From an optimization exercise on the open Yosys and OpenROAD flow, aimed at small area and a short achievable clock period; shortcuts taken in it are not production practice. In this exercise RTL edits were held to simulation tests only and were not proved equivalent to the original. The series may have gaps, and a smaller design here may also do less where the tests do not look.

Run 1, M1 wires:
Supply wires on this layer in gray. Cells faint in the background.
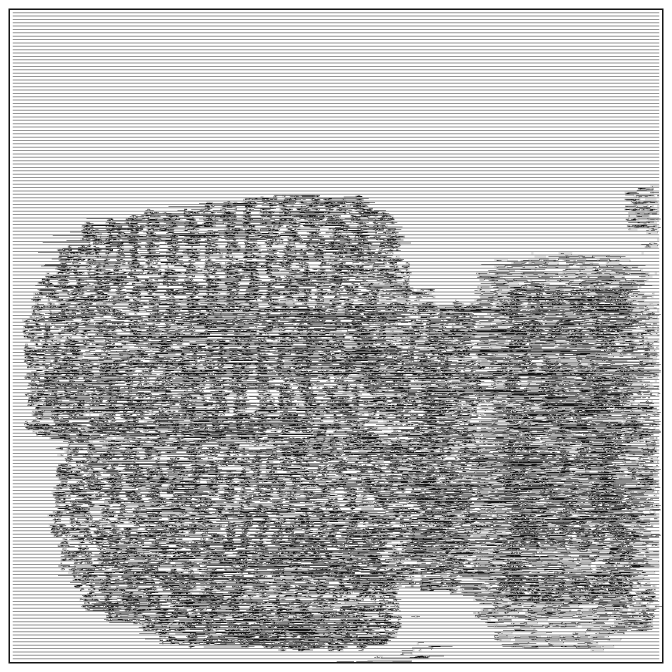
Run 1, signal wires on met2:
Bar = 200 um.
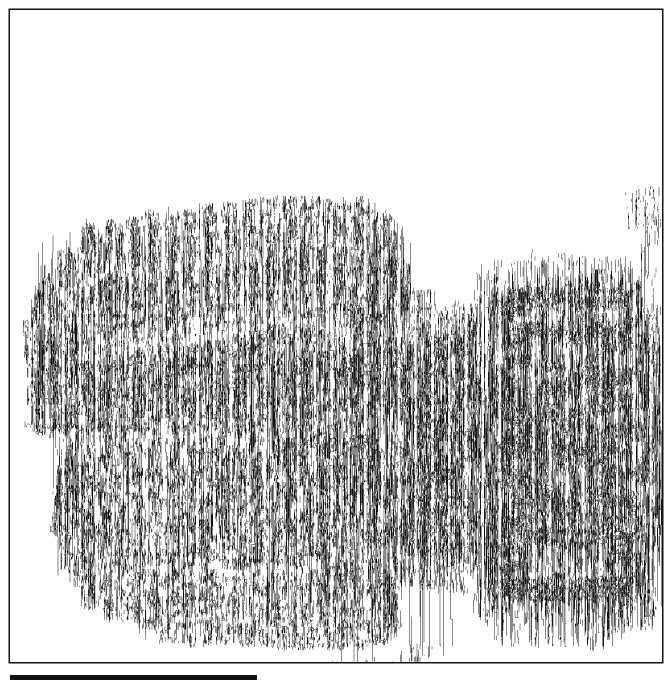
Run 1, the metal 3 layer:
Bar = 200 um.
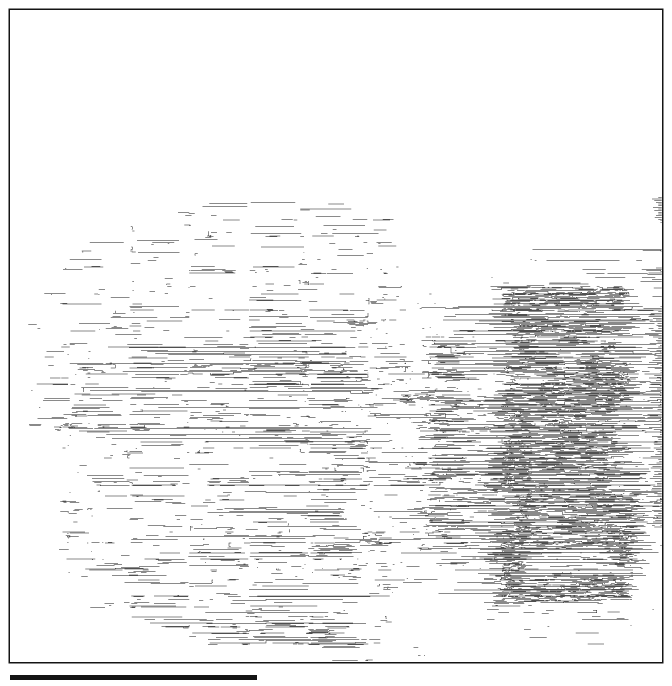
--- flow/design.v: outline only ---
// module main32: 173 lines
// module mc_cneg: 90 lines
// module mc_cinc: 90 lines
// module mc_dec16: 10 lines
// module mc_sel16: 22 lines
// module mc_sel17: 22 lines
// module mc_sel18: 22 lines
// module mc_rport: 12 lines
// module mc_rporta: 43 lines
// module mc_rportb: 43 lines
// module mc_alu: 89 lines
// module mc_rowp: 443 lines
// module mc_rown: 446 lines
// module mc_rowf: 191 lines
// module mc_hadd: 186 lines
// module g_a21o: 3 lines
// module g_a21oi: 3 lines
// module g_a222oi: 3 lines
// module g_a22oi: 3 lines
// module g_inv: 3 lines
// module g_nand2: 3 lines
// module g_nand3: 3 lines
// module g_nor2: 3 lines
// module g_o21a: 3 lines
// module g_o21ai: 3 lines
// module g_o22ai: 3 lines
// module g_or2: 3 lines
// module g_xnor2: 3 lines
// module g_xor2: 3 lines
// module g_ha: 4 lines
module main32 (
    input rst, clk,
    input [3:0] rSelect,
    output [31:0] regOut, PCOut,
    output [3:0] flagOut,
    input [31:0] instIn,
    output [7:0] memAddr,
    output [31:0] memWData,
    output memWE,
    input [31:0] memRData
);
  // ...
==> flow/flow/run.sh <==
#!/bin/bash
# Own layout flow: the standard synthesis, then the standard ORFS layout with the
# port buffers set to buf_2 (the default picks the weakest buffer, a delay cell).
set -euo pipefail
bash standard.sh synth > synth.log 2>&1
bash standard.sh "BUFFER_PORTS_ARGS=-buffer_cell sky130_fd_sc_hd__buf_2" finish > layout.log 2>&1
==> flow/standard.sh <==
#!/bin/bash
# synth_recipe.tcl (not shown) runs the flow's synth.tcl, then flattens the netlist and writes it again
# the make line also repeats each setting of config.mk as NAME=value (left out here)
make -C /OpenROAD-flow-scripts/flow DESIGN_CONFIG=/design/flow/config.mk WORK_HOME=/design/flow/orfs CLKGATE_MAP_FILE= SYNTH_SCRIPT=/design/flow/synth_recipe.tcl "${@:-finish}"
==> flow/config.mk <==
export PLATFORM = sky130hd
export DESIGN_NAME = main32
export DESIGN_NICKNAME = main32
export VERILOG_FILES = /design/flow/design.v
export SDC_FILE = /design/flow/constraint.sdc
export NUM_CORES = 8
export LEC_CHECK = 0
export CAP_MARGIN = 20
export CORE_MARGIN = 2
export CORE_UTILIZATION = 30
export SLEW_MARGIN = 20
export SYNTH_HIERARCHICAL = 1
==> flow/constraint.sdc <==
create_clock -name core_clock -period 560.0 [get_ports {clk}]
set_input_delay 112.0000 -clock core_clock [delete_from_list [all_inputs] [get_ports {clk}]]
set_output_delay 112.0000 -clock core_clock [all_outputs]
set_load 0.01 [all_outputs]
==> notes.md, run 1 <==
Clock insertion delay at the later pin of the skew report: 630 ps
Antenna violations before repair: 34
Slew Viols, Final: 0
Mean post-synth cell area: 7.55 um^2
Antenna Violating Nets Remaining: 0
Number of DRC markers in iteration 0: 18060
CTS root buf: clkbuf_16
Post-route insts no fill: 14922
Max transition margin: 8.18%
Synthesis Warnings: 8
Largest net degree at the start of global routing: 108
Clock Path Buffers: 3
Post-Synthesis Cells: 10878
Clk sink count: 546
Worst Slack Setup Final: 332810 ps
Resized Gates After CTS: 0
CTS buffer count: 46
F_max: 0.00440 GHz
Final setup viols: 0
Port Buffers: 178
Vias in the first global route: 83476
CP Max Fanout: 32
Placed Area: 90000 um^2
Setup tns final: 0 ps
Gpl congestion: 1.01
Die height: 527 um
Dpl hpwl: 277000 um
Total GRT Usage: 25.6%
Clk slew on worst S/H paths: 70 ps
Post-route DRC: 0
Area Growth Syn to Fin: 11.6%
Met3 Usage GRT: 8.54%
Die W: 527 um
GRT Max-Usage Layer: met2
Pre-CTS WS: 333030 ps
Fin. Hold Viols: 0
Final worst path period share: 40.6%
Met1 Use GR: 32.0%
Hold_ws: 577 ps
Met2 usage: 39.0%
Largest register FFs: 512
Status: finished clean
Crit end category: output pin
IO Count: 179
Initial Utilization: 30.1%
Setup Skew: 46.2 ps
Post-CTS Setup Inserts: 0
Worst slew pin tran: 1340 ps
Area of the core: 273000 um^2
CTS HTree Levels: 2
MaxCap Viol Count: 0
Worst hold path type: reg -> reg
Design area: 91600 um^2
CTS tree: yes
Cell area after synthesis: 82100 um^2
CP Data Required Time: 448000 ps
Grt ovf: 0
Worst path arrival time: 115190 ps
DR WL/cell: 25.6 um
DR pass1 iterations: 22
R2r setup slk: 448840 ps
Setup CP Type: in -> out
Proportion of layout cells with a drive suffix above 1: 7.45%
Placed cell count: 14812
CP Launch Type: input port
Unrepaired setup endpoints after global routing: no
Nets: 11474
Cell Rows: 192
First-pass GRT wire length: 547000 um
Minimum clock period: 227190 ps
FILL cells: 28884
Die ar.: 278000 um^2
Vias per inst: 6.25
Post-route core utilization: 33.6%
Hold_buf cts: 0
Hold path depth: 2
Worst r2r path cells: 362
About 'M1 wires':
nets with wire on the layer = 11033
longest straight run = 205 um
wire length on this layer = 146 mm

About 'signal wires on met2':
nets with wire on the layer = 9333
wire length on this layer = 159 mm

About 'the metal 3 layer':
wire length on this layer = 50.8 mm
nets with wire on the layer = 1566
share of all routed wire = 13%
main direction = horizontal
longest straight run = 224 um
DRT Wirelength: 381000 um
total vias in the final route: 93214

-- run 1: per-layer routing --
layer  wire length, um  share of wire [%]
met1            146000                 38
met2            159000                 42
met3             50800                 13
met4             24500                6.4
met5               767               0.20
-- run 1: area by class of cell --
cell class	count	area [um^2]	area share (%)
multi-input combinational	9585	64000	69.8
sequential	546	16100	17.5
tap	3589	4490	4.90
timing repair buffer	489	3260	3.56
inverter	604	2270	2.48
clock buffer	51	1190	1.30
clock inverter	33	322	0.351
antenna	25	62.6	0.0683
-- run 1: worst max-delay path: stages --
cell	delay, ps
buf_2	270
inv_1	180
or3b_4	470
nor3_4	130
buf_4	620
a222oi_1	250
nand3_1	170
or2_1	790
buf_2	270
-- run 1: placed cells by master (no fill, tap or decap), types with 172 or more instances in the layout --
| master | count |
|---|---|
| nand3_1 | 219 |
| mux2i_1 | 172 |
| nand2_1 | 1205 |
| o21ai_1 | 1008 |
| o22ai_1 | 1913 |
| inv_1 | 602 |
| xor2_1 | 541 |
| a222oi_1 | 488 |
| edfxtp_1 | 514 |
| xnor2_1 | 1666 |
| nor2_1 | 1070 |
| buf_4 | 312 |
| buf_2 | 175 |
--- run 2: outline of the changes from run 1 ---
flow/design.v: 1928 -> 1955 lines; modules unchanged: 19
  main32: edited, 173 -> 173 lines
  mc_rport: edited, 12 -> 40 lines
  mc_rporta: edited, 43 -> 43 lines
  mc_rportb: edited, 43 -> 43 lines
  mc_alu: edited, 89 -> 89 lines
  mc_rowp: edited, 443 -> 445 lines
  mc_rown: edited, 446 -> 449 lines
  mc_rowf: edited, 191 -> 191 lines
  mc_hadd: edited, 186 -> 186 lines
  removed: g_a21o, g_o21a
==> module mc_hadd as of run 2 <==
module mc_hadd (
    input [31:0] x, y,
    output [31:0] s
);
  wire [31:0] h_g, h_p, h_s;
  assign h_p[0] = x[0] ^ y[0];
  assign h_g[0] = x[0] & y[0];
  assign h_p[1] = x[1] ^ y[1];
  assign h_g[1] = x[1] & y[1];
  assign h_p[2] = x[2] ^ y[2];
  assign h_g[2] = x[2] & y[2];
  assign h_p[3] = x[3] ^ y[3];
  assign h_g[3] = x[3] & y[3];
  assign h_p[4] = x[4] ^ y[4];
  assign h_g[4] = x[4] & y[4];
  assign h_p[5] = x[5] ^ y[5];
  assign h_g[5] = x[5] & y[5];
  assign h_p[6] = x[6] ^ y[6];
  assign h_g[6] = x[6] & y[6];
  assign h_p[7] = x[7] ^ y[7];
  assign h_g[7] = x[7] & y[7];
  assign h_p[8] = x[8] ^ y[8];
  assign h_g[8] = x[8] & y[8];
  assign h_p[9] = x[9] ^ y[9];
  assign h_g[9] = x[9] & y[9];
  assign h_p[10] = x[10] ^ y[10];
  assign h_g[10] = x[10] & y[10];
  assign h_p[11] = x[11] ^ y[11];
  assign h_g[11] = x[11] & y[11];
  assign h_p[12] = x[12] ^ y[12];
  assign h_g[12] = x[12] & y[12];
  assign h_p[13] = x[13] ^ y[13];
  assign h_g[13] = x[13] & y[13];
  assign h_p[14] = x[14] ^ y[14];
  assign h_g[14] = x[14] & y[14];
  assign h_p[15] = x[15] ^ y[15];
  assign h_g[15] = x[15] & y[15];
  assign h_p[16] = x[16] ^ y[16];
  assign h_g[16] = x[16] & y[16];
  assign h_p[17] = x[17] ^ y[17];
  assign h_g[17] = x[17] & y[17];
  assign h_p[18] = x[18] ^ y[18];
  assign h_g[18] = x[18] & y[18];
  assign h_p[19] = x[19] ^ y[19];
  assign h_g[19] = x[19] & y[19];
  assign h_p[20] = x[20] ^ y[20];
  assign h_g[20] = x[20] & y[20];
  assign h_p[21] = x[21] ^ y[21];
  assign h_g[21] = x[21] & y[21];
  assign h_p[22] = x[22] ^ y[22];
  assign h_g[22] = x[22] & y[22];
  assign h_p[23] = x[23] ^ y[23];
  assign h_g[23] = x[23] & y[23];
  assign h_p[24] = x[24] ^ y[24];
  assign h_g[24] = x[24] & y[24];
  assign h_p[25] = x[25] ^ y[25];
  assign h_g[25] = x[25] & y[25];
  assign h_p[26] = x[26] ^ y[26];
  assign h_g[26] = x[26] & y[26];
  assign h_p[27] = x[27] ^ y[27];
  assign h_g[27] = x[27] & y[27];
  assign h_p[28] = x[28] ^ y[28];
  assign h_g[28] = x[28] & y[28];
  assign h_p[29] = x[29] ^ y[29];
  assign h_g[29] = x[29] & y[29];
  assign h_p[30] = x[30] ^ y[30];
  assign h_g[30] = x[30] & y[30];
  assign h_p[31] = x[31] ^ y[31];
  assign h_g[31] = x[31] & y[31];
  wire hg1117 = h_g[1] | (h_p[1] & h_g[0]);
  wire hg1118 = h_g[3] | (h_p[3] & h_g[2]);
  wire hp1119 = h_p[3] & h_p[2];
  wire hg1120 = h_g[5] | (h_p[5] & h_g[4]);
  wire hp1121 = h_p[5] & h_p[4];
  wire hg1122 = h_g[7] | (h_p[7] & h_g[6]);
  wire hp1123 = h_p[7] & h_p[6];
  wire hg1124 = h_g[9] | (h_p[9] & h_g[8]);
  wire hp1125 = h_p[9] & h_p[8];
  wire hg1126 = h_g[11] | (h_p[11] & h_g[10]);
  wire hp1127 = h_p[11] & h_p[10];
  wire hg1128 = h_g[13] | (h_p[13] & h_g[12]);
  wire hp1129 = h_p[13] & h_p[12];
  wire hg1130 = h_g[15] | (h_p[15] & h_g[14]);
  wire hp1131 = h_p[15] & h_p[14];
  wire hg1132 = h_g[17] | (h_p[17] & h_g[16]);
  wire hp1133 = h_p[17] & h_p[16];
  wire hg1134 = h_g[19] | (h_p[19] & h_g[18]);
  wire hp1135 = h_p[19] & h_p[18];
  wire hg1136 = h_g[21] | (h_p[21] & h_g[20]);
  wire hp1137 = h_p[21] & h_p[20];
  wire hg1138 = h_g[23] | (h_p[23] & h_g[22]);
  wire hp1139 = h_p[23] & h_p[22];
  wire hg1140 = h_g[25] | (h_p[25] & h_g[24]);
  wire hp1141 = h_p[25] & h_p[24];
  wire hg1142 = h_g[27] | (h_p[27] & h_g[26]);
  wire hp1143 = h_p[27] & h_p[26];
  wire hg1144 = h_g[29] | (h_p[29] & h_g[28]);
  wire hp1145 = h_p[29] & h_p[28];
  wire hg1146 = h_g[31] | (h_p[31] & h_g[30]);
  wire hp1147 = h_p[31] & h_p[30];
  wire hg1148 = hg1118 | (hp1119 & hg1117);
  wire hg1149 = hg1122 | (hp1123 & hg1120);
  wire hp1150 = hp1123 & hp1121;
  wire hg1151 = hg1126 | (hp1127 & hg1124);
  wire hp1152 = hp1127 & hp1125;
  wire hg1153 = hg1130 | (hp1131 & hg1128);
  wire hp1154 = hp1131 & hp1129;
  wire hg1155 = hg1134 | (hp1135 & hg1132);
  wire hp1156 = hp1135 & hp1133;
  wire hg1157 = hg1138 | (hp1139 & hg1136);
  wire hp1158 = hp1139 & hp1137;
  wire hg1159 = hg1142 | (hp1143 & hg1140);
  wire hp1160 = hp1143 & hp1141;
  wire hg1161 = hg1146 | (hp1147 & hg1144);
  wire hp1162 = hp1147 & hp1145;
  wire hg1163 = hg1149 | (hp1150 & hg1148);
  wire hg1164 = hg1153 | (hp1154 & hg1151);
  wire hp1165 = hp1154 & hp1152;
  wire hg1166 = hg1157 | (hp1158 & hg1155);
  wire hp1167 = hp1158 & hp1156;
  wire hg1168 = hg1161 | (hp1162 & hg1159);
  wire hp1169 = hp1162 & hp1160;
  wire hg1170 = hg1164 | (hp1165 & hg1163);
  wire hg1171 = hg1168 | (hp1169 & hg1166);
  wire hp1172 = hp1169 & hp1167;
  wire hg1173 = hg1171 | (hp1172 & hg1170);
  wire hg1174 = hg1166 | (hp1167 & hg1170);
  wire hg1175 = hg1151 | (hp1152 & hg1163);
  wire hg1176 = hg1155 | (hp1156 & hg1170);
  wire hg1177 = hg1159 | (hp1160 & hg1174);
  wire hg1178 = hg1120 | (hp1121 & hg1148);
  wire hg1179 = hg1124 | (hp1125 & hg1163);
  wire hg1180 = hg1128 | (hp1129 & hg1175);
  wire hg1181 = hg1132 | (hp1133 & hg1170);
  wire hg1182 = hg1136 | (hp1137 & hg1176);
  wire hg1183 = hg1140 | (hp1141 & hg1174);
  wire hg1184 = hg1144 | (hp1145 & hg1177);
  wire hg1185 = h_g[2] | (h_p[2] & hg1117);
  wire hg1186 = h_g[4] | (h_p[4] & hg1148);
  wire hg1187 = h_g[6] | (h_p[6] & hg1178);
  wire hg1188 = h_g[8] | (h_p[8] & hg1163);
  wire hg1189 = h_g[10] | (h_p[10] & hg1179);
  wire hg1190 = h_g[12] | (h_p[12] & hg1175);
  wire hg1191 = h_g[14] | (h_p[14] & hg1180);
  wire hg1192 = h_g[16] | (h_p[16] & hg1170);
  wire hg1193 = h_g[18] | (h_p[18] & hg1181);
  wire hg1194 = h_g[20] | (h_p[20] & hg1176);
  wire hg1195 = h_g[22] | (h_p[22] & hg1182);
  wire hg1196 = h_g[24] | (h_p[24] & hg1174);
  wire hg1197 = h_g[26] | (h_p[26] & hg1183);
  wire hg1198 = h_g[28] | (h_p[28] & hg1177);
  wire hg1199 = h_g[30] | (h_p[30] & hg1184);
  assign h_s[0] = h_p[0] ^ 1'b0;
  assign h_s[1] = h_p[1] ^ h_g[0];
  assign h_s[2] = h_p[2] ^ hg1117;
  assign h_s[3] = h_p[3] ^ hg1185;
  assign h_s[4] = h_p[4] ^ hg1148;
  assign h_s[5] = h_p[5] ^ hg1186;
  assign h_s[6] = h_p[6] ^ hg1178;
  assign h_s[7] = h_p[7] ^ hg1187;
  assign h_s[8] = h_p[8] ^ hg1163;
  assign h_s[9] = h_p[9] ^ hg1188;
  assign h_s[10] = h_p[10] ^ hg1179;
  assign h_s[11] = h_p[11] ^ hg1189;
  assign h_s[12] = h_p[12] ^ hg1175;
  assign h_s[13] = h_p[13] ^ hg1190;
  assign h_s[14] = h_p[14] ^ hg1180;
  assign h_s[15] = h_p[15] ^ hg1191;
  assign h_s[16] = h_p[16] ^ hg1170;
  assign h_s[17] = h_p[17] ^ hg1192;
  assign h_s[18] = h_p[18] ^ hg1181;
  assign h_s[19] = h_p[19] ^ hg1193;
  assign h_s[20] = h_p[20] ^ hg1176;
  assign h_s[21] = h_p[21] ^ hg1194;
  assign h_s[22] = h_p[22] ^ hg1182;
  assign h_s[23] = h_p[23] ^ hg1195;
  assign h_s[24] = h_p[24] ^ hg1174;
  assign h_s[25] = h_p[25] ^ hg1196;
  assign h_s[26] = h_p[26] ^ hg1183;
  assign h_s[27] = h_p[27] ^ hg1197;
  assign h_s[28] = h_p[28] ^ hg1177;
  assign h_s[29] = h_p[29] ^ hg1198;
  assign h_s[30] = h_p[30] ^ hg1184;
  assign h_s[31] = h_p[31] ^ hg1199;
  assign s = h_s;
endmodule
==> module mc_rporta as of run 2 <==
module mc_rporta (
    input [511:0] q,
    input [31:0] inst,
    output [31:0] y
);
  wire [1:0] ip = inst[25:24];
  wire [15:0] oh0;
  mc_dec16 u_dec0 (.s(inst[19:16]), .en(~ip[0]), .oh(oh0));
  wire xl = ip[0];
  wire xh = ip[0] & ~ip[1];
  mc_sel17 u_b0 (.oh({xl, oh0}), .d({inst[0], q[480], q[448], q[416], q[384], q[352], q[320], q[288], q[256], q[224], q[192], q[160], q[128], q[96], q[64], q[32], q[0]}), .y(y[0]));
  mc_sel17 u_b1 (.oh({xl, oh0}), .d({inst[1], q[481], q[449], q[417], q[385], q[353], q[321], q[289], q[257], q[225], q[193], q[161], q[129], q[97], q[65], q[33], q[1]}), .y(y[1]));
  mc_sel17 u_b2 (.oh({xl, oh0}), .d({inst[2], q[482], q[450], q[418], q[386], q[354], q[322], q[290], q[258], q[226], q[194], q[162], q[130], q[98], q[66], q[34], q[2]}), .y(y[2]));
  mc_sel17 u_b3 (.oh({xl, oh0}), .d({inst[3], q[483], q[451], q[419], q[387], q[355], q[323], q[291], q[259], q[227], q[195], q[163], q[131], q[99], q[67], q[35], q[3]}), .y(y[3]));
  mc_sel17 u_b4 (.oh({xl, oh0}), .d({inst[4], q[484], q[452], q[420], q[388], q[356], q[324], q[292], q[260], q[228], q[196], q[164], q[132], q[100], q[68], q[36], q[4]}), .y(y[4]));
  mc_sel17 u_b5 (.oh({xl, oh0}), .d({inst[5], q[485], q[453], q[421], q[389], q[357], q[325], q[293], q[261], q[229], q[197], q[165], q[133], q[101], q[69], q[37], q[5]}), .y(y[5]));
  mc_sel17 u_b6 (.oh({xl, oh0}), .d({inst[6], q[486], q[454], q[422], q[390], q[358], q[326], q[294], q[262], q[230], q[198], q[166], q[134], q[102], q[70], q[38], q[6]}), .y(y[6]));
  mc_sel17 u_b7 (.oh({xl, oh0}), .d({inst[7], q[487], q[455], q[423], q[391], q[359], q[327], q[295], q[263], q[231], q[199], q[167], q[135], q[103], q[71], q[39], q[7]}), .y(y[7]));
  mc_sel17 u_b8 (.oh({xh, oh0}), .d({inst[8], q[488], q[456], q[424], q[392], q[360], q[328], q[296], q[264], q[232], q[200], q[168], q[136], q[104], q[72], q[40], q[8]}), .y(y[8]));
  mc_sel17 u_b9 (.oh({xh, oh0}), .d({inst[9], q[489], q[457], q[425], q[393], q[361], q[329], q[297], q[265], q[233], q[201], q[169], q[137], q[105], q[73], q[41], q[9]}), .y(y[9]));
  mc_sel17 u_b10 (.oh({xh, oh0}), .d({inst[10], q[490], q[458], q[426], q[394], q[362], q[330], q[298], q[266], q[234], q[202], q[170], q[138], q[106], q[74], q[42], q[10]}), .y(y[10]));
  mc_sel17 u_b11 (.oh({xh, oh0}), .d({inst[11], q[491], q[459], q[427], q[395], q[363], q[331], q[299], q[267], q[235], q[203], q[171], q[139], q[107], q[75], q[43], q[11]}), .y(y[11]));
  mc_sel17 u_b12 (.oh({xh, oh0}), .d({inst[12], q[492], q[460], q[428], q[396], q[364], q[332], q[300], q[268], q[236], q[204], q[172], q[140], q[108], q[76], q[44], q[12]}), .y(y[12]));
  mc_sel17 u_b13 (.oh({xh, oh0}), .d({inst[13], q[493], q[461], q[429], q[397], q[365], q[333], q[301], q[269], q[237], q[205], q[173], q[141], q[109], q[77], q[45], q[13]}), .y(y[13]));
  mc_sel17 u_b14 (.oh({xh, oh0}), .d({inst[14], q[494], q[462], q[430], q[398], q[366], q[334], q[302], q[270], q[238], q[206], q[174], q[142], q[110], q[78], q[46], q[14]}), .y(y[14]));
  mc_sel17 u_b15 (.oh({xh, oh0}), .d({inst[15], q[495], q[463], q[431], q[399], q[367], q[335], q[303], q[271], q[239], q[207], q[175], q[143], q[111], q[79], q[47], q[15]}), .y(y[15]));
  mc_sel16 u_b16 (.oh(oh0), .d({q[496], q[464], q[432], q[400], q[368], q[336], q[304], q[272], q[240], q[208], q[176], q[144], q[112], q[80], q[48], q[16]}), .y(y[16]));
  mc_sel16 u_b17 (.oh(oh0), .d({q[497], q[465], q[433], q[401], q[369], q[337], q[305], q[273], q[241], q[209], q[177], q[145], q[113], q[81], q[49], q[17]}), .y(y[17]));
  mc_sel16 u_b18 (.oh(oh0), .d({q[498], q[466], q[434], q[402], q[370], q[338], q[306], q[274], q[242], q[210], q[178], q[146], q[114], q[82], q[50], q[18]}), .y(y[18]));
  mc_sel16 u_b19 (.oh(oh0), .d({q[499], q[467], q[435], q[403], q[371], q[339], q[307], q[275], q[243], q[211], q[179], q[147], q[115], q[83], q[51], q[19]}), .y(y[19]));
  mc_sel16 u_b20 (.oh(oh0), .d({q[500], q[468], q[436], q[404], q[372], q[340], q[308], q[276], q[244], q[212], q[180], q[148], q[116], q[84], q[52], q[20]}), .y(y[20]));
  mc_sel16 u_b21 (.oh(oh0), .d({q[501], q[469], q[437], q[405], q[373], q[341], q[309], q[277], q[245], q[213], q[181], q[149], q[117], q[85], q[53], q[21]}), .y(y[21]));
  mc_sel16 u_b22 (.oh(oh0), .d({q[502], q[470], q[438], q[406], q[374], q[342], q[310], q[278], q[246], q[214], q[182], q[150], q[118], q[86], q[54], q[22]}), .y(y[22]));
  mc_sel16 u_b23 (.oh(oh0), .d({q[503], q[471], q[439], q[407], q[375], q[343], q[311], q[279], q[247], q[215], q[183], q[151], q[119], q[87], q[55], q[23]}), .y(y[23]));
  mc_sel16 u_b24 (.oh(oh0), .d({q[504], q[472], q[440], q[408], q[376], q[344], q[312], q[280], q[248], q[216], q[184], q[152], q[120], q[88], q[56], q[24]}), .y(y[24]));
  mc_sel16 u_b25 (.oh(oh0), .d({q[505], q[473], q[441], q[409], q[377], q[345], q[313], q[281], q[249], q[217], q[185], q[153], q[121], q[89], q[57], q[25]}), .y(y[25]));
  mc_sel16 u_b26 (.oh(oh0), .d({q[506], q[474], q[442], q[410], q[378], q[346], q[314], q[282], q[250], q[218], q[186], q[154], q[122], q[90], q[58], q[26]}), .y(y[26]));
  mc_sel16 u_b27 (.oh(oh0), .d({q[507], q[475], q[443], q[411], q[379], q[347], q[315], q[283], q[251], q[219], q[187], q[155], q[123], q[91], q[59], q[27]}), .y(y[27]));
  mc_sel16 u_b28 (.oh(oh0), .d({q[508], q[476], q[444], q[412], q[380], q[348], q[316], q[284], q[252], q[220], q[188], q[156], q[124], q[92], q[60], q[28]}), .y(y[28]));
  mc_sel16 u_b29 (.oh(oh0), .d({q[509], q[477], q[445], q[413], q[381], q[349], q[317], q[285], q[253], q[221], q[189], q[157], q[125], q[93], q[61], q[29]}), .y(y[29]));
  mc_sel16 u_b30 (.oh(oh0), .d({q[510], q[478], q[446], q[414], q[382], q[350], q[318], q[286], q[254], q[222], q[190], q[158], q[126], q[94], q[62], q[30]}), .y(y[30]));
  mc_sel16 u_b31 (.oh(oh0), .d({q[511], q[479], q[447], q[415], q[383], q[351], q[319], q[287], q[255], q[223], q[191], q[159], q[127], q[95], q[63], q[31]}), .y(y[31]));
endmodule
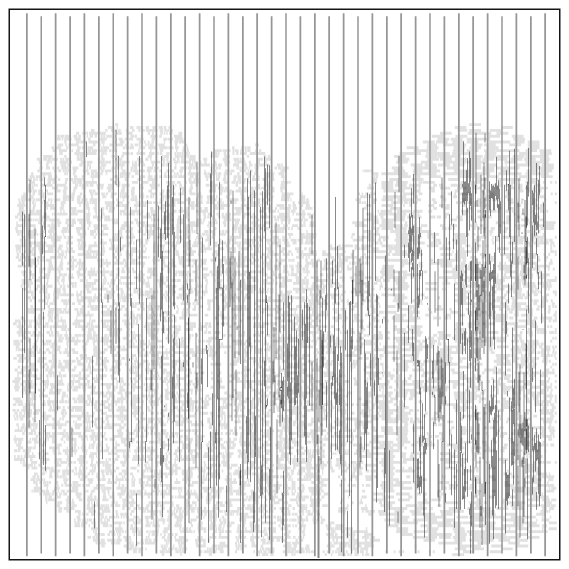
Run 2: the metal 4 layer
Supply wires on this layer in gray. Cells faint in the background.
share of all routed wire = 6.5%
wire length on this layer = 28.7 mm
main direction = vertical
nets with wire on the layer = 398
DRT Wirelength: 443000 um
total vias in the final route: 96154

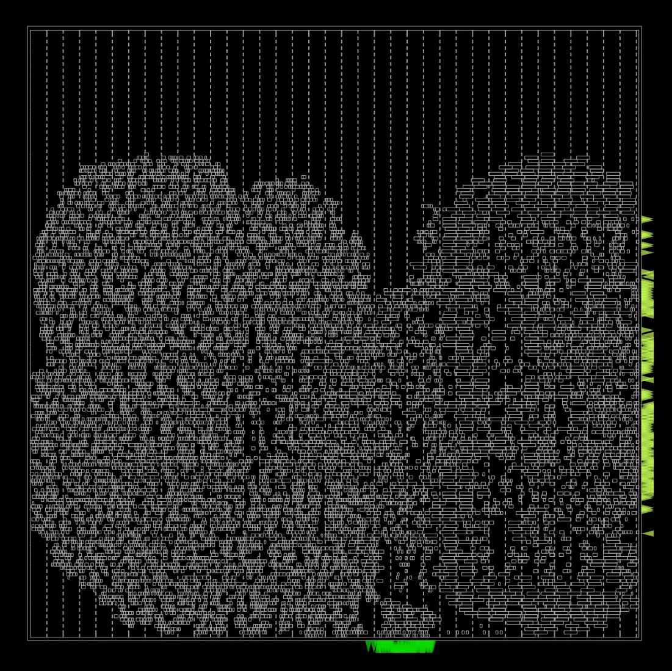
Run 2: placed standard cells
n_taps: 3515
seq_cells: 546

==> run 2 against run 1 <==
Net effect: area after synthesis shrank 3.7%; die area shrank 3.6%; still clean; critical path type unchanged; cell count decreased by 0.30%; critical path depth decreased by 1; design area fell by 2.8%; worst setup slack worse by 160 ps; worst hold slack worse by 46 ps; register-to-register slack gained 7300 ps.
==> notes.md, run 2 <==
Design area: 89100 um^2
Flops & latches, synth: 546
Synthesis Warnings: 7
Area Growth Syn to Fin: 12.6%
Placed Area: 87200 um^2
Dpl hpwl: 331000 um
Clock insertion delay at the later pin of the skew report: 660 ps
Hold_ws: 531 ps
Vias per inst: 6.46
Proportion of layout cells with a drive suffix above 1: 8.18%
DR pass1 iterations: 22
Clk slew on worst S/H paths: 60 ps
Initial Utilization: 30.2%
F_max: 0.00440 GHz
Setup Skew: 55.4 ps
Gpl congestion: 1.05
First-pass GRT wire length: 610000 um
Vias in the first global route: 82813
Post-route insts no fill: 14877
Clk sink count: 546
DR WL/cell: 29.8 um
CP Max Fanout: 20
Final setup viols: 0
Async set-or-reset flop fraction in the synthesized netlist: 0%
Antenna violations before repair: 36
Nets: 11539
Minimum clock period: 227350 ps
Post-route DRC: 0
CTS root buf: clkbuf_16
Cell with the most instances after synthesis: o22ai_1
Crit-path cells: buf_2 -> nand3_1 -> nor3_2 -> buf_4 -> a222oi_1 -> nand3_1 -> or2_1 -> buf_2
Hold path depth: 2
Cell area after synthesis: 79100 um^2
Number of DRC markers in iteration 0: 17842
Post-Synthesis Cells: 10849
CP Data Required Time: 448000 ps
MaxCap Viol Count: 0
Final worst path period share: 40.6%
Die ar.: 268000 um^2
Resized Gates After CTS: 0
Antenna Violating Nets Remaining: 0
CTS buffer count: 53
CTS tree: yes
Post-synth EDFFs: 514
Worst Slack Setup Final: 332650 ps
Die W: 517 um
Pre-CTS WS: 332750 ps
CTS HTree Levels: 2
Grt ovf: 0
Post-CTS Setup Inserts: 0
Worst r2r path cells: 388
Status: finished clean
Most used flip-flop cell after synthesis: edfxtp_1
Critical Path Max Stage Delay: 900 ps
Cell family with most CP delay: simple AND/OR/NAND/NOR gates
Area share of the largest cell type after synthesis: 19.5%
Worst path depth: 8
Synth area leaders: edfxtp_1, o22ai_1, o21ai_1
Commonest non-fill, non-tap cell in the layout: o22ai_1
Hold_buf cts: 0
Placed cell count: 14763
Buf/Inv on CP: 3
Mean post-synth cell area: 7.29 um^2
Most frequent cells in the layout: o22ai_1, o21ai_1, nand2_1
IO Count: 179
Max transition margin: 5.89%
Post-synth top area cell: edfxtp_1
Largest register FFs: 512
Slew Viols, Final: 0
Port Buffers: 178
Area of the core: 262000 um^2
Worst slew pin tran: 1410 ps
Setup CP Type: in -> out
Slowest cell on the critical path: nor3_2
Setup tns final: 0 ps
Total GRT Usage: 31.2%
Top cells by count, synth: o22ai_1, o21ai_1, nand2_1, nor2_1, xnor2_1
Crit end category: output pin
Die height: 517 um
Worst path arrival time: 115350 ps
Worst hold path type: reg -> reg
Synth unique cells: 92
Cell Rows: 188
Post-route core utilization: 34.0%
Fin. Hold Viols: 0
CP Launch Type: input port
Clock Path Buffers: 3
Largest net degree at the start of global routing: 89
Unrepaired setup endpoints after global routing: no
R2r setup slk: 456130 ps
Seq/Total Area, Yosys: 20.3%
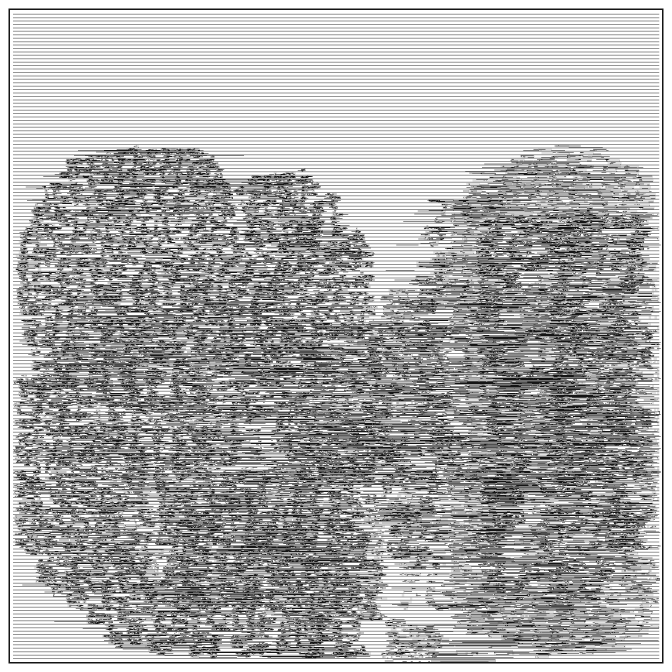
Run 2: M1 wires
Supply wires on this layer in gray. Cells faint in the background.
share of all routed wire = 39%
main direction = horizontal
longest straight run = 168 um
nets with wire on the layer = 11168
wire length on this layer = 174 mm
met1 Use GR: 39.4%

-- run 2: area by class of cell --
cell class,instances,area (um^2)
Tap cell,3515,4400
Inverter,612,2300
Timing Repair Buffer,521,3500
Multi-Input combinational cell,9571,61000
Clock buffer,59,1370
Antenna cell,16,40.0
Fill cell,27981,173000
Clock inverter,37,369
Sequential cell,546,16100
-- run 2: worst register-to-register path: cells and delay by family, from the launching register on --
family / cells / cell delay (ps)
AOI/OAI and AO/OA: 247 / 67640
muxes: 1 / 310
adders and majority gates: 4 / 1180
DFF: 1 / 470
xor gates and xnor gates: 35 / 9380
buffers and inverters: 51 / 13550
and+or+nand+nor: 50 / 10910
-- run 2: cell families after synthesis --
| family | Yosys count | synth area share [%] |
|---|---|---|
| other cells | 2 | 0.00950 |
| compound gates | 4946 | 39.9 |
| flops | 546 | 20.3 |
| buf+inv | 736 | 3.74 |
| xor+xnor | 1279 | 14.2 |
| mux | 170 | 2.19 |
| fa+ha+maj | 164 | 3.05 |
| simple gates | 3006 | 16.7 |
-- run 2: metal layers --
metal / part of all wire [%] / track usage, % / vias to the layer above / wire, um
li1: - / - / 44116 / -
met1: 39 / 39.4 / 44770 / 174000
met2: 42 / 47.2 / 6002 / 185000
met3: 13 / 9.87 / 1230 / 55400
met4: 6.5 / 16.4 / 36 / 28700
met5: 0.10 / 1.21 / - / 446
--- run 3: outline of the changes from run 2 ---
flow/design.v: 1955 -> 2688 lines; modules unchanged: 18
  main32: edited, 173 -> 244 lines
  mc_cneg: edited, 90 -> 227 lines
  mc_cincn: new, 227 lines
  mc_cinc: edited, 90 -> 227 lines
  mc_sel16: edited, 22 -> 22 lines
  mc_sel17: edited, 22 -> 22 lines
  mc_sel18: edited, 22 -> 22 lines
  mc_rowp: edited, 445 -> 445 lines
  mc_rown: edited, 449 -> 449 lines
  mc_rowf: edited, 191 -> 191 lines
  mc_hadd: edited, 186 -> 347 lines
==> module mc_sel17 as of run 3 <==
module mc_sel17 (
    input [16:0] oh, d,
    output y
);
  wire w739;
  g_a222oi g740 (.a1(oh[0]), .a2(d[0]), .b1(oh[1]), .b2(d[1]), .c1(oh[2]), .c2(d[2]), .y(w739));
  wire w741;
  g_a222oi g742 (.a1(oh[3]), .a2(d[3]), .b1(oh[4]), .b2(d[4]), .c1(oh[5]), .c2(d[5]), .y(w741));
  wire w743;
  g_a222oi g744 (.a1(oh[6]), .a2(d[6]), .b1(oh[7]), .b2(d[7]), .c1(oh[8]), .c2(d[8]), .y(w743));
  wire w745;
  g_a222oi g746 (.a1(oh[9]), .a2(d[9]), .b1(oh[10]), .b2(d[10]), .c1(oh[11]), .c2(d[11]), .y(w745));
  wire w747;
  g_a222oi g748 (.a1(oh[12]), .a2(d[12]), .b1(oh[13]), .b2(d[13]), .c1(oh[14]), .c2(d[14]), .y(w747));
  wire w749;
  g_a22oi g750 (.a1(oh[15]), .a2(d[15]), .b1(oh[16]), .b2(d[16]), .y(w749));
  wire w751;
  g_nand3 g752 (.a(w739), .b(w741), .c(w743), .y(w751));
  wire w753;
  g_nand3 g754 (.a(w745), .b(w747), .c(w749), .y(w753));
  g_or2 g755 (.a(w751), .b(w753), .y(y));
endmodule
==> module mc_rowf as of run 3 <==
module mc_rowf (
    input [31:0] u,
    input lsb, div, nb,
    output [31:0] r,
    output q
);
  wire [31:0] t = {31'h0, lsb};
  wire [31:0] a_g, a_p, a_s;
  assign a_p[0] = t[0] ^ u[0];
  assign a_g[0] = (t[0] & u[0]) | (a_p[0] & div);
  assign a_p[1] = t[1] ^ u[1];
  assign a_g[1] = t[1] & u[1];
  assign a_p[2] = t[2] ^ u[2];
  assign a_g[2] = t[2] & u[2];
  assign a_p[3] = t[3] ^ u[3];
  assign a_g[3] = t[3] & u[3];
  assign a_p[4] = t[4] ^ u[4];
  assign a_g[4] = t[4] & u[4];
  assign a_p[5] = t[5] ^ u[5];
  assign a_g[5] = t[5] & u[5];
  assign a_p[6] = t[6] ^ u[6];
  assign a_g[6] = t[6] & u[6];
  assign a_p[7] = t[7] ^ u[7];
  assign a_g[7] = t[7] & u[7];
  assign a_p[8] = t[8] ^ u[8];
  assign a_g[8] = t[8] & u[8];
  assign a_p[9] = t[9] ^ u[9];
  assign a_g[9] = t[9] & u[9];
  assign a_p[10] = t[10] ^ u[10];
  assign a_g[10] = t[10] & u[10];
  assign a_p[11] = t[11] ^ u[11];
  assign a_g[11] = t[11] & u[11];
  assign a_p[12] = t[12] ^ u[12];
  assign a_g[12] = t[12] & u[12];
  assign a_p[13] = t[13] ^ u[13];
  assign a_g[13] = t[13] & u[13];
  assign a_p[14] = t[14] ^ u[14];
  assign a_g[14] = t[14] & u[14];
  assign a_p[15] = t[15] ^ u[15];
  assign a_g[15] = t[15] & u[15];
  assign a_p[16] = t[16] ^ u[16];
  assign a_g[16] = t[16] & u[16];
  assign a_p[17] = t[17] ^ u[17];
  assign a_g[17] = t[17] & u[17];
  assign a_p[18] = t[18] ^ u[18];
  assign a_g[18] = t[18] & u[18];
  assign a_p[19] = t[19] ^ u[19];
  assign a_g[19] = t[19] & u[19];
  assign a_p[20] = t[20] ^ u[20];
  assign a_g[20] = t[20] & u[20];
  assign a_p[21] = t[21] ^ u[21];
  assign a_g[21] = t[21] & u[21];
  assign a_p[22] = t[22] ^ u[22];
  assign a_g[22] = t[22] & u[22];
  assign a_p[23] = t[23] ^ u[23];
  assign a_g[23] = t[23] & u[23];
  assign a_p[24] = t[24] ^ u[24];
  assign a_g[24] = t[24] & u[24];
  assign a_p[25] = t[25] ^ u[25];
  assign a_g[25] = t[25] & u[25];
  assign a_p[26] = t[26] ^ u[26];
  assign a_g[26] = t[26] & u[26];
  assign a_p[27] = t[27] ^ u[27];
  assign a_g[27] = t[27] & u[27];
  assign a_p[28] = t[28] ^ u[28];
  assign a_g[28] = t[28] & u[28];
  assign a_p[29] = t[29] ^ u[29];
  assign a_g[29] = t[29] & u[29];
  assign a_p[30] = t[30] ^ u[30];
  assign a_g[30] = t[30] & u[30];
  assign a_p[31] = t[31] ^ u[31];
  assign a_g[31] = t[31] & u[31];
  wire ag1651 = a_g[1] | (a_p[1] & a_g[0]);
  wire ag1652 = a_g[3] | (a_p[3] & a_g[2]);
  wire ap1653 = a_p[3] & a_p[2];
  wire ag1654 = a_g[5] | (a_p[5] & a_g[4]);
  wire ap1655 = a_p[5] & a_p[4];
  wire ag1656 = a_g[7] | (a_p[7] & a_g[6]);
  wire ap1657 = a_p[7] & a_p[6];
  wire ag1658 = a_g[9] | (a_p[9] & a_g[8]);
  wire ap1659 = a_p[9] & a_p[8];
  wire ag1660 = a_g[11] | (a_p[11] & a_g[10]);
  wire ap1661 = a_p[11] & a_p[10];
  wire ag1662 = a_g[13] | (a_p[13] & a_g[12]);
  wire ap1663 = a_p[13] & a_p[12];
  wire ag1664 = a_g[15] | (a_p[15] & a_g[14]);
  wire ap1665 = a_p[15] & a_p[14];
  wire ag1666 = a_g[17] | (a_p[17] & a_g[16]);
  wire ap1667 = a_p[17] & a_p[16];
  wire ag1668 = a_g[19] | (a_p[19] & a_g[18]);
  wire ap1669 = a_p[19] & a_p[18];
  wire ag1670 = a_g[21] | (a_p[21] & a_g[20]);
  wire ap1671 = a_p[21] & a_p[20];
  wire ag1672 = a_g[23] | (a_p[23] & a_g[22]);
  wire ap1673 = a_p[23] & a_p[22];
  wire ag1674 = a_g[25] | (a_p[25] & a_g[24]);
  wire ap1675 = a_p[25] & a_p[24];
  wire ag1676 = a_g[27] | (a_p[27] & a_g[26]);
  wire ap1677 = a_p[27] & a_p[26];
  wire ag1678 = a_g[29] | (a_p[29] & a_g[28]);
  wire ap1679 = a_p[29] & a_p[28];
  wire ag1680 = a_g[31] | (a_p[31] & a_g[30]);
  wire ap1681 = a_p[31] & a_p[30];
  wire ag1682 = ag1652 | (ap1653 & ag1651);
  wire ag1683 = ag1656 | (ap1657 & ag1654);
  wire ap1684 = ap1657 & ap1655;
  wire ag1685 = ag1660 | (ap1661 & ag1658);
  wire ap1686 = ap1661 & ap1659;
  wire ag1687 = ag1664 | (ap1665 & ag1662);
  wire ap1688 = ap1665 & ap1663;
  wire ag1689 = ag1668 | (ap1669 & ag1666);
  wire ap1690 = ap1669 & ap1667;
  wire ag1691 = ag1672 | (ap1673 & ag1670);
  wire ap1692 = ap1673 & ap1671;
  wire ag1693 = ag1676 | (ap1677 & ag1674);
  wire ap1694 = ap1677 & ap1675;
  wire ag1695 = ag1680 | (ap1681 & ag1678);
  wire ap1696 = ap1681 & ap1679;
  wire ag1697 = ag1683 | (ap1684 & ag1682);
  wire ag1698 = ag1687 | (ap1688 & ag1685);
  wire ap1699 = ap1688 & ap1686;
  wire ag1700 = ag1691 | (ap1692 & ag1689);
  wire ap1701 = ap1692 & ap1690;
  wire ag1702 = ag1695 | (ap1696 & ag1693);
  wire ap1703 = ap1696 & ap1694;
  wire ag1704 = ag1698 | (ap1699 & ag1697);
  wire ag1705 = ag1702 | (ap1703 & ag1700);
  wire ap1706 = ap1703 & ap1701;
  wire ag1707 = ag1705 | (ap1706 & ag1704);
  wire ag1708 = ag1700 | (ap1701 & ag1704);
  wire ag1709 = ag1685 | (ap1686 & ag1697);
  wire ag1710 = ag1689 | (ap1690 & ag1704);
  wire ag1711 = ag1693 | (ap1694 & ag1708);
  wire ag1712 = ag1654 | (ap1655 & ag1682);
  wire ag1713 = ag1658 | (ap1659 & ag1697);
  wire ag1714 = ag1662 | (ap1663 & ag1709);
  wire ag1715 = ag1666 | (ap1667 & ag1704);
  wire ag1716 = ag1670 | (ap1671 & ag1710);
  wire ag1717 = ag1674 | (ap1675 & ag1708);
  wire ag1718 = ag1678 | (ap1679 & ag1711);
  wire ag1719 = a_g[2] | (a_p[2] & ag1651);
  wire ag1720 = a_g[4] | (a_p[4] & ag1682);
  wire ag1721 = a_g[6] | (a_p[6] & ag1712);
  wire ag1722 = a_g[8] | (a_p[8] & ag1697);
  wire ag1723 = a_g[10] | (a_p[10] & ag1713);
  wire ag1724 = a_g[12] | (a_p[12] & ag1709);
  wire ag1725 = a_g[14] | (a_p[14] & ag1714);
  wire ag1726 = a_g[16] | (a_p[16] & ag1704);
  wire ag1727 = a_g[18] | (a_p[18] & ag1715);
  wire ag1728 = a_g[20] | (a_p[20] & ag1710);
  wire ag1729 = a_g[22] | (a_p[22] & ag1716);
  wire ag1730 = a_g[24] | (a_p[24] & ag1708);
  wire ag1731 = a_g[26] | (a_p[26] & ag1717);
  wire ag1732 = a_g[28] | (a_p[28] & ag1711);
  wire ag1733 = a_g[30] | (a_p[30] & ag1718);
  assign a_s[0] = a_p[0] ^ div;
  assign a_s[1] = a_p[1] ^ a_g[0];
  assign a_s[2] = a_p[2] ^ ag1651;
  assign a_s[3] = a_p[3] ^ ag1719;
  assign a_s[4] = a_p[4] ^ ag1682;
  assign a_s[5] = a_p[5] ^ ag1720;
  assign a_s[6] = a_p[6] ^ ag1712;
  assign a_s[7] = a_p[7] ^ ag1721;
  assign a_s[8] = a_p[8] ^ ag1697;
  assign a_s[9] = a_p[9] ^ ag1722;
  assign a_s[10] = a_p[10] ^ ag1713;
  assign a_s[11] = a_p[11] ^ ag1723;
  assign a_s[12] = a_p[12] ^ ag1709;
  assign a_s[13] = a_p[13] ^ ag1724;
  assign a_s[14] = a_p[14] ^ ag1714;
  assign a_s[15] = a_p[15] ^ ag1725;
  assign a_s[16] = a_p[16] ^ ag1704;
  assign a_s[17] = a_p[17] ^ ag1726;
  assign a_s[18] = a_p[18] ^ ag1715;
  assign a_s[19] = a_p[19] ^ ag1727;
  assign a_s[20] = a_p[20] ^ ag1710;
  assign a_s[21] = a_p[21] ^ ag1728;
  assign a_s[22] = a_p[22] ^ ag1716;
  assign a_s[23] = a_p[23] ^ ag1729;
  assign a_s[24] = a_p[24] ^ ag1708;
  assign a_s[25] = a_p[25] ^ ag1730;
  assign a_s[26] = a_p[26] ^ ag1717;
  assign a_s[27] = a_p[27] ^ ag1731;
  assign a_s[28] = a_p[28] ^ ag1711;
  assign a_s[29] = a_p[29] ^ ag1732;
  assign a_s[30] = a_p[30] ^ ag1718;
  assign a_s[31] = a_p[31] ^ ag1733;
  wire sel = (div & a_s[31]) | nb;
  assign q = ~sel;
  assign r = sel ? t : a_s;
endmodule
==> module mc_sel18 as of run 3 <==
module mc_sel18 (
    input [17:0] oh, d,
    output y
);
  wire w756;
  g_a222oi g757 (.a1(oh[0]), .a2(d[0]), .b1(oh[1]), .b2(d[1]), .c1(oh[2]), .c2(d[2]), .y(w756));
  wire w758;
  g_a222oi g759 (.a1(oh[3]), .a2(d[3]), .b1(oh[4]), .b2(d[4]), .c1(oh[5]), .c2(d[5]), .y(w758));
  wire w760;
  g_a222oi g761 (.a1(oh[6]), .a2(d[6]), .b1(oh[7]), .b2(d[7]), .c1(oh[8]), .c2(d[8]), .y(w760));
  wire w762;
  g_a222oi g763 (.a1(oh[9]), .a2(d[9]), .b1(oh[10]), .b2(d[10]), .c1(oh[11]), .c2(d[11]), .y(w762));
  wire w764;
  g_a222oi g765 (.a1(oh[12]), .a2(d[12]), .b1(oh[13]), .b2(d[13]), .c1(oh[14]), .c2(d[14]), .y(w764));
  wire w766;
  g_a222oi g767 (.a1(oh[15]), .a2(d[15]), .b1(oh[16]), .b2(d[16]), .c1(oh[17]), .c2(d[17]), .y(w766));
  wire w768;
  g_nand3 g769 (.a(w756), .b(w758), .c(w760), .y(w768));
  wire w770;
  g_nand3 g771 (.a(w762), .b(w764), .c(w766), .y(w770));
  g_or2 g772 (.a(w768), .b(w770), .y(y));
endmodule
==> module mc_sel16 as of run 3 <==
module mc_sel16 (
    input [15:0] oh, d,
    output y
);
  wire w722;
  g_a222oi g723 (.a1(oh[0]), .a2(d[0]), .b1(oh[1]), .b2(d[1]), .c1(oh[2]), .c2(d[2]), .y(w722));
  wire w724;
  g_a222oi g725 (.a1(oh[3]), .a2(d[3]), .b1(oh[4]), .b2(d[4]), .c1(oh[5]), .c2(d[5]), .y(w724));
  wire w726;
  g_a222oi g727 (.a1(oh[6]), .a2(d[6]), .b1(oh[7]), .b2(d[7]), .c1(oh[8]), .c2(d[8]), .y(w726));
  wire w728;
  g_a222oi g729 (.a1(oh[9]), .a2(d[9]), .b1(oh[10]), .b2(d[10]), .c1(oh[11]), .c2(d[11]), .y(w728));
  wire w730;
  g_a222oi g731 (.a1(oh[12]), .a2(d[12]), .b1(oh[13]), .b2(d[13]), .c1(oh[14]), .c2(d[14]), .y(w730));
  wire w732;
  g_nand2 g733 (.a(oh[15]), .b(d[15]), .y(w732));
  wire w734;
  g_nand3 g735 (.a(w722), .b(w724), .c(w726), .y(w734));
  wire w736;
  g_nand3 g737 (.a(w728), .b(w730), .c(w732), .y(w736));
  g_or2 g738 (.a(w734), .b(w736), .y(y));
endmodule
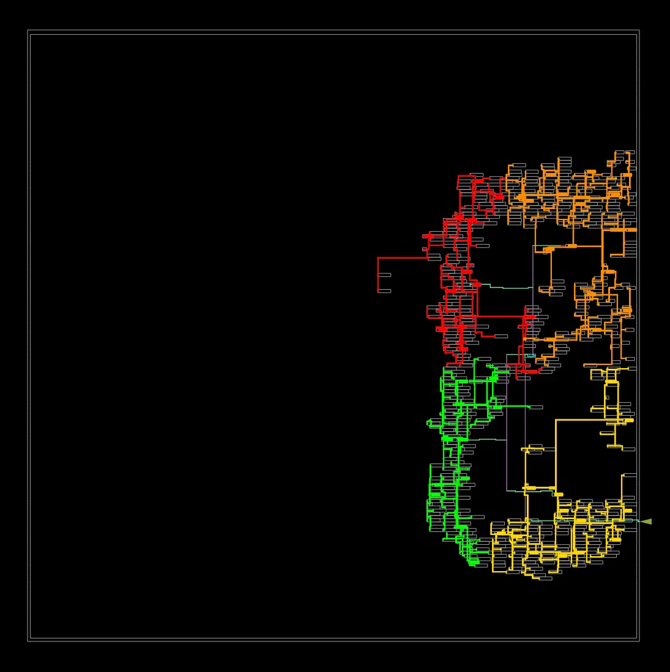
Run 3: the clock tree on the layout
CTS HTree Levels: 2
CTS buffer count: 54
clk sink count: 546
CTS root buf: clkbuf_16

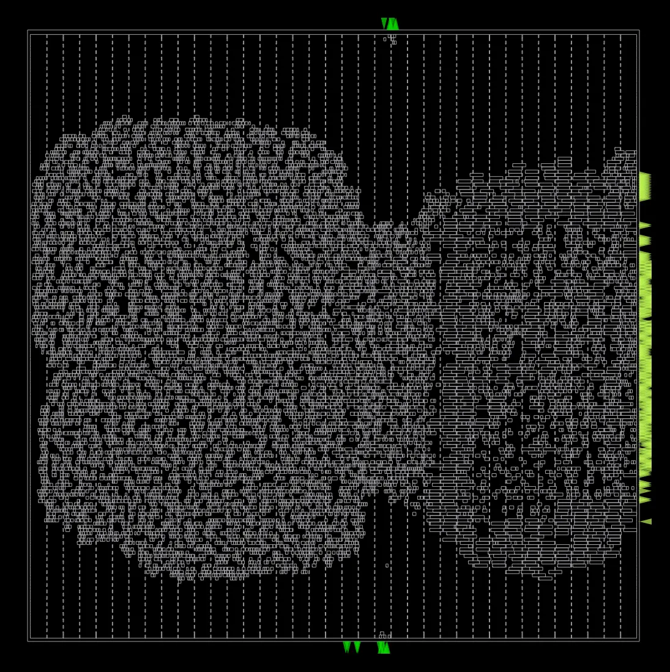
Run 3: placed standard cells
post-route insts no fill: 14888
n_taps: 3402
post-route core utilization: 33.9%

==> run 3 against run 2 <==
Net effect: still clean; sequential share of layout area up 0.23 points; first-iteration DRC count down 4.0%; register-to-register slack worse by 3000 ps; synthesized cell count up 1.4%; sequential cell count unchanged; die area down 0.87%; non-clock buffer count down 46; critical endpoint is now memAddr[0]; highest routed layer unchanged.
==> notes.md, run 3 <==
Status: finished clean
Die height: 515 um
Most used flip-flop cell after synthesis: edfxtp_1
Largest register FFs: 512
MaxCap Viol Count: 0
CTS tree: yes
Unrepaired setup endpoints after global routing: no
Slew Viols, Final: 0
F_max: 0.00440 GHz
Proportion of layout cells with a drive suffix above 1: 7.25%
Clock Path Buffers: 3
DR pass1 iterations: 31
Cell family with most CP delay: simple AND/OR/NAND/NOR gates
Crit end category: output pin
Antenna Violating Nets Remaining: 0
Area Growth Syn to Fin: 12.2%
Area share of the largest cell type after synthesis: 20.0%
R2r setup slk: 453100 ps
Commonest non-fill, non-tap cell in the layout: o22ai_1
Synth area leaders: o22ai_1, edfxtp_1, o21ai_1
Cell Rows: 187
Clock insertion delay at the later pin of the skew report: 670 ps
Port Buffers: 178
Nets: 11619
Post-CTS Setup Inserts: 0
Die W: 515 um
Hold path depth: 1
Worst path depth: 7
Design area: 88000 um^2
Post-route DRC: 0
CP Max Fanout: 32
Fin. Hold Viols: 0
CP Data Required Time: 448000 ps
Worst path arrival time: 115390 ps
Antenna violations before repair: 34
Critical Path Max Stage Delay: 970 ps
Worst hold path type: reg -> reg
Number of DRC markers in iteration 0: 17121
Total GRT Usage: 28.2%
Flops & latches, synth: 546
Clk slew on worst S/H paths: 70 ps
Vias in the first global route: 82776
Gpl congestion: 1.04
Die ar.: 265000 um^2
Async set-or-reset flop fraction in the synthesized netlist: 0%
Seq/Total Area, Yosys: 20.5%
Vias per inst: 6.39
Placed Area: 86100 um^2
Cell with the most instances after synthesis: o22ai_1
First-pass GRT wire length: 561000 um
Most frequent cells in the layout: o22ai_1, o21ai_1, nand2_1
Slowest cell on the critical path: nor2_4
Minimum clock period: 227390 ps
Final setup viols: 0
Setup Skew: 39.5 ps
Post-synth top area cell: o22ai_1
Buf/Inv on CP: 2
CP Launch Type: input port
Largest net degree at the start of global routing: 87
Final worst path period share: 40.6%
Worst r2r path cells: 411
Top cells by count, synth: o22ai_1, o21ai_1, nor2_1, nand2_1, xor2_1
Post-Synthesis Cells: 10996
Grt ovf: 0
Synthesis Warnings: 7
Setup tns final: 0 ps
DR WL/cell: 26.8 um
Post-synth EDFFs: 514
Synth unique cells: 69
Area of the core: 260000 um^2
Resized Gates After CTS: 0
Mean post-synth cell area: 7.13 um^2
Crit-path cells: buf_2 -> nand2_1 -> nor2_4 -> a222oi_1 -> nand3_1 -> or2_1 -> buf_2
Cell area after synthesis: 78400 um^2
FILL cells: 27659
Dpl hpwl: 301000 um
Hold_buf cts: 0
IO Count: 179
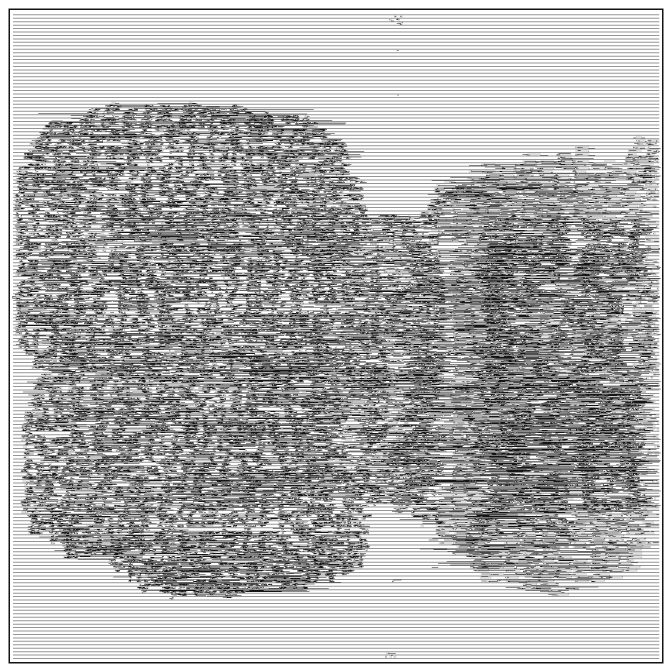
Run 3: M1 wires
Supply wires on this layer in gray. Cells faint in the background.
longest straight run = 117 um
share of all routed wire = 39%
met1 Use GR: 35.6%
DRT Wirelength: 399000 um
total vias in the final route: 95095

## run 3: changes by cell type after synthesis, moves of 22 or more
cell,change
xnor2_1,-46
o21ai_1,+55
o41ai_1,-22
a32o_1,+30
nor2_1,+186
ha_1,-30
xor2_1,+62
o31ai_1,-24
o22ai_1,+92
nand2_1,+136
## run 3: cell families (layout without fill, tap and decap cells)
kind of cell / count (synthesis) / count (layout) / synth area share (%)
xor+xnor: 1295 / 1295 / 14.5
flops: 546 / 546 / 20.5
other cells: 2 / 19 / 0.00958
fa+ha+maj: 118 / 118 / 2.19
simple gates: 3227 / 3227 / 17.4
compound gates: 4948 / 4948 / 39.9
mux: 146 / 146 / 1.87
buf+inv: 714 / 1187 / 3.66
## run 3: metrics by stage
stage / hold slack (ps) / setup slack, ps
2_1_floorplan: 510 / 333380
3_3_place_gp: 469 / 332940
3_5_place_dp: 476 / 332900
4_1_cts: 485 / 332890
5_1_grt: 505 / 332690
6_report: 481 / 332610
## run 3: routing by layer
layer	global-route usage [%]	share of wire, %
met1	35.6	39
met2	42.5	41
met3	9.54	13
met4	13.8	5.9
met5	2.21	0.27
## run 3: final cells by class
cell class	count	area (um^2)	share of cell area (%)
inverter	612	2300	2.62
clock buffer	60	1370	1.56
multi-input combinational	9742	60400	68.6
antenna	11	27.5	0.0313
sequential	546	16100	18.3
clock inverter	40	439	0.499
tap	3402	4260	4.84
timing repair buffer	475	3120	3.54
## Run 4: large edit since run 3, in outline
flow/design.v: 2688 -> 2676 lines; modules unchanged: 25
  mc_rowp: edited, 445 -> 441 lines
  mc_rown: edited, 449 -> 441 lines
  mc_rowf: edited, 191 -> 191 lines
  mc_hadd: edited, 347 -> 347 lines
==> module mc_rowf as of run 4 <==
module mc_rowf (
    input [31:0] u,
    input lsb, div, nb,
    output [31:0] r,
    output q
);
  wire [31:0] t = {31'h0, lsb};
  wire [31:0] a_g, a_p, a_s;
  assign a_p[0] = t[0] ^ u[0];
  assign a_g[0] = (t[0] & u[0]) | (a_p[0] & div);
  assign a_p[1] = t[1] ^ u[1];
  assign a_g[1] = t[1] & u[1];
  assign a_p[2] = t[2] ^ u[2];
  assign a_g[2] = t[2] & u[2];
  assign a_p[3] = t[3] ^ u[3];
  assign a_g[3] = t[3] & u[3];
  assign a_p[4] = t[4] ^ u[4];
  assign a_g[4] = t[4] & u[4];
  assign a_p[5] = t[5] ^ u[5];
  assign a_g[5] = t[5] & u[5];
  assign a_p[6] = t[6] ^ u[6];
  assign a_g[6] = t[6] & u[6];
  assign a_p[7] = t[7] ^ u[7];
  assign a_g[7] = t[7] & u[7];
  assign a_p[8] = t[8] ^ u[8];
  assign a_g[8] = t[8] & u[8];
  assign a_p[9] = t[9] ^ u[9];
  assign a_g[9] = t[9] & u[9];
  assign a_p[10] = t[10] ^ u[10];
  assign a_g[10] = t[10] & u[10];
  assign a_p[11] = t[11] ^ u[11];
  assign a_g[11] = t[11] & u[11];
  assign a_p[12] = t[12] ^ u[12];
  assign a_g[12] = t[12] & u[12];
  assign a_p[13] = t[13] ^ u[13];
  assign a_g[13] = t[13] & u[13];
  assign a_p[14] = t[14] ^ u[14];
  assign a_g[14] = t[14] & u[14];
  assign a_p[15] = t[15] ^ u[15];
  assign a_g[15] = t[15] & u[15];
  assign a_p[16] = t[16] ^ u[16];
  assign a_g[16] = t[16] & u[16];
  assign a_p[17] = t[17] ^ u[17];
  assign a_g[17] = t[17] & u[17];
  assign a_p[18] = t[18] ^ u[18];
  assign a_g[18] = t[18] & u[18];
  assign a_p[19] = t[19] ^ u[19];
  assign a_g[19] = t[19] & u[19];
  assign a_p[20] = t[20] ^ u[20];
  assign a_g[20] = t[20] & u[20];
  assign a_p[21] = t[21] ^ u[21];
  assign a_g[21] = t[21] & u[21];
  assign a_p[22] = t[22] ^ u[22];
  assign a_g[22] = t[22] & u[22];
  assign a_p[23] = t[23] ^ u[23];
  assign a_g[23] = t[23] & u[23];
  assign a_p[24] = t[24] ^ u[24];
  assign a_g[24] = t[24] & u[24];
  assign a_p[25] = t[25] ^ u[25];
  assign a_g[25] = t[25] & u[25];
  assign a_p[26] = t[26] ^ u[26];
  assign a_g[26] = t[26] & u[26];
  assign a_p[27] = t[27] ^ u[27];
  assign a_g[27] = t[27] & u[27];
  assign a_p[28] = t[28] ^ u[28];
  assign a_g[28] = t[28] & u[28];
  assign a_p[29] = t[29] ^ u[29];
  assign a_g[29] = t[29] & u[29];
  assign a_p[30] = t[30] ^ u[30];
  assign a_g[30] = t[30] & u[30];
  assign a_p[31] = t[31] ^ u[31];
  assign a_g[31] = t[31] & u[31];
  wire ag1639 = a_g[1] | (a_p[1] & a_g[0]);
  wire ag1640 = a_g[3] | (a_p[3] & a_g[2]);
  wire ap1641 = a_p[3] & a_p[2];
  wire ag1642 = a_g[5] | (a_p[5] & a_g[4]);
  wire ap1643 = a_p[5] & a_p[4];
  wire ag1644 = a_g[7] | (a_p[7] & a_g[6]);
  wire ap1645 = a_p[7] & a_p[6];
  wire ag1646 = a_g[9] | (a_p[9] & a_g[8]);
  wire ap1647 = a_p[9] & a_p[8];
  wire ag1648 = a_g[11] | (a_p[11] & a_g[10]);
  wire ap1649 = a_p[11] & a_p[10];
  wire ag1650 = a_g[13] | (a_p[13] & a_g[12]);
  wire ap1651 = a_p[13] & a_p[12];
  wire ag1652 = a_g[15] | (a_p[15] & a_g[14]);
  wire ap1653 = a_p[15] & a_p[14];
  wire ag1654 = a_g[17] | (a_p[17] & a_g[16]);
  wire ap1655 = a_p[17] & a_p[16];
  wire ag1656 = a_g[19] | (a_p[19] & a_g[18]);
  wire ap1657 = a_p[19] & a_p[18];
  wire ag1658 = a_g[21] | (a_p[21] & a_g[20]);
  wire ap1659 = a_p[21] & a_p[20];
  wire ag1660 = a_g[23] | (a_p[23] & a_g[22]);
  wire ap1661 = a_p[23] & a_p[22];
  wire ag1662 = a_g[25] | (a_p[25] & a_g[24]);
  wire ap1663 = a_p[25] & a_p[24];
  wire ag1664 = a_g[27] | (a_p[27] & a_g[26]);
  wire ap1665 = a_p[27] & a_p[26];
  wire ag1666 = a_g[29] | (a_p[29] & a_g[28]);
  wire ap1667 = a_p[29] & a_p[28];
  wire ag1668 = a_g[31] | (a_p[31] & a_g[30]);
  wire ap1669 = a_p[31] & a_p[30];
  wire ag1670 = ag1640 | (ap1641 & ag1639);
  wire ag1671 = ag1644 | (ap1645 & ag1642);
  wire ap1672 = ap1645 & ap1643;
  wire ag1673 = ag1648 | (ap1649 & ag1646);
  wire ap1674 = ap1649 & ap1647;
  wire ag1675 = ag1652 | (ap1653 & ag1650);
  wire ap1676 = ap1653 & ap1651;
  wire ag1677 = ag1656 | (ap1657 & ag1654);
  wire ap1678 = ap1657 & ap1655;
  wire ag1679 = ag1660 | (ap1661 & ag1658);
  wire ap1680 = ap1661 & ap1659;
  wire ag1681 = ag1664 | (ap1665 & ag1662);
  wire ap1682 = ap1665 & ap1663;
  wire ag1683 = ag1668 | (ap1669 & ag1666);
  wire ap1684 = ap1669 & ap1667;
  wire ag1685 = ag1671 | (ap1672 & ag1670);
  wire ag1686 = ag1675 | (ap1676 & ag1673);
  wire ap1687 = ap1676 & ap1674;
  wire ag1688 = ag1679 | (ap1680 & ag1677);
  wire ap1689 = ap1680 & ap1678;
  wire ag1690 = ag1683 | (ap1684 & ag1681);
  wire ap1691 = ap1684 & ap1682;
  wire ag1692 = ag1686 | (ap1687 & ag1685);
  wire ag1693 = ag1690 | (ap1691 & ag1688);
  wire ap1694 = ap1691 & ap1689;
  wire ag1695 = ag1693 | (ap1694 & ag1692);
  wire ag1696 = ag1688 | (ap1689 & ag1692);
  wire ag1697 = ag1673 | (ap1674 & ag1685);
  wire ag1698 = ag1677 | (ap1678 & ag1692);
  wire ag1699 = ag1681 | (ap1682 & ag1696);
  wire ag1700 = ag1642 | (ap1643 & ag1670);
  wire ag1701 = ag1646 | (ap1647 & ag1685);
  wire ag1702 = ag1650 | (ap1651 & ag1697);
  wire ag1703 = ag1654 | (ap1655 & ag1692);
  wire ag1704 = ag1658 | (ap1659 & ag1698);
  wire ag1705 = ag1662 | (ap1663 & ag1696);
  wire ag1706 = ag1666 | (ap1667 & ag1699);
  wire ag1707 = a_g[2] | (a_p[2] & ag1639);
  wire ag1708 = a_g[4] | (a_p[4] & ag1670);
  wire ag1709 = a_g[6] | (a_p[6] & ag1700);
  wire ag1710 = a_g[8] | (a_p[8] & ag1685);
  wire ag1711 = a_g[10] | (a_p[10] & ag1701);
  wire ag1712 = a_g[12] | (a_p[12] & ag1697);
  wire ag1713 = a_g[14] | (a_p[14] & ag1702);
  wire ag1714 = a_g[16] | (a_p[16] & ag1692);
  wire ag1715 = a_g[18] | (a_p[18] & ag1703);
  wire ag1716 = a_g[20] | (a_p[20] & ag1698);
  wire ag1717 = a_g[22] | (a_p[22] & ag1704);
  wire ag1718 = a_g[24] | (a_p[24] & ag1696);
  wire ag1719 = a_g[26] | (a_p[26] & ag1705);
  wire ag1720 = a_g[28] | (a_p[28] & ag1699);
  wire ag1721 = a_g[30] | (a_p[30] & ag1706);
  assign a_s[0] = a_p[0] ^ div;
  assign a_s[1] = a_p[1] ^ a_g[0];
  assign a_s[2] = a_p[2] ^ ag1639;
  assign a_s[3] = a_p[3] ^ ag1707;
  assign a_s[4] = a_p[4] ^ ag1670;
  assign a_s[5] = a_p[5] ^ ag1708;
  assign a_s[6] = a_p[6] ^ ag1700;
  assign a_s[7] = a_p[7] ^ ag1709;
  assign a_s[8] = a_p[8] ^ ag1685;
  assign a_s[9] = a_p[9] ^ ag1710;
  assign a_s[10] = a_p[10] ^ ag1701;
  assign a_s[11] = a_p[11] ^ ag1711;
  assign a_s[12] = a_p[12] ^ ag1697;
  assign a_s[13] = a_p[13] ^ ag1712;
  assign a_s[14] = a_p[14] ^ ag1702;
  assign a_s[15] = a_p[15] ^ ag1713;
  assign a_s[16] = a_p[16] ^ ag1692;
  assign a_s[17] = a_p[17] ^ ag1714;
  assign a_s[18] = a_p[18] ^ ag1703;
  assign a_s[19] = a_p[19] ^ ag1715;
  assign a_s[20] = a_p[20] ^ ag1698;
  assign a_s[21] = a_p[21] ^ ag1716;
  assign a_s[22] = a_p[22] ^ ag1704;
  assign a_s[23] = a_p[23] ^ ag1717;
  assign a_s[24] = a_p[24] ^ ag1696;
  assign a_s[25] = a_p[25] ^ ag1718;
  assign a_s[26] = a_p[26] ^ ag1705;
  assign a_s[27] = a_p[27] ^ ag1719;
  assign a_s[28] = a_p[28] ^ ag1699;
  assign a_s[29] = a_p[29] ^ ag1720;
  assign a_s[30] = a_p[30] ^ ag1706;
  assign a_s[31] = a_p[31] ^ ag1721;
  wire sel = (div & a_s[31]) | nb;
  assign q = ~sel;
  assign r = sel ? t : a_s;
endmodule
==> flow/flow/run.sh (replaced) <==
#!/bin/bash
# Own layout flow: the standard synthesis, then the standard ORFS layout with
#  - the port buffers set to buf_2 (the default picks the weakest buffer, a delay cell),
#  - ORFS's repair_timing (after CTS and after global routing) allowed to upsize gates
#    (no buffering) on paths with less than 332.5 ns of slack at the 560 ns clock.
# Each tool's full output goes to its own log here (synth.log, layout.log) and to
# ORFS's logs under orfs/logs/.
set -euo pipefail
bash standard.sh synth > synth.log 2>&1
bash standard.sh "BUFFER_PORTS_ARGS=-buffer_cell sky130_fd_sc_hd__buf_2" \
  SETUP_SLACK_MARGIN=332.5 SETUP_MOVE_SEQUENCE=sizeup,swap finish > layout.log 2>&1
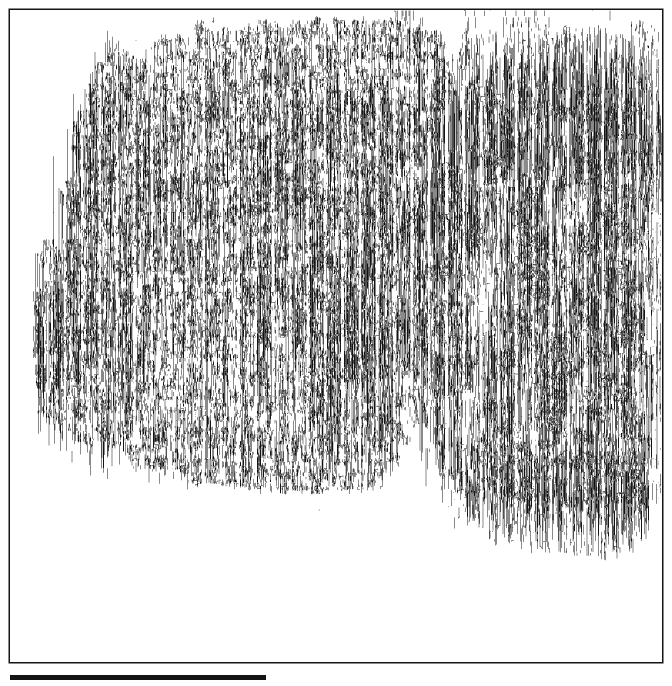
Run 4: signal wires on met2
Bar = 200 um.
main direction = vertical
wire length on this layer = 171 mm
longest straight run = 177 um
nets with wire on the layer = 9412
total vias in the final route: 94951
met2 usage: 44.1%

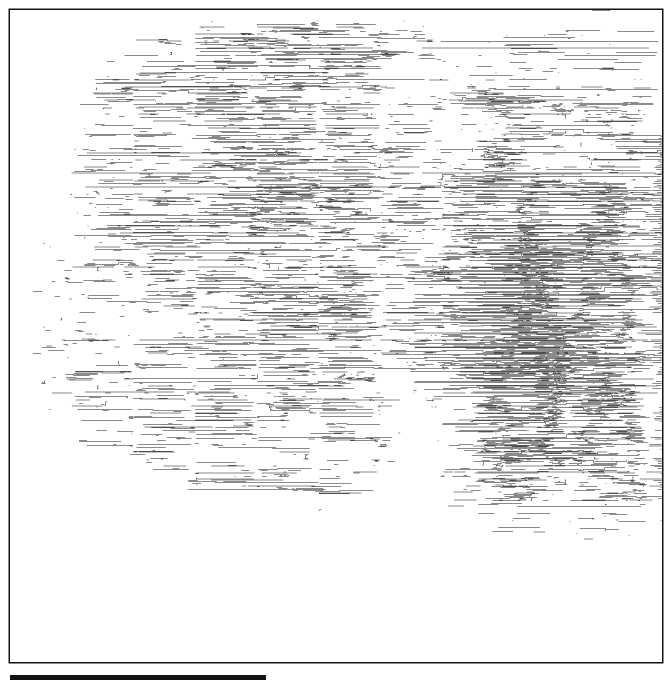
Run 4: the metal 3 layer
Bar = 200 um.
main direction = horizontal
share of all routed wire = 15%
wire length on this layer = 62.2 mm
longest straight run = 182 um
DRT Wirelength: 427000 um
met3 Usage GRT: 10.6%

==> run 4 against run 3 <==
Net effect: still clean; maximum frequency is essentially flat; via count shrank 0.15%; worst hold slack lost 0.85 ps; synthesized cell count shrank 0.84%; critical path type unchanged.
==> notes.md, run 4 <==
Resized Gates After CTS: 0
Number of DRC markers in iteration 0: 20040
Largest net degree at the start of global routing: 87
F_max: 0.00440 GHz
First-pass GRT wire length: 588000 um
Antenna Violating Nets Remaining: 0
FILL cells: 27066
Die height: 510 um
Die W: 510 um
Final setup viols: 0
Seq/Total Area, Yosys: 20.9%
Clock Path Buffers: 3
Largest register FFs: 512
Synth area leaders: edfxtp_1, o21ai_1, o22ai_1
CP Data Required Time: 448000 ps
Top cells by count, synth: o21ai_1, o22ai_1, nand2_1, nor2_1, xnor2_1
Total GRT Usage: 30.8%
DR WL/cell: 29.0 um
Most used flip-flop cell after synthesis: edfxtp_1
Nets: 11503
Vias in the first global route: 79344
Worst hold path type: reg -> reg
Grt ovf: 0
Gpl congestion: 1.05
Slew Viols, Final: 0
Minimum clock period: 227270 ps
Worst r2r path cells: 372
Antenna violations before repair: 26
Post-synth EDFFs: 514
Post-synth top area cell: edfxtp_1
Crit end category: output pin
CTS buffer count: 47
Clock insertion delay at the later pin of the skew report: 640 ps
CTS tree: yes
Fin. Hold Viols: 0
CTS HTree Levels: 2
Initial Utilization: 30.2%
Area Growth Syn to Fin: 12.3%
Mean post-synth cell area: 7.05 um^2
Synth Area in XOR/XNOR: 14.8%
Proportion of layout cells with a drive suffix above 1: 7.06%
MaxCap Viol Count: 0
Max transition margin: 8.09%
CP Max Fanout: 22
Post-route core utilization: 33.9%
CTS root buf: clkbuf_16
IO Count: 179
Cell Rows: 185
Clk sink count: 546
Post-route DRC: 0
Cell area after synthesis: 76800 um^2
Setup CP Type: in -> out
Vias per inst: 6.44
Status: finished clean
Cell with the most instances after synthesis: o21ai_1
CP Launch Type: input port
Die ar.: 260000 um^2
Most frequent cells in the layout: o21ai_1, o22ai_1, nand2_1
Adder-cell share of the synthesized area: 2.23%
Dpl hpwl: 316000 um
Async set-or-reset flop fraction in the synthesized netlist: 0%
Compound-gate portion of the synthesized area: 38.8%
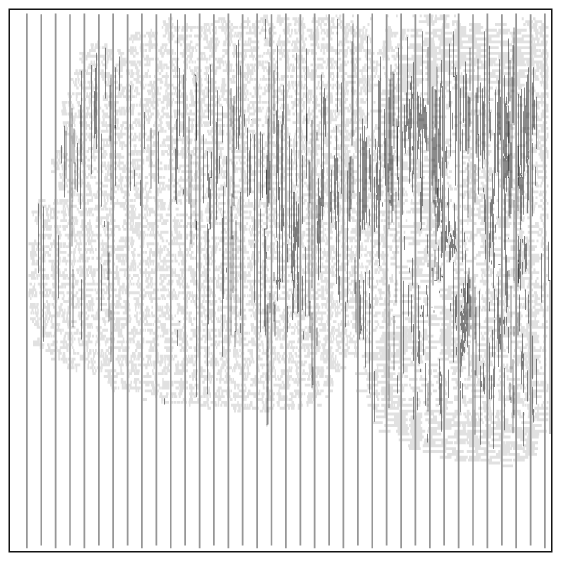
Run 4: the metal 4 layer
Supply wires on this layer in gray. Cells faint in the background.
nets with wire on the layer = 378
longest straight run = 166 um
share of all routed wire = 5.9%
main direction = vertical
wire length on this layer = 25.1 mm

==> run 4: cell count changes in the layout (fill, tap and decap cells not counted), sizes merged, moves of 18 or more <==
cell	before	now
o22ai	2504	1694
xnor2	644	779
nor2	1330	1000
a21oi	175	144
nand2	1318	1648
inv	618	582
buf	475	457
xor2	651	516
o21ai	1651	2430
==> run 4: cell families (layout without fill, tap and decap cells) <==
family | count (synthesis) | in the layout
adder cells (fa/ha/maj) | 118 | 118
AO/OA/AOI/OAI | 4886 | 4886
AND/OR/NAND/NOR | 3227 | 3227
XOR/XNOR | 1295 | 1295
flip-flops | 546 | 546
other | 2 | 21
multiplexers | 146 | 146
buffers and inverters | 684 | 1128
==> run 4: metal layers <==
| metal | vias up | part of all wire (%) | global-route usage (%) |
|---|---|---|---|
| met4 | 40 | 5.9 | 14.7 |
| met2 | 6726 | 40 | 44.1 |
| met3 | 1178 | 15 | 10.6 |
| li1 | 43058 | - | - |
| met5 | - | 0.20 | 2.08 |
| met1 | 43949 | 39 | 40.9 |
==> run 4: layout make-up <==
class                   count  area (um^2)  area share [%]
multi-input cells        9680        59100            68.6
flip-flops and latches    546        16100            18.6
well taps                3366         4210            4.88
repair buffers            458         3010            3.48
inverters                 582         2190            2.54
clock buffers              56         1230            1.43
clock inverters            32          385           0.447
diodes                     13         32.5          0.0377
==> run 4: through the flow <==
stage	cells	cell area (um^2)	hold WS (ps)	worst slack, ps
global placement	14631	84600	477	332900
finish	14733	86300	481	332730
global route	14723	86300	510	332840
CTS	14719	86200	486	332920
detailed placement	14631	84600	476	332930
floorplan	10910	76900	510	333380
==> run 4: critical path: stages <==
cell and delay [ps]:
buf_2 230, inv_1 160, nand3b_1 300, nor3_2 910, buf_4 500, a222oi_1 110, nand3_1 160, or2_1 590
buf_2 260
==> run 4 -> run 5 <==
--- a/flow/config.mk
+++ b/flow/config.mk
@@ -8,5 +8,7 @@
 export CAP_MARGIN = 20
 export CORE_MARGIN = 2
 export CORE_UTILIZATION = 30
+export CTS_CLUSTER_DIAMETER = 60
+export CTS_CLUSTER_SIZE = 25
 export SLEW_MARGIN = 20
 export SYNTH_HIERARCHICAL = 1
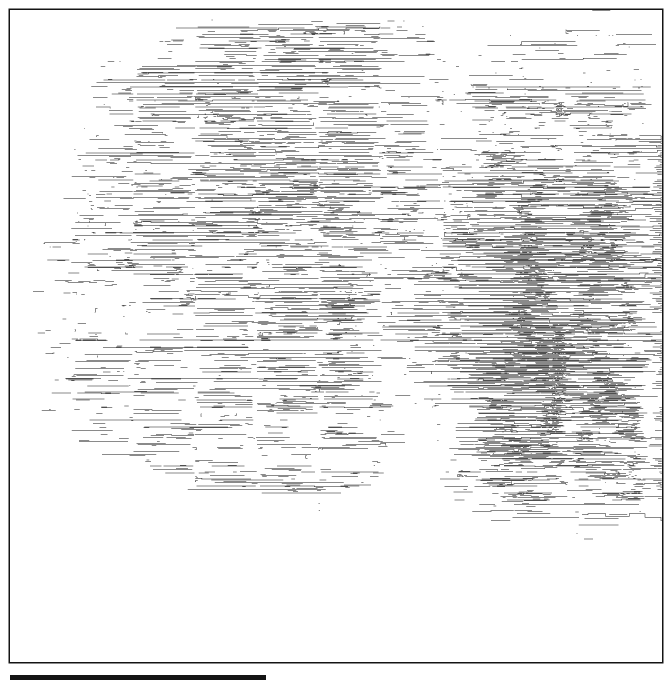
Run 5: the metal 3 layer
Bar = 200 um.
nets with wire on the layer = 1992
main direction = horizontal
wire length on this layer = 61.6 mm
share of all routed wire = 14%
total vias in the final route: 95040
DRT Wirelength: 427000 um

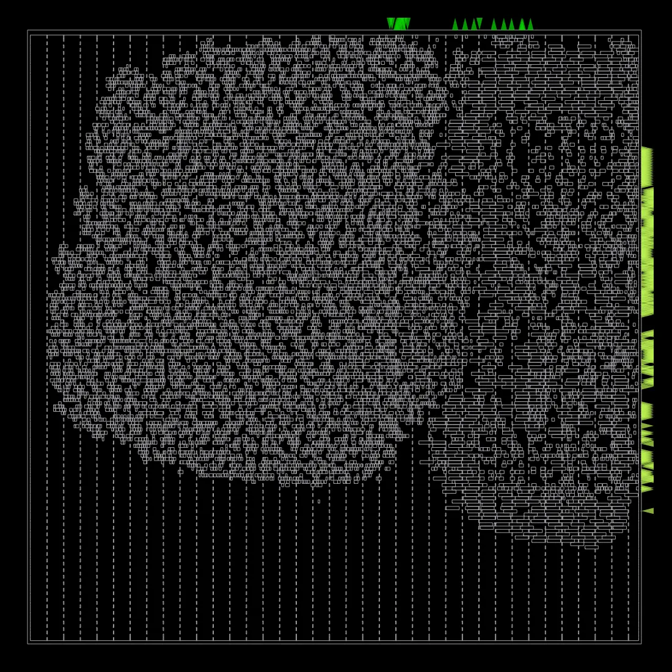
Run 5: placed standard cells
post-route insts no fill: 14704
post-route core utilization: 33.7%
FILL cells: 27116
area of the core: 254000 um^2
fraction of area in registers: 18.8%

==> run 5 against run 4 <==
Net effect: still clean; critical path depth did not move; clock skew shrank 9.6 ps; die area unchanged; via count is essentially flat; utilization fell by 0.22 points; maximum frequency hardly changed; largest cell class unchanged.
==> notes.md, run 5 <==
Clk sink count: 546
Most used flip-flop cell after synthesis: edfxtp_1
Die ar.: 260000 um^2
Port Buffers: 178
Clock Path Buffers: 3
Vias per inst: 6.46
Final worst path period share: 40.6%
Area Growth Syn to Fin: 11.6%
CP Max Fanout: 22
Worst r2r path cells: 372
CTS root buf: clkbuf_16
Hold_buf cts: 0
Unrepaired setup endpoints after global routing: no
DR pass1 iterations: 23
Area of the multi-input gates: 59200 um^2
Worst path depth: 9
Cell Rows: 185
Crit end category: output pin
Seq/Total Area, Yosys: 20.9%
Crit-path cells: buf_2 -> inv_1 -> nand3b_1 -> nor3_2 -> buf_4 -> a222oi_1 -> nand3_1 -> or2_1 -> buf_2
R2r setup slk: 452070 ps
DR WL/cell: 29.0 um
Most frequent cells in the layout: o21ai_1, o22ai_1, nand2_1
Placed Area: 84600 um^2
Flops & latches, synth: 546
Post-Synthesis Cells: 10904
Hold path depth: 1
Largest register FFs: 512
Die height: 510 um
Cell with the most instances after synthesis: o21ai_1
Total GRT Usage: 30.7%
Synth unique cells: 69
Cell area after synthesis: 76800 um^2
F_max: 0.00440 GHz
CP Data Required Time: 448000 ps
Minimum clock period: 227310 ps
Nets: 11486
CTS tree: yes
MaxCap Viol Count: 0
Top cells by count, synth: o21ai_1, o22ai_1, nand2_1, nor2_1, xnor2_1
CTS buffer count: 31
Slew Viols, Final: 0
Synth area leaders: edfxtp_1, o21ai_1, o22ai_1
Number of DRC markers in iteration 0: 19897
Gpl congestion: 1.05
Fin. Hold Viols: 0
Antenna violations before repair: 35
Worst hold path type: reg -> reg
Buf/Inv on CP: 4
Largest net degree at the start of global routing: 87
CP Launch Type: input port
Antenna Violating Nets Remaining: 0
Post-synth EDFFs: 514
Synthesis Warnings: 7
Max transition margin: 11.9%
Initial Utilization: 30.2%
Worst path arrival time: 115310 ps
CTS HTree Levels: 1
Proportion of layout cells with a drive suffix above 1: 6.84%
Setup tns final: 0 ps
Design area: 85700 um^2
Die W: 510 um
Crit-path most repeated cell: buf_2
Setup Skew: 27.5 ps
Grt ovf: 0
Resized Gates After CTS: 0
Final setup viols: 0
Commonest non-fill, non-tap cell in the layout: o21ai_1
Setup CP Type: in -> out
Clk slew on worst S/H paths: 90 ps
Worst slew pin tran: 1320 ps
Post-synth top area cell: edfxtp_1
Slowest cell on the critical path: nor3_2
Seq. cell area: 16100 um^2
First-pass GRT wire length: 587000 um
Cell family with most CP delay: simple AND/OR/NAND/NOR gates
Status: finished clean
Post-route DRC: 0
Async set-or-reset flop fraction in the synthesized netlist: 0%
Post-CTS Setup Inserts: 0
Dpl hpwl: 316000 um
IO Count: 179
Area share of the largest cell type after synthesis: 20.1%
Mean post-synth cell area: 7.05 um^2
Critical Path Max Stage Delay: 900 ps
Vias in the first global route: 79048
Clock insertion delay at the later pin of the skew report: 690 ps
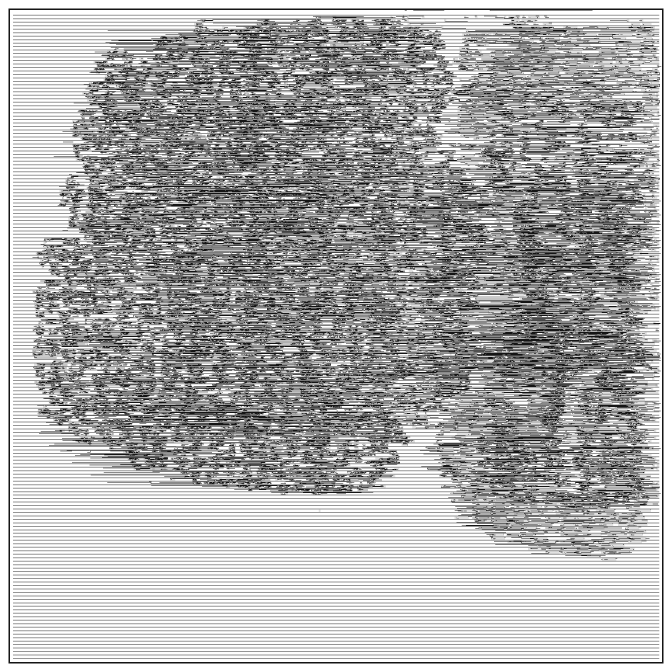
Run 5: M1 wires
Supply wires on this layer in gray. Cells faint in the background.
main direction = horizontal
share of all routed wire = 40%
met1 Use GR: 41.2%

## run 5: cell count changes in the layout (fill, tap and decap cells not counted), sizes merged
cell	previous run	this run
bufinv	6	2
clkinvlp	4	2
clkbuf	57	36
clkinv	22	14
inv	582	581
diode	13	20
## run 5: layout make-up
class	instances	share of cell area, %
inverter	582	2.56
clock inverter	17	0.298
sequential	546	18.8
multi-input combinational	9680	69.0
antenna	20	0.0584
clock buffer	36	0.927
tap	3366	4.91
timing repair buffer	457	3.50
## run 5: through the flow
step	cells	hold WS [ps]	worst slack [ps]
finish	14704	485	332690
global route	14687	514	332840
CTS	14684	490	332920
detailed placement	14631	476	332930
global placement	14631	477	332900
floorplan	10910	510	333380
## run 5: layer usage
| layer | up-vias | global-route usage, % | wire, um |
|---|---|---|---|
| met5 | - | 1.54 | 849 |
| met4 | 48 | 14.0 | 24700 |
| li1 | 43042 | - | - |
| met2 | 6771 | 44.2 | 171000 |
| met3 | 1170 | 10.1 | 61600 |
| met1 | 44009 | 41.2 | 169000 |
## run 5: logic make-up after synthesis
group	after synthesis	synth area share [%]
simple gates	3227	17.8
other cells	2	0.00977
mux	146	1.91
buf+inv	684	3.59
flops	546	20.9
compound gates	4886	38.8
fa+ha+maj	118	2.23
xor+xnor	1295	14.8
## run 5: worst register-to-register path, delay by kind of cell, from the launching register on
family	cells	cell delay, ps
AO/OA/AOI/OAI	246	77190
XOR/XNOR	34	7870
AND/OR/NAND/NOR	50	9380
adder cells (fa/ha/maj)	3	800
buffers and inverters	39	11650
flip-flops	1	650
--- run 6: outline of the changes from run 5 ---
flow/design.v: 2676 -> 2682 lines; modules unchanged: 21
  mc_sel17: edited, 22 -> 24 lines
  mc_sel18: edited, 22 -> 22 lines
  mc_alu: edited, 89 -> 87 lines
  mc_rowp: edited, 441 -> 441 lines
  mc_rown: edited, 441 -> 441 lines
  mc_rowf: edited, 191 -> 191 lines
  mc_hadd: edited, 347 -> 347 lines
  g_and2: new, 3 lines
  g_mux4: new, 3 lines
  g_nand4: new, 3 lines
  removed: g_a22oi
==> module mc_alu as of run 6 <==
module mc_alu (
    input [31:0] A, B, negA,
    input [2:0] sp,
    input cadd,
    output [31:0] S, b0res,
    output co
);
  wire [31:0] Bx = B ^ {32{cadd}};
  wire [32:0] ads_c;
  wire [31:0] ads_s;
  assign ads_c[0] = cadd;
  assign ads_s[0] = A[0] ^ Bx[0] ^ ads_c[0];
  assign ads_c[1] = (A[0] & Bx[0]) | (A[0] & ads_c[0]) | (Bx[0] & ads_c[0]);
  assign ads_s[1] = A[1] ^ Bx[1] ^ ads_c[1];
  assign ads_c[2] = (A[1] & Bx[1]) | (A[1] & ads_c[1]) | (Bx[1] & ads_c[1]);
  assign ads_s[2] = A[2] ^ Bx[2] ^ ads_c[2];
  assign ads_c[3] = (A[2] & Bx[2]) | (A[2] & ads_c[2]) | (Bx[2] & ads_c[2]);
  assign ads_s[3] = A[3] ^ Bx[3] ^ ads_c[3];
  assign ads_c[4] = (A[3] & Bx[3]) | (A[3] & ads_c[3]) | (Bx[3] & ads_c[3]);
  assign ads_s[4] = A[4] ^ Bx[4] ^ ads_c[4];
  assign ads_c[5] = (A[4] & Bx[4]) | (A[4] & ads_c[4]) | (Bx[4] & ads_c[4]);
  assign ads_s[5] = A[5] ^ Bx[5] ^ ads_c[5];
  assign ads_c[6] = (A[5] & Bx[5]) | (A[5] & ads_c[5]) | (Bx[5] & ads_c[5]);
  assign ads_s[6] = A[6] ^ Bx[6] ^ ads_c[6];
  assign ads_c[7] = (A[6] & Bx[6]) | (A[6] & ads_c[6]) | (Bx[6] & ads_c[6]);
  assign ads_s[7] = A[7] ^ Bx[7] ^ ads_c[7];
  assign ads_c[8] = (A[7] & Bx[7]) | (A[7] & ads_c[7]) | (Bx[7] & ads_c[7]);
  assign ads_s[8] = A[8] ^ Bx[8] ^ ads_c[8];
  assign ads_c[9] = (A[8] & Bx[8]) | (A[8] & ads_c[8]) | (Bx[8] & ads_c[8]);
  assign ads_s[9] = A[9] ^ Bx[9] ^ ads_c[9];
  assign ads_c[10] = (A[9] & Bx[9]) | (A[9] & ads_c[9]) | (Bx[9] & ads_c[9]);
  assign ads_s[10] = A[10] ^ Bx[10] ^ ads_c[10];
  assign ads_c[11] = (A[10] & Bx[10]) | (A[10] & ads_c[10]) | (Bx[10] & ads_c[10]);
  assign ads_s[11] = A[11] ^ Bx[11] ^ ads_c[11];
  assign ads_c[12] = (A[11] & Bx[11]) | (A[11] & ads_c[11]) | (Bx[11] & ads_c[11]);
  assign ads_s[12] = A[12] ^ Bx[12] ^ ads_c[12];
  assign ads_c[13] = (A[12] & Bx[12]) | (A[12] & ads_c[12]) | (Bx[12] & ads_c[12]);
  assign ads_s[13] = A[13] ^ Bx[13] ^ ads_c[13];
  assign ads_c[14] = (A[13] & Bx[13]) | (A[13] & ads_c[13]) | (Bx[13] & ads_c[13]);
  assign ads_s[14] = A[14] ^ Bx[14] ^ ads_c[14];
  assign ads_c[15] = (A[14] & Bx[14]) | (A[14] & ads_c[14]) | (Bx[14] & ads_c[14]);
  assign ads_s[15] = A[15] ^ Bx[15] ^ ads_c[15];
  assign ads_c[16] = (A[15] & Bx[15]) | (A[15] & ads_c[15]) | (Bx[15] & ads_c[15]);
  assign ads_s[16] = A[16] ^ Bx[16] ^ ads_c[16];
  assign ads_c[17] = (A[16] & Bx[16]) | (A[16] & ads_c[16]) | (Bx[16] & ads_c[16]);
  assign ads_s[17] = A[17] ^ Bx[17] ^ ads_c[17];
  assign ads_c[18] = (A[17] & Bx[17]) | (A[17] & ads_c[17]) | (Bx[17] & ads_c[17]);
  assign ads_s[18] = A[18] ^ Bx[18] ^ ads_c[18];
  assign ads_c[19] = (A[18] & Bx[18]) | (A[18] & ads_c[18]) | (Bx[18] & ads_c[18]);
  assign ads_s[19] = A[19] ^ Bx[19] ^ ads_c[19];
  assign ads_c[20] = (A[19] & Bx[19]) | (A[19] & ads_c[19]) | (Bx[19] & ads_c[19]);
  assign ads_s[20] = A[20] ^ Bx[20] ^ ads_c[20];
  assign ads_c[21] = (A[20] & Bx[20]) | (A[20] & ads_c[20]) | (Bx[20] & ads_c[20]);
  assign ads_s[21] = A[21] ^ Bx[21] ^ ads_c[21];
  assign ads_c[22] = (A[21] & Bx[21]) | (A[21] & ads_c[21]) | (Bx[21] & ads_c[21]);
  assign ads_s[22] = A[22] ^ Bx[22] ^ ads_c[22];
  assign ads_c[23] = (A[22] & Bx[22]) | (A[22] & ads_c[22]) | (Bx[22] & ads_c[22]);
  assign ads_s[23] = A[23] ^ Bx[23] ^ ads_c[23];
  assign ads_c[24] = (A[23] & Bx[23]) | (A[23] & ads_c[23]) | (Bx[23] & ads_c[23]);
  assign ads_s[24] = A[24] ^ Bx[24] ^ ads_c[24];
  assign ads_c[25] = (A[24] & Bx[24]) | (A[24] & ads_c[24]) | (Bx[24] & ads_c[24]);
  assign ads_s[25] = A[25] ^ Bx[25] ^ ads_c[25];
  assign ads_c[26] = (A[25] & Bx[25]) | (A[25] & ads_c[25]) | (Bx[25] & ads_c[25]);
  assign ads_s[26] = A[26] ^ Bx[26] ^ ads_c[26];
  assign ads_c[27] = (A[26] & Bx[26]) | (A[26] & ads_c[26]) | (Bx[26] & ads_c[26]);
  assign ads_s[27] = A[27] ^ Bx[27] ^ ads_c[27];
  assign ads_c[28] = (A[27] & Bx[27]) | (A[27] & ads_c[27]) | (Bx[27] & ads_c[27]);
  assign ads_s[28] = A[28] ^ Bx[28] ^ ads_c[28];
  assign ads_c[29] = (A[28] & Bx[28]) | (A[28] & ads_c[28]) | (Bx[28] & ads_c[28]);
  assign ads_s[29] = A[29] ^ Bx[29] ^ ads_c[29];
  assign ads_c[30] = (A[29] & Bx[29]) | (A[29] & ads_c[29]) | (Bx[29] & ads_c[29]);
  assign ads_s[30] = A[30] ^ Bx[30] ^ ads_c[30];
  assign ads_c[31] = (A[30] & Bx[30]) | (A[30] & ads_c[30]) | (Bx[30] & ads_c[30]);
  assign ads_s[31] = A[31] ^ Bx[31] ^ ads_c[31];
  assign ads_c[32] = (A[31] & Bx[31]) | (A[31] & ads_c[31]) | (Bx[31] & ads_c[31]);
  assign S = ads_s;
  assign co = ads_c[32];
  wire isand = (sp[1:0] == 2'b00), isor = (sp[1:0] == 2'b01), isxor = (sp[1:0] == 2'b10);
  wire k11 = ~isxor ^ sp[2];
  wire k10 = ~isand ^ sp[2];
  wire k01 = (isor | isxor) ^ sp[2];
  wire k00 = sp[2];
  genvar k;
  generate for (k = 0; k < 32; k = k + 1) begin : b0
    g_mux4 u_x (.a0(k00), .a1(k01), .a2(k10), .a3(k11), .s0(B[k]), .s1(A[k]), .y(b0res[k]));
  end endgenerate
endmodule
==> module mc_sel18 as of run 6 <==
module mc_sel18 (
    input [17:0] oh, d,
    output y
);
  wire w758;
  g_a222oi g759 (.a1(oh[0]), .a2(d[0]), .b1(oh[1]), .b2(d[1]), .c1(oh[2]), .c2(d[2]), .y(w758));
  wire w760;
  g_a222oi g761 (.a1(oh[3]), .a2(d[3]), .b1(oh[4]), .b2(d[4]), .c1(oh[5]), .c2(d[5]), .y(w760));
  wire w762;
  g_a222oi g763 (.a1(oh[6]), .a2(d[6]), .b1(oh[7]), .b2(d[7]), .c1(oh[8]), .c2(d[8]), .y(w762));
  wire w764;
  g_a222oi g765 (.a1(oh[9]), .a2(d[9]), .b1(oh[10]), .b2(d[10]), .c1(oh[11]), .c2(d[11]), .y(w764));
  wire w766;
  g_a222oi g767 (.a1(oh[12]), .a2(d[12]), .b1(oh[13]), .b2(d[13]), .c1(oh[14]), .c2(d[14]), .y(w766));
  wire w768;
  g_a222oi g769 (.a1(oh[15]), .a2(d[15]), .b1(oh[16]), .b2(d[16]), .c1(oh[17]), .c2(d[17]), .y(w768));
  wire w770;
  g_nand3 g771 (.a(w758), .b(w760), .c(w762), .y(w770));
  wire w772;
  g_nand3 g773 (.a(w764), .b(w766), .c(w768), .y(w772));
  g_or2 g774 (.a(w770), .b(w772), .y(y));
endmodule
==> module g_mux4 as of run 6 <==
module g_mux4 (input a0, a1, a2, a3, s0, s1, output y);
  assign y = s1 ? (s0 ? a3 : a2) : (s0 ? a1 : a0);
endmodule
==> module g_and2 as of run 6 <==
module g_and2 (input a, b, output y);
  assign y = a & b;
endmodule
==> module g_nand4 as of run 6 <==
module g_nand4 (input a, b, c, d, output y);
  assign y = ~(a & b & c & d);
endmodule
==> flow/flow/run.sh (replaced) <==
#!/bin/bash
# Own layout flow: the standard synthesis, then the standard ORFS layout with
#  - the port buffers set to buf_2 (the default picks the weakest buffer, a delay cell),
#  - ORFS's repair_timing (after CTS and after global routing) allowed to upsize gates only
#    (no buffering, no pin swaps) on paths with less than 333.2 ns of slack at the 560 ns clock.
# Each tool's full output goes to its own log here (synth.log, layout.log) and to
# ORFS's logs under orfs/logs/.
set -euo pipefail
bash standard.sh synth > synth.log 2>&1
bash standard.sh "BUFFER_PORTS_ARGS=-buffer_cell sky130_fd_sc_hd__buf_2" \
  SETUP_SLACK_MARGIN=333.2 SETUP_MOVE_SEQUENCE=sizeup SKIP_PIN_SWAP=1 finish > layout.log 2>&1
--- a/flow/config.mk
+++ b/flow/config.mk
@@ -7,4 +7,5 @@
 export LEC_CHECK = 0
 export CAP_MARGIN = 20
+export CELL_PAD_IN_SITES_DETAIL_PLACEMENT = 1
 export CORE_MARGIN = 2
 export CORE_UTILIZATION = 30
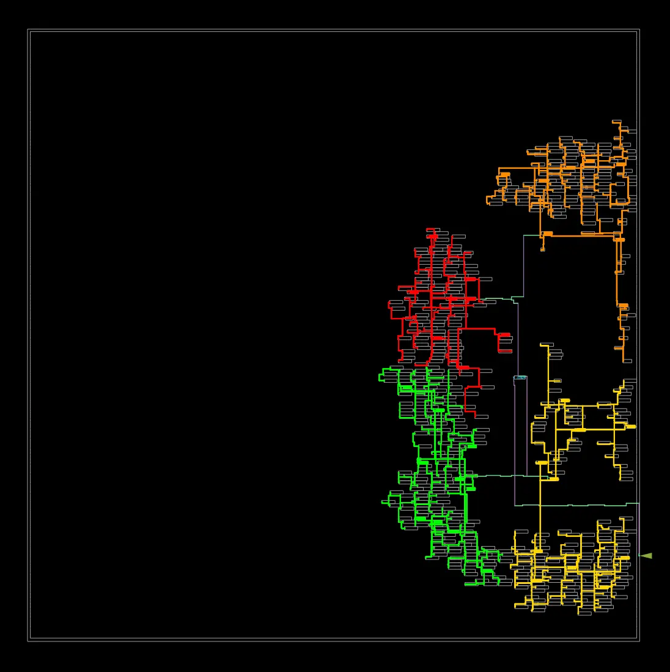
Run 6: the clock tree on the layout
CTS buffer count: 37

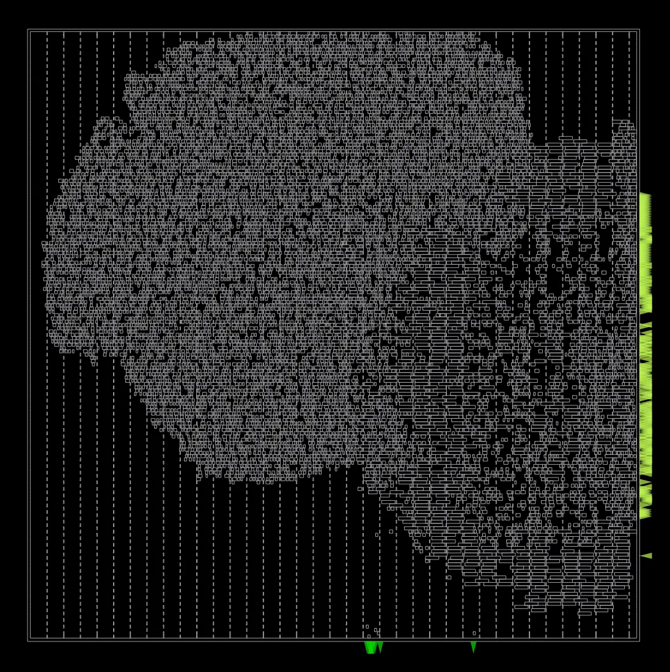
Run 6: placed standard cells
n_taps: 3366
FILL cells: 32057
fraction of area in registers: 18.8%
post-route core utilization: 33.8%

==> run 6 against run 5 <==
Net effect: area after synthesis down 0.83%; utilization up 0.14 points; still clean on timing, DRC and antenna; worst hold slack better by 97 ps; global-route usage up 2.6 points; maximum frequency up 0.18%; clock skew up 14 ps; largest cell class unchanged; sequential share of layout area about the same; sequential cell count unchanged.
==> notes.md, run 6 <==
Minimum clock period: 226890 ps
Worst hold path type: reg -> reg
Total vias in the final route: 98949
Buf/Inv on CP: 2
Area of the multi-input gates: 58700 um^2
Post-route DRC: 0
Worst Slack Setup Final: 333110 ps
Most frequent cells in the layout: o21ai_1, nand2_1, o22ai_1
Fin. Hold Viols: 0
Placed Area: 84200 um^2
Design area: 85700 um^2
Mean post-synth cell area: 7.01 um^2
Grt ovf: 0
Unrepaired setup endpoints after global routing: no
Die height: 508 um
Top cells by count, synth: o21ai_1, nand2_1, o22ai_1, nor2_1, xnor2_1
Slew Viols, Final: 0
First-pass GRT wire length: 640000 um
IO Count: 179
Area Growth Syn to Fin: 12.5%
Flops & latches, synth: 546
Seq/Total Area, Yosys: 21.1%
Crit-path most repeated cell: buf_2
Proportion of layout cells with a drive suffix above 1: 7.15%
Async set-or-reset flop fraction in the synthesized netlist: 0%
Critical Path Max Stage Delay: 1110 ps
CP Max Fanout: 32
Number of DRC markers in iteration 0: 17306
Total GRT Usage: 33.4%
Final worst path period share: 40.5%
Area share of the largest cell type after synthesis: 20.3%
Vias per inst: 6.73
Setup Skew: 41.8 ps
CTS HTree Levels: 2
Synth area leaders: edfxtp_1, o21ai_1, o22ai_1
DR WL/cell: 31.0 um
Die W: 508 um
Commonest non-fill, non-tap cell in the layout: o21ai_1
DR pass1 iterations: 23
Setup tns final: 0 ps
Worst slew pin tran: 1380 ps
Hold_buf cts: 0
Clock insertion delay at the later pin of the skew report: 630 ps
Worst path arrival time: 114890 ps
Area of the core: 253000 um^2
Post-CTS Setup Inserts: 0
CTS tree: yes
Clock Path Buffers: 3
Crit end category: output pin
Gpl congestion: 1.09
Post-synth top area cell: edfxtp_1
Cell family with most CP delay: simple AND/OR/NAND/NOR gates
CTS root buf: clkbuf_16
R2r setup slk: 451740 ps
Pre-CTS WS: 332980 ps
DRT Wirelength: 456000 um
Final setup viols: 0
Cell area after synthesis: 76200 um^2
Die ar.: 258000 um^2
Cell Rows: 185
Setup CP Type: in -> out
Seq. cell area: 16100 um^2
CP Data Required Time: 448000 ps
Post-Synthesis Cells: 10864
Initial Utilization: 30.1%
Post-synth EDFFs: 514
Most used flip-flop cell after synthesis: edfxtp_1
Hold path depth: 1
Nets: 11436
Worst r2r path cells: 396
Status: finished clean
Slowest cell on the critical path: nor2_4
Synth unique cells: 69
Clk sink count: 546
Worst path depth: 7
Vias in the first global route: 91444
Synthesis Warnings: 7
Cell with the most instances after synthesis: o21ai_1
F_max: 0.00441 GHz
Antenna Violating Nets Remaining: 0
Max transition margin: 7.55%
Antenna violations before repair: 41
Largest net degree at the start of global routing: 88
Crit-path cells: buf_2 -> nand3b_1 -> nor2_4 -> a222oi_1 -> nand3_1 -> or2_2 -> buf_2
Clk slew on worst S/H paths: 100 ps
Dpl hpwl: 336000 um
Largest register FFs: 512
Port Buffers: 178
MaxCap Viol Count: 0
CP Launch Type: input port
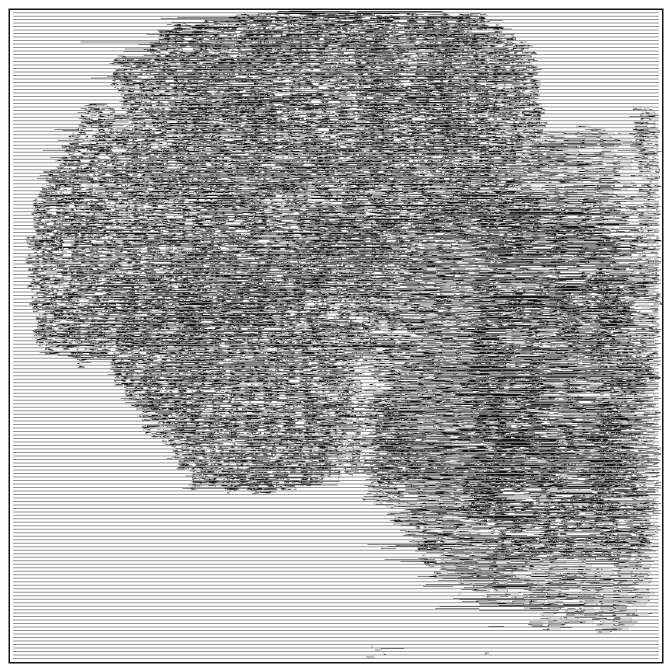
Run 6: M1 wires
Supply wires on this layer in gray. Cells faint in the background.
wire length on this layer = 176 mm
nets with wire on the layer = 11119
share of all routed wire = 39%
main direction = horizontal
longest straight run = 172 um

run 6: changes by cell type after synthesis, sizes merged, moves of 31 or more:
cell    previous run  this run
ha                86        53
mux4               0        32
nand2           1648      1696
a222oi           520       488
xor2             516       485
nor2b             37         6
run 6: worst reg2reg max path: cells and delay by family (launching register included):
family	cells	cell delay, ps
simple gates	54	9960
compound gates	254	75070
flops	1	500
mux	1	240
buf+inv	49	12830
fa+ha+maj	3	750
xor+xnor	35	8460
run 6: through the flow:
step | utilization [%] | hold WS (ps) | cells
global placement | 33.2 | 551 | 14603
finish | 33.8 | 583 | 14701
CTS | 33.8 | 575 | 14665
detailed placement | 33.3 | 559 | 14604
floorplan | - | 510 | 10870
global route | 33.8 | 599 | 14678
run 6: metal layers:
metal | vias up | share of wire, % | routed length (um) | GRT usage (%)
li1 | 42805 | - | - | -
met1 | 47690 | 39 | 176000 | 41.4
met2 | 6724 | 40 | 183000 | 48.0
met3 | 1682 | 14 | 63300 | 13.4
met4 | 48 | 7.1 | 32400 | 19.7
met5 | - | 0.30 | 1370 | 2.54
run 6: area by class of cell:
cell class | instances | share of cell area, %
diodes | 32 | 0.0935
clock buffers | 40 | 1.09
clock inverters | 21 | 0.403
inverters | 581 | 2.55
multi-input cells | 9641 | 68.5
flip-flops and latches | 546 | 18.8
well taps | 3366 | 4.91
repair buffers | 474 | 3.71
run 6: timing repair:
action | 4_1_cts | 5_1_grt
endpoints found under the hold margin | 0 | 0
setup endpoints to repair | 6 | 7
gates resized for setup | 6 | 8
run 6: cell families after synthesis:
group,count (synthesis),share of synthesized area (%)
AO/OA/AOI/OAI,4830,38.3
AND/OR/NAND/NOR,3274,17.8
XOR/XNOR,1266,14.6
buffers and inverters,683,3.62
flip-flops,546,21.1
multiplexers,178,2.87
adder cells (fa/ha/maj),85,1.71
other,2,0.00986

## what the ideal ports hide
In the flow no input, the clock included, has a driving cell. The finished layouts below were timed again as built, in two steps. Step 1: set_driving_cell puts a clkbuf_16 on clk and a buf_2 on each other input, an assumption about the parent block. Step 2 moves the port delays by t, midway between the first and last clock arrival at a register: inputs arrive t later, outputs are due t later. That takes back most of the time a late clock gives input paths. Three values: ideal ports, drivers, drivers and shift; two values: the first two.
run | shift t [ns] | setup WS [ns] | worst data-port slew with drivers (ns)
run 1 | 0.664 | 332.811 / 332.791 / 332.791 | 0.11
run 2 | 0.702 | 332.652 / 332.630 / 332.630 | 0.19
run 3 | 0.720 | 332.610 / 332.582 / 332.582 | 0.23
run 4 | 0.691 | 332.725 / 332.691 / 332.691 | 0.20
run 5 | 0.748 | 332.694 / 332.658 / 332.658 | 0.20
run 6 | 0.680 | 333.105 / 333.081 / 333.081 | 0.20
After both steps every run listed still meets setup and hold. For run 5, which loses most, drivers alone change the setup slack by -0.036 ns; drivers and shift together by -0.036 ns.
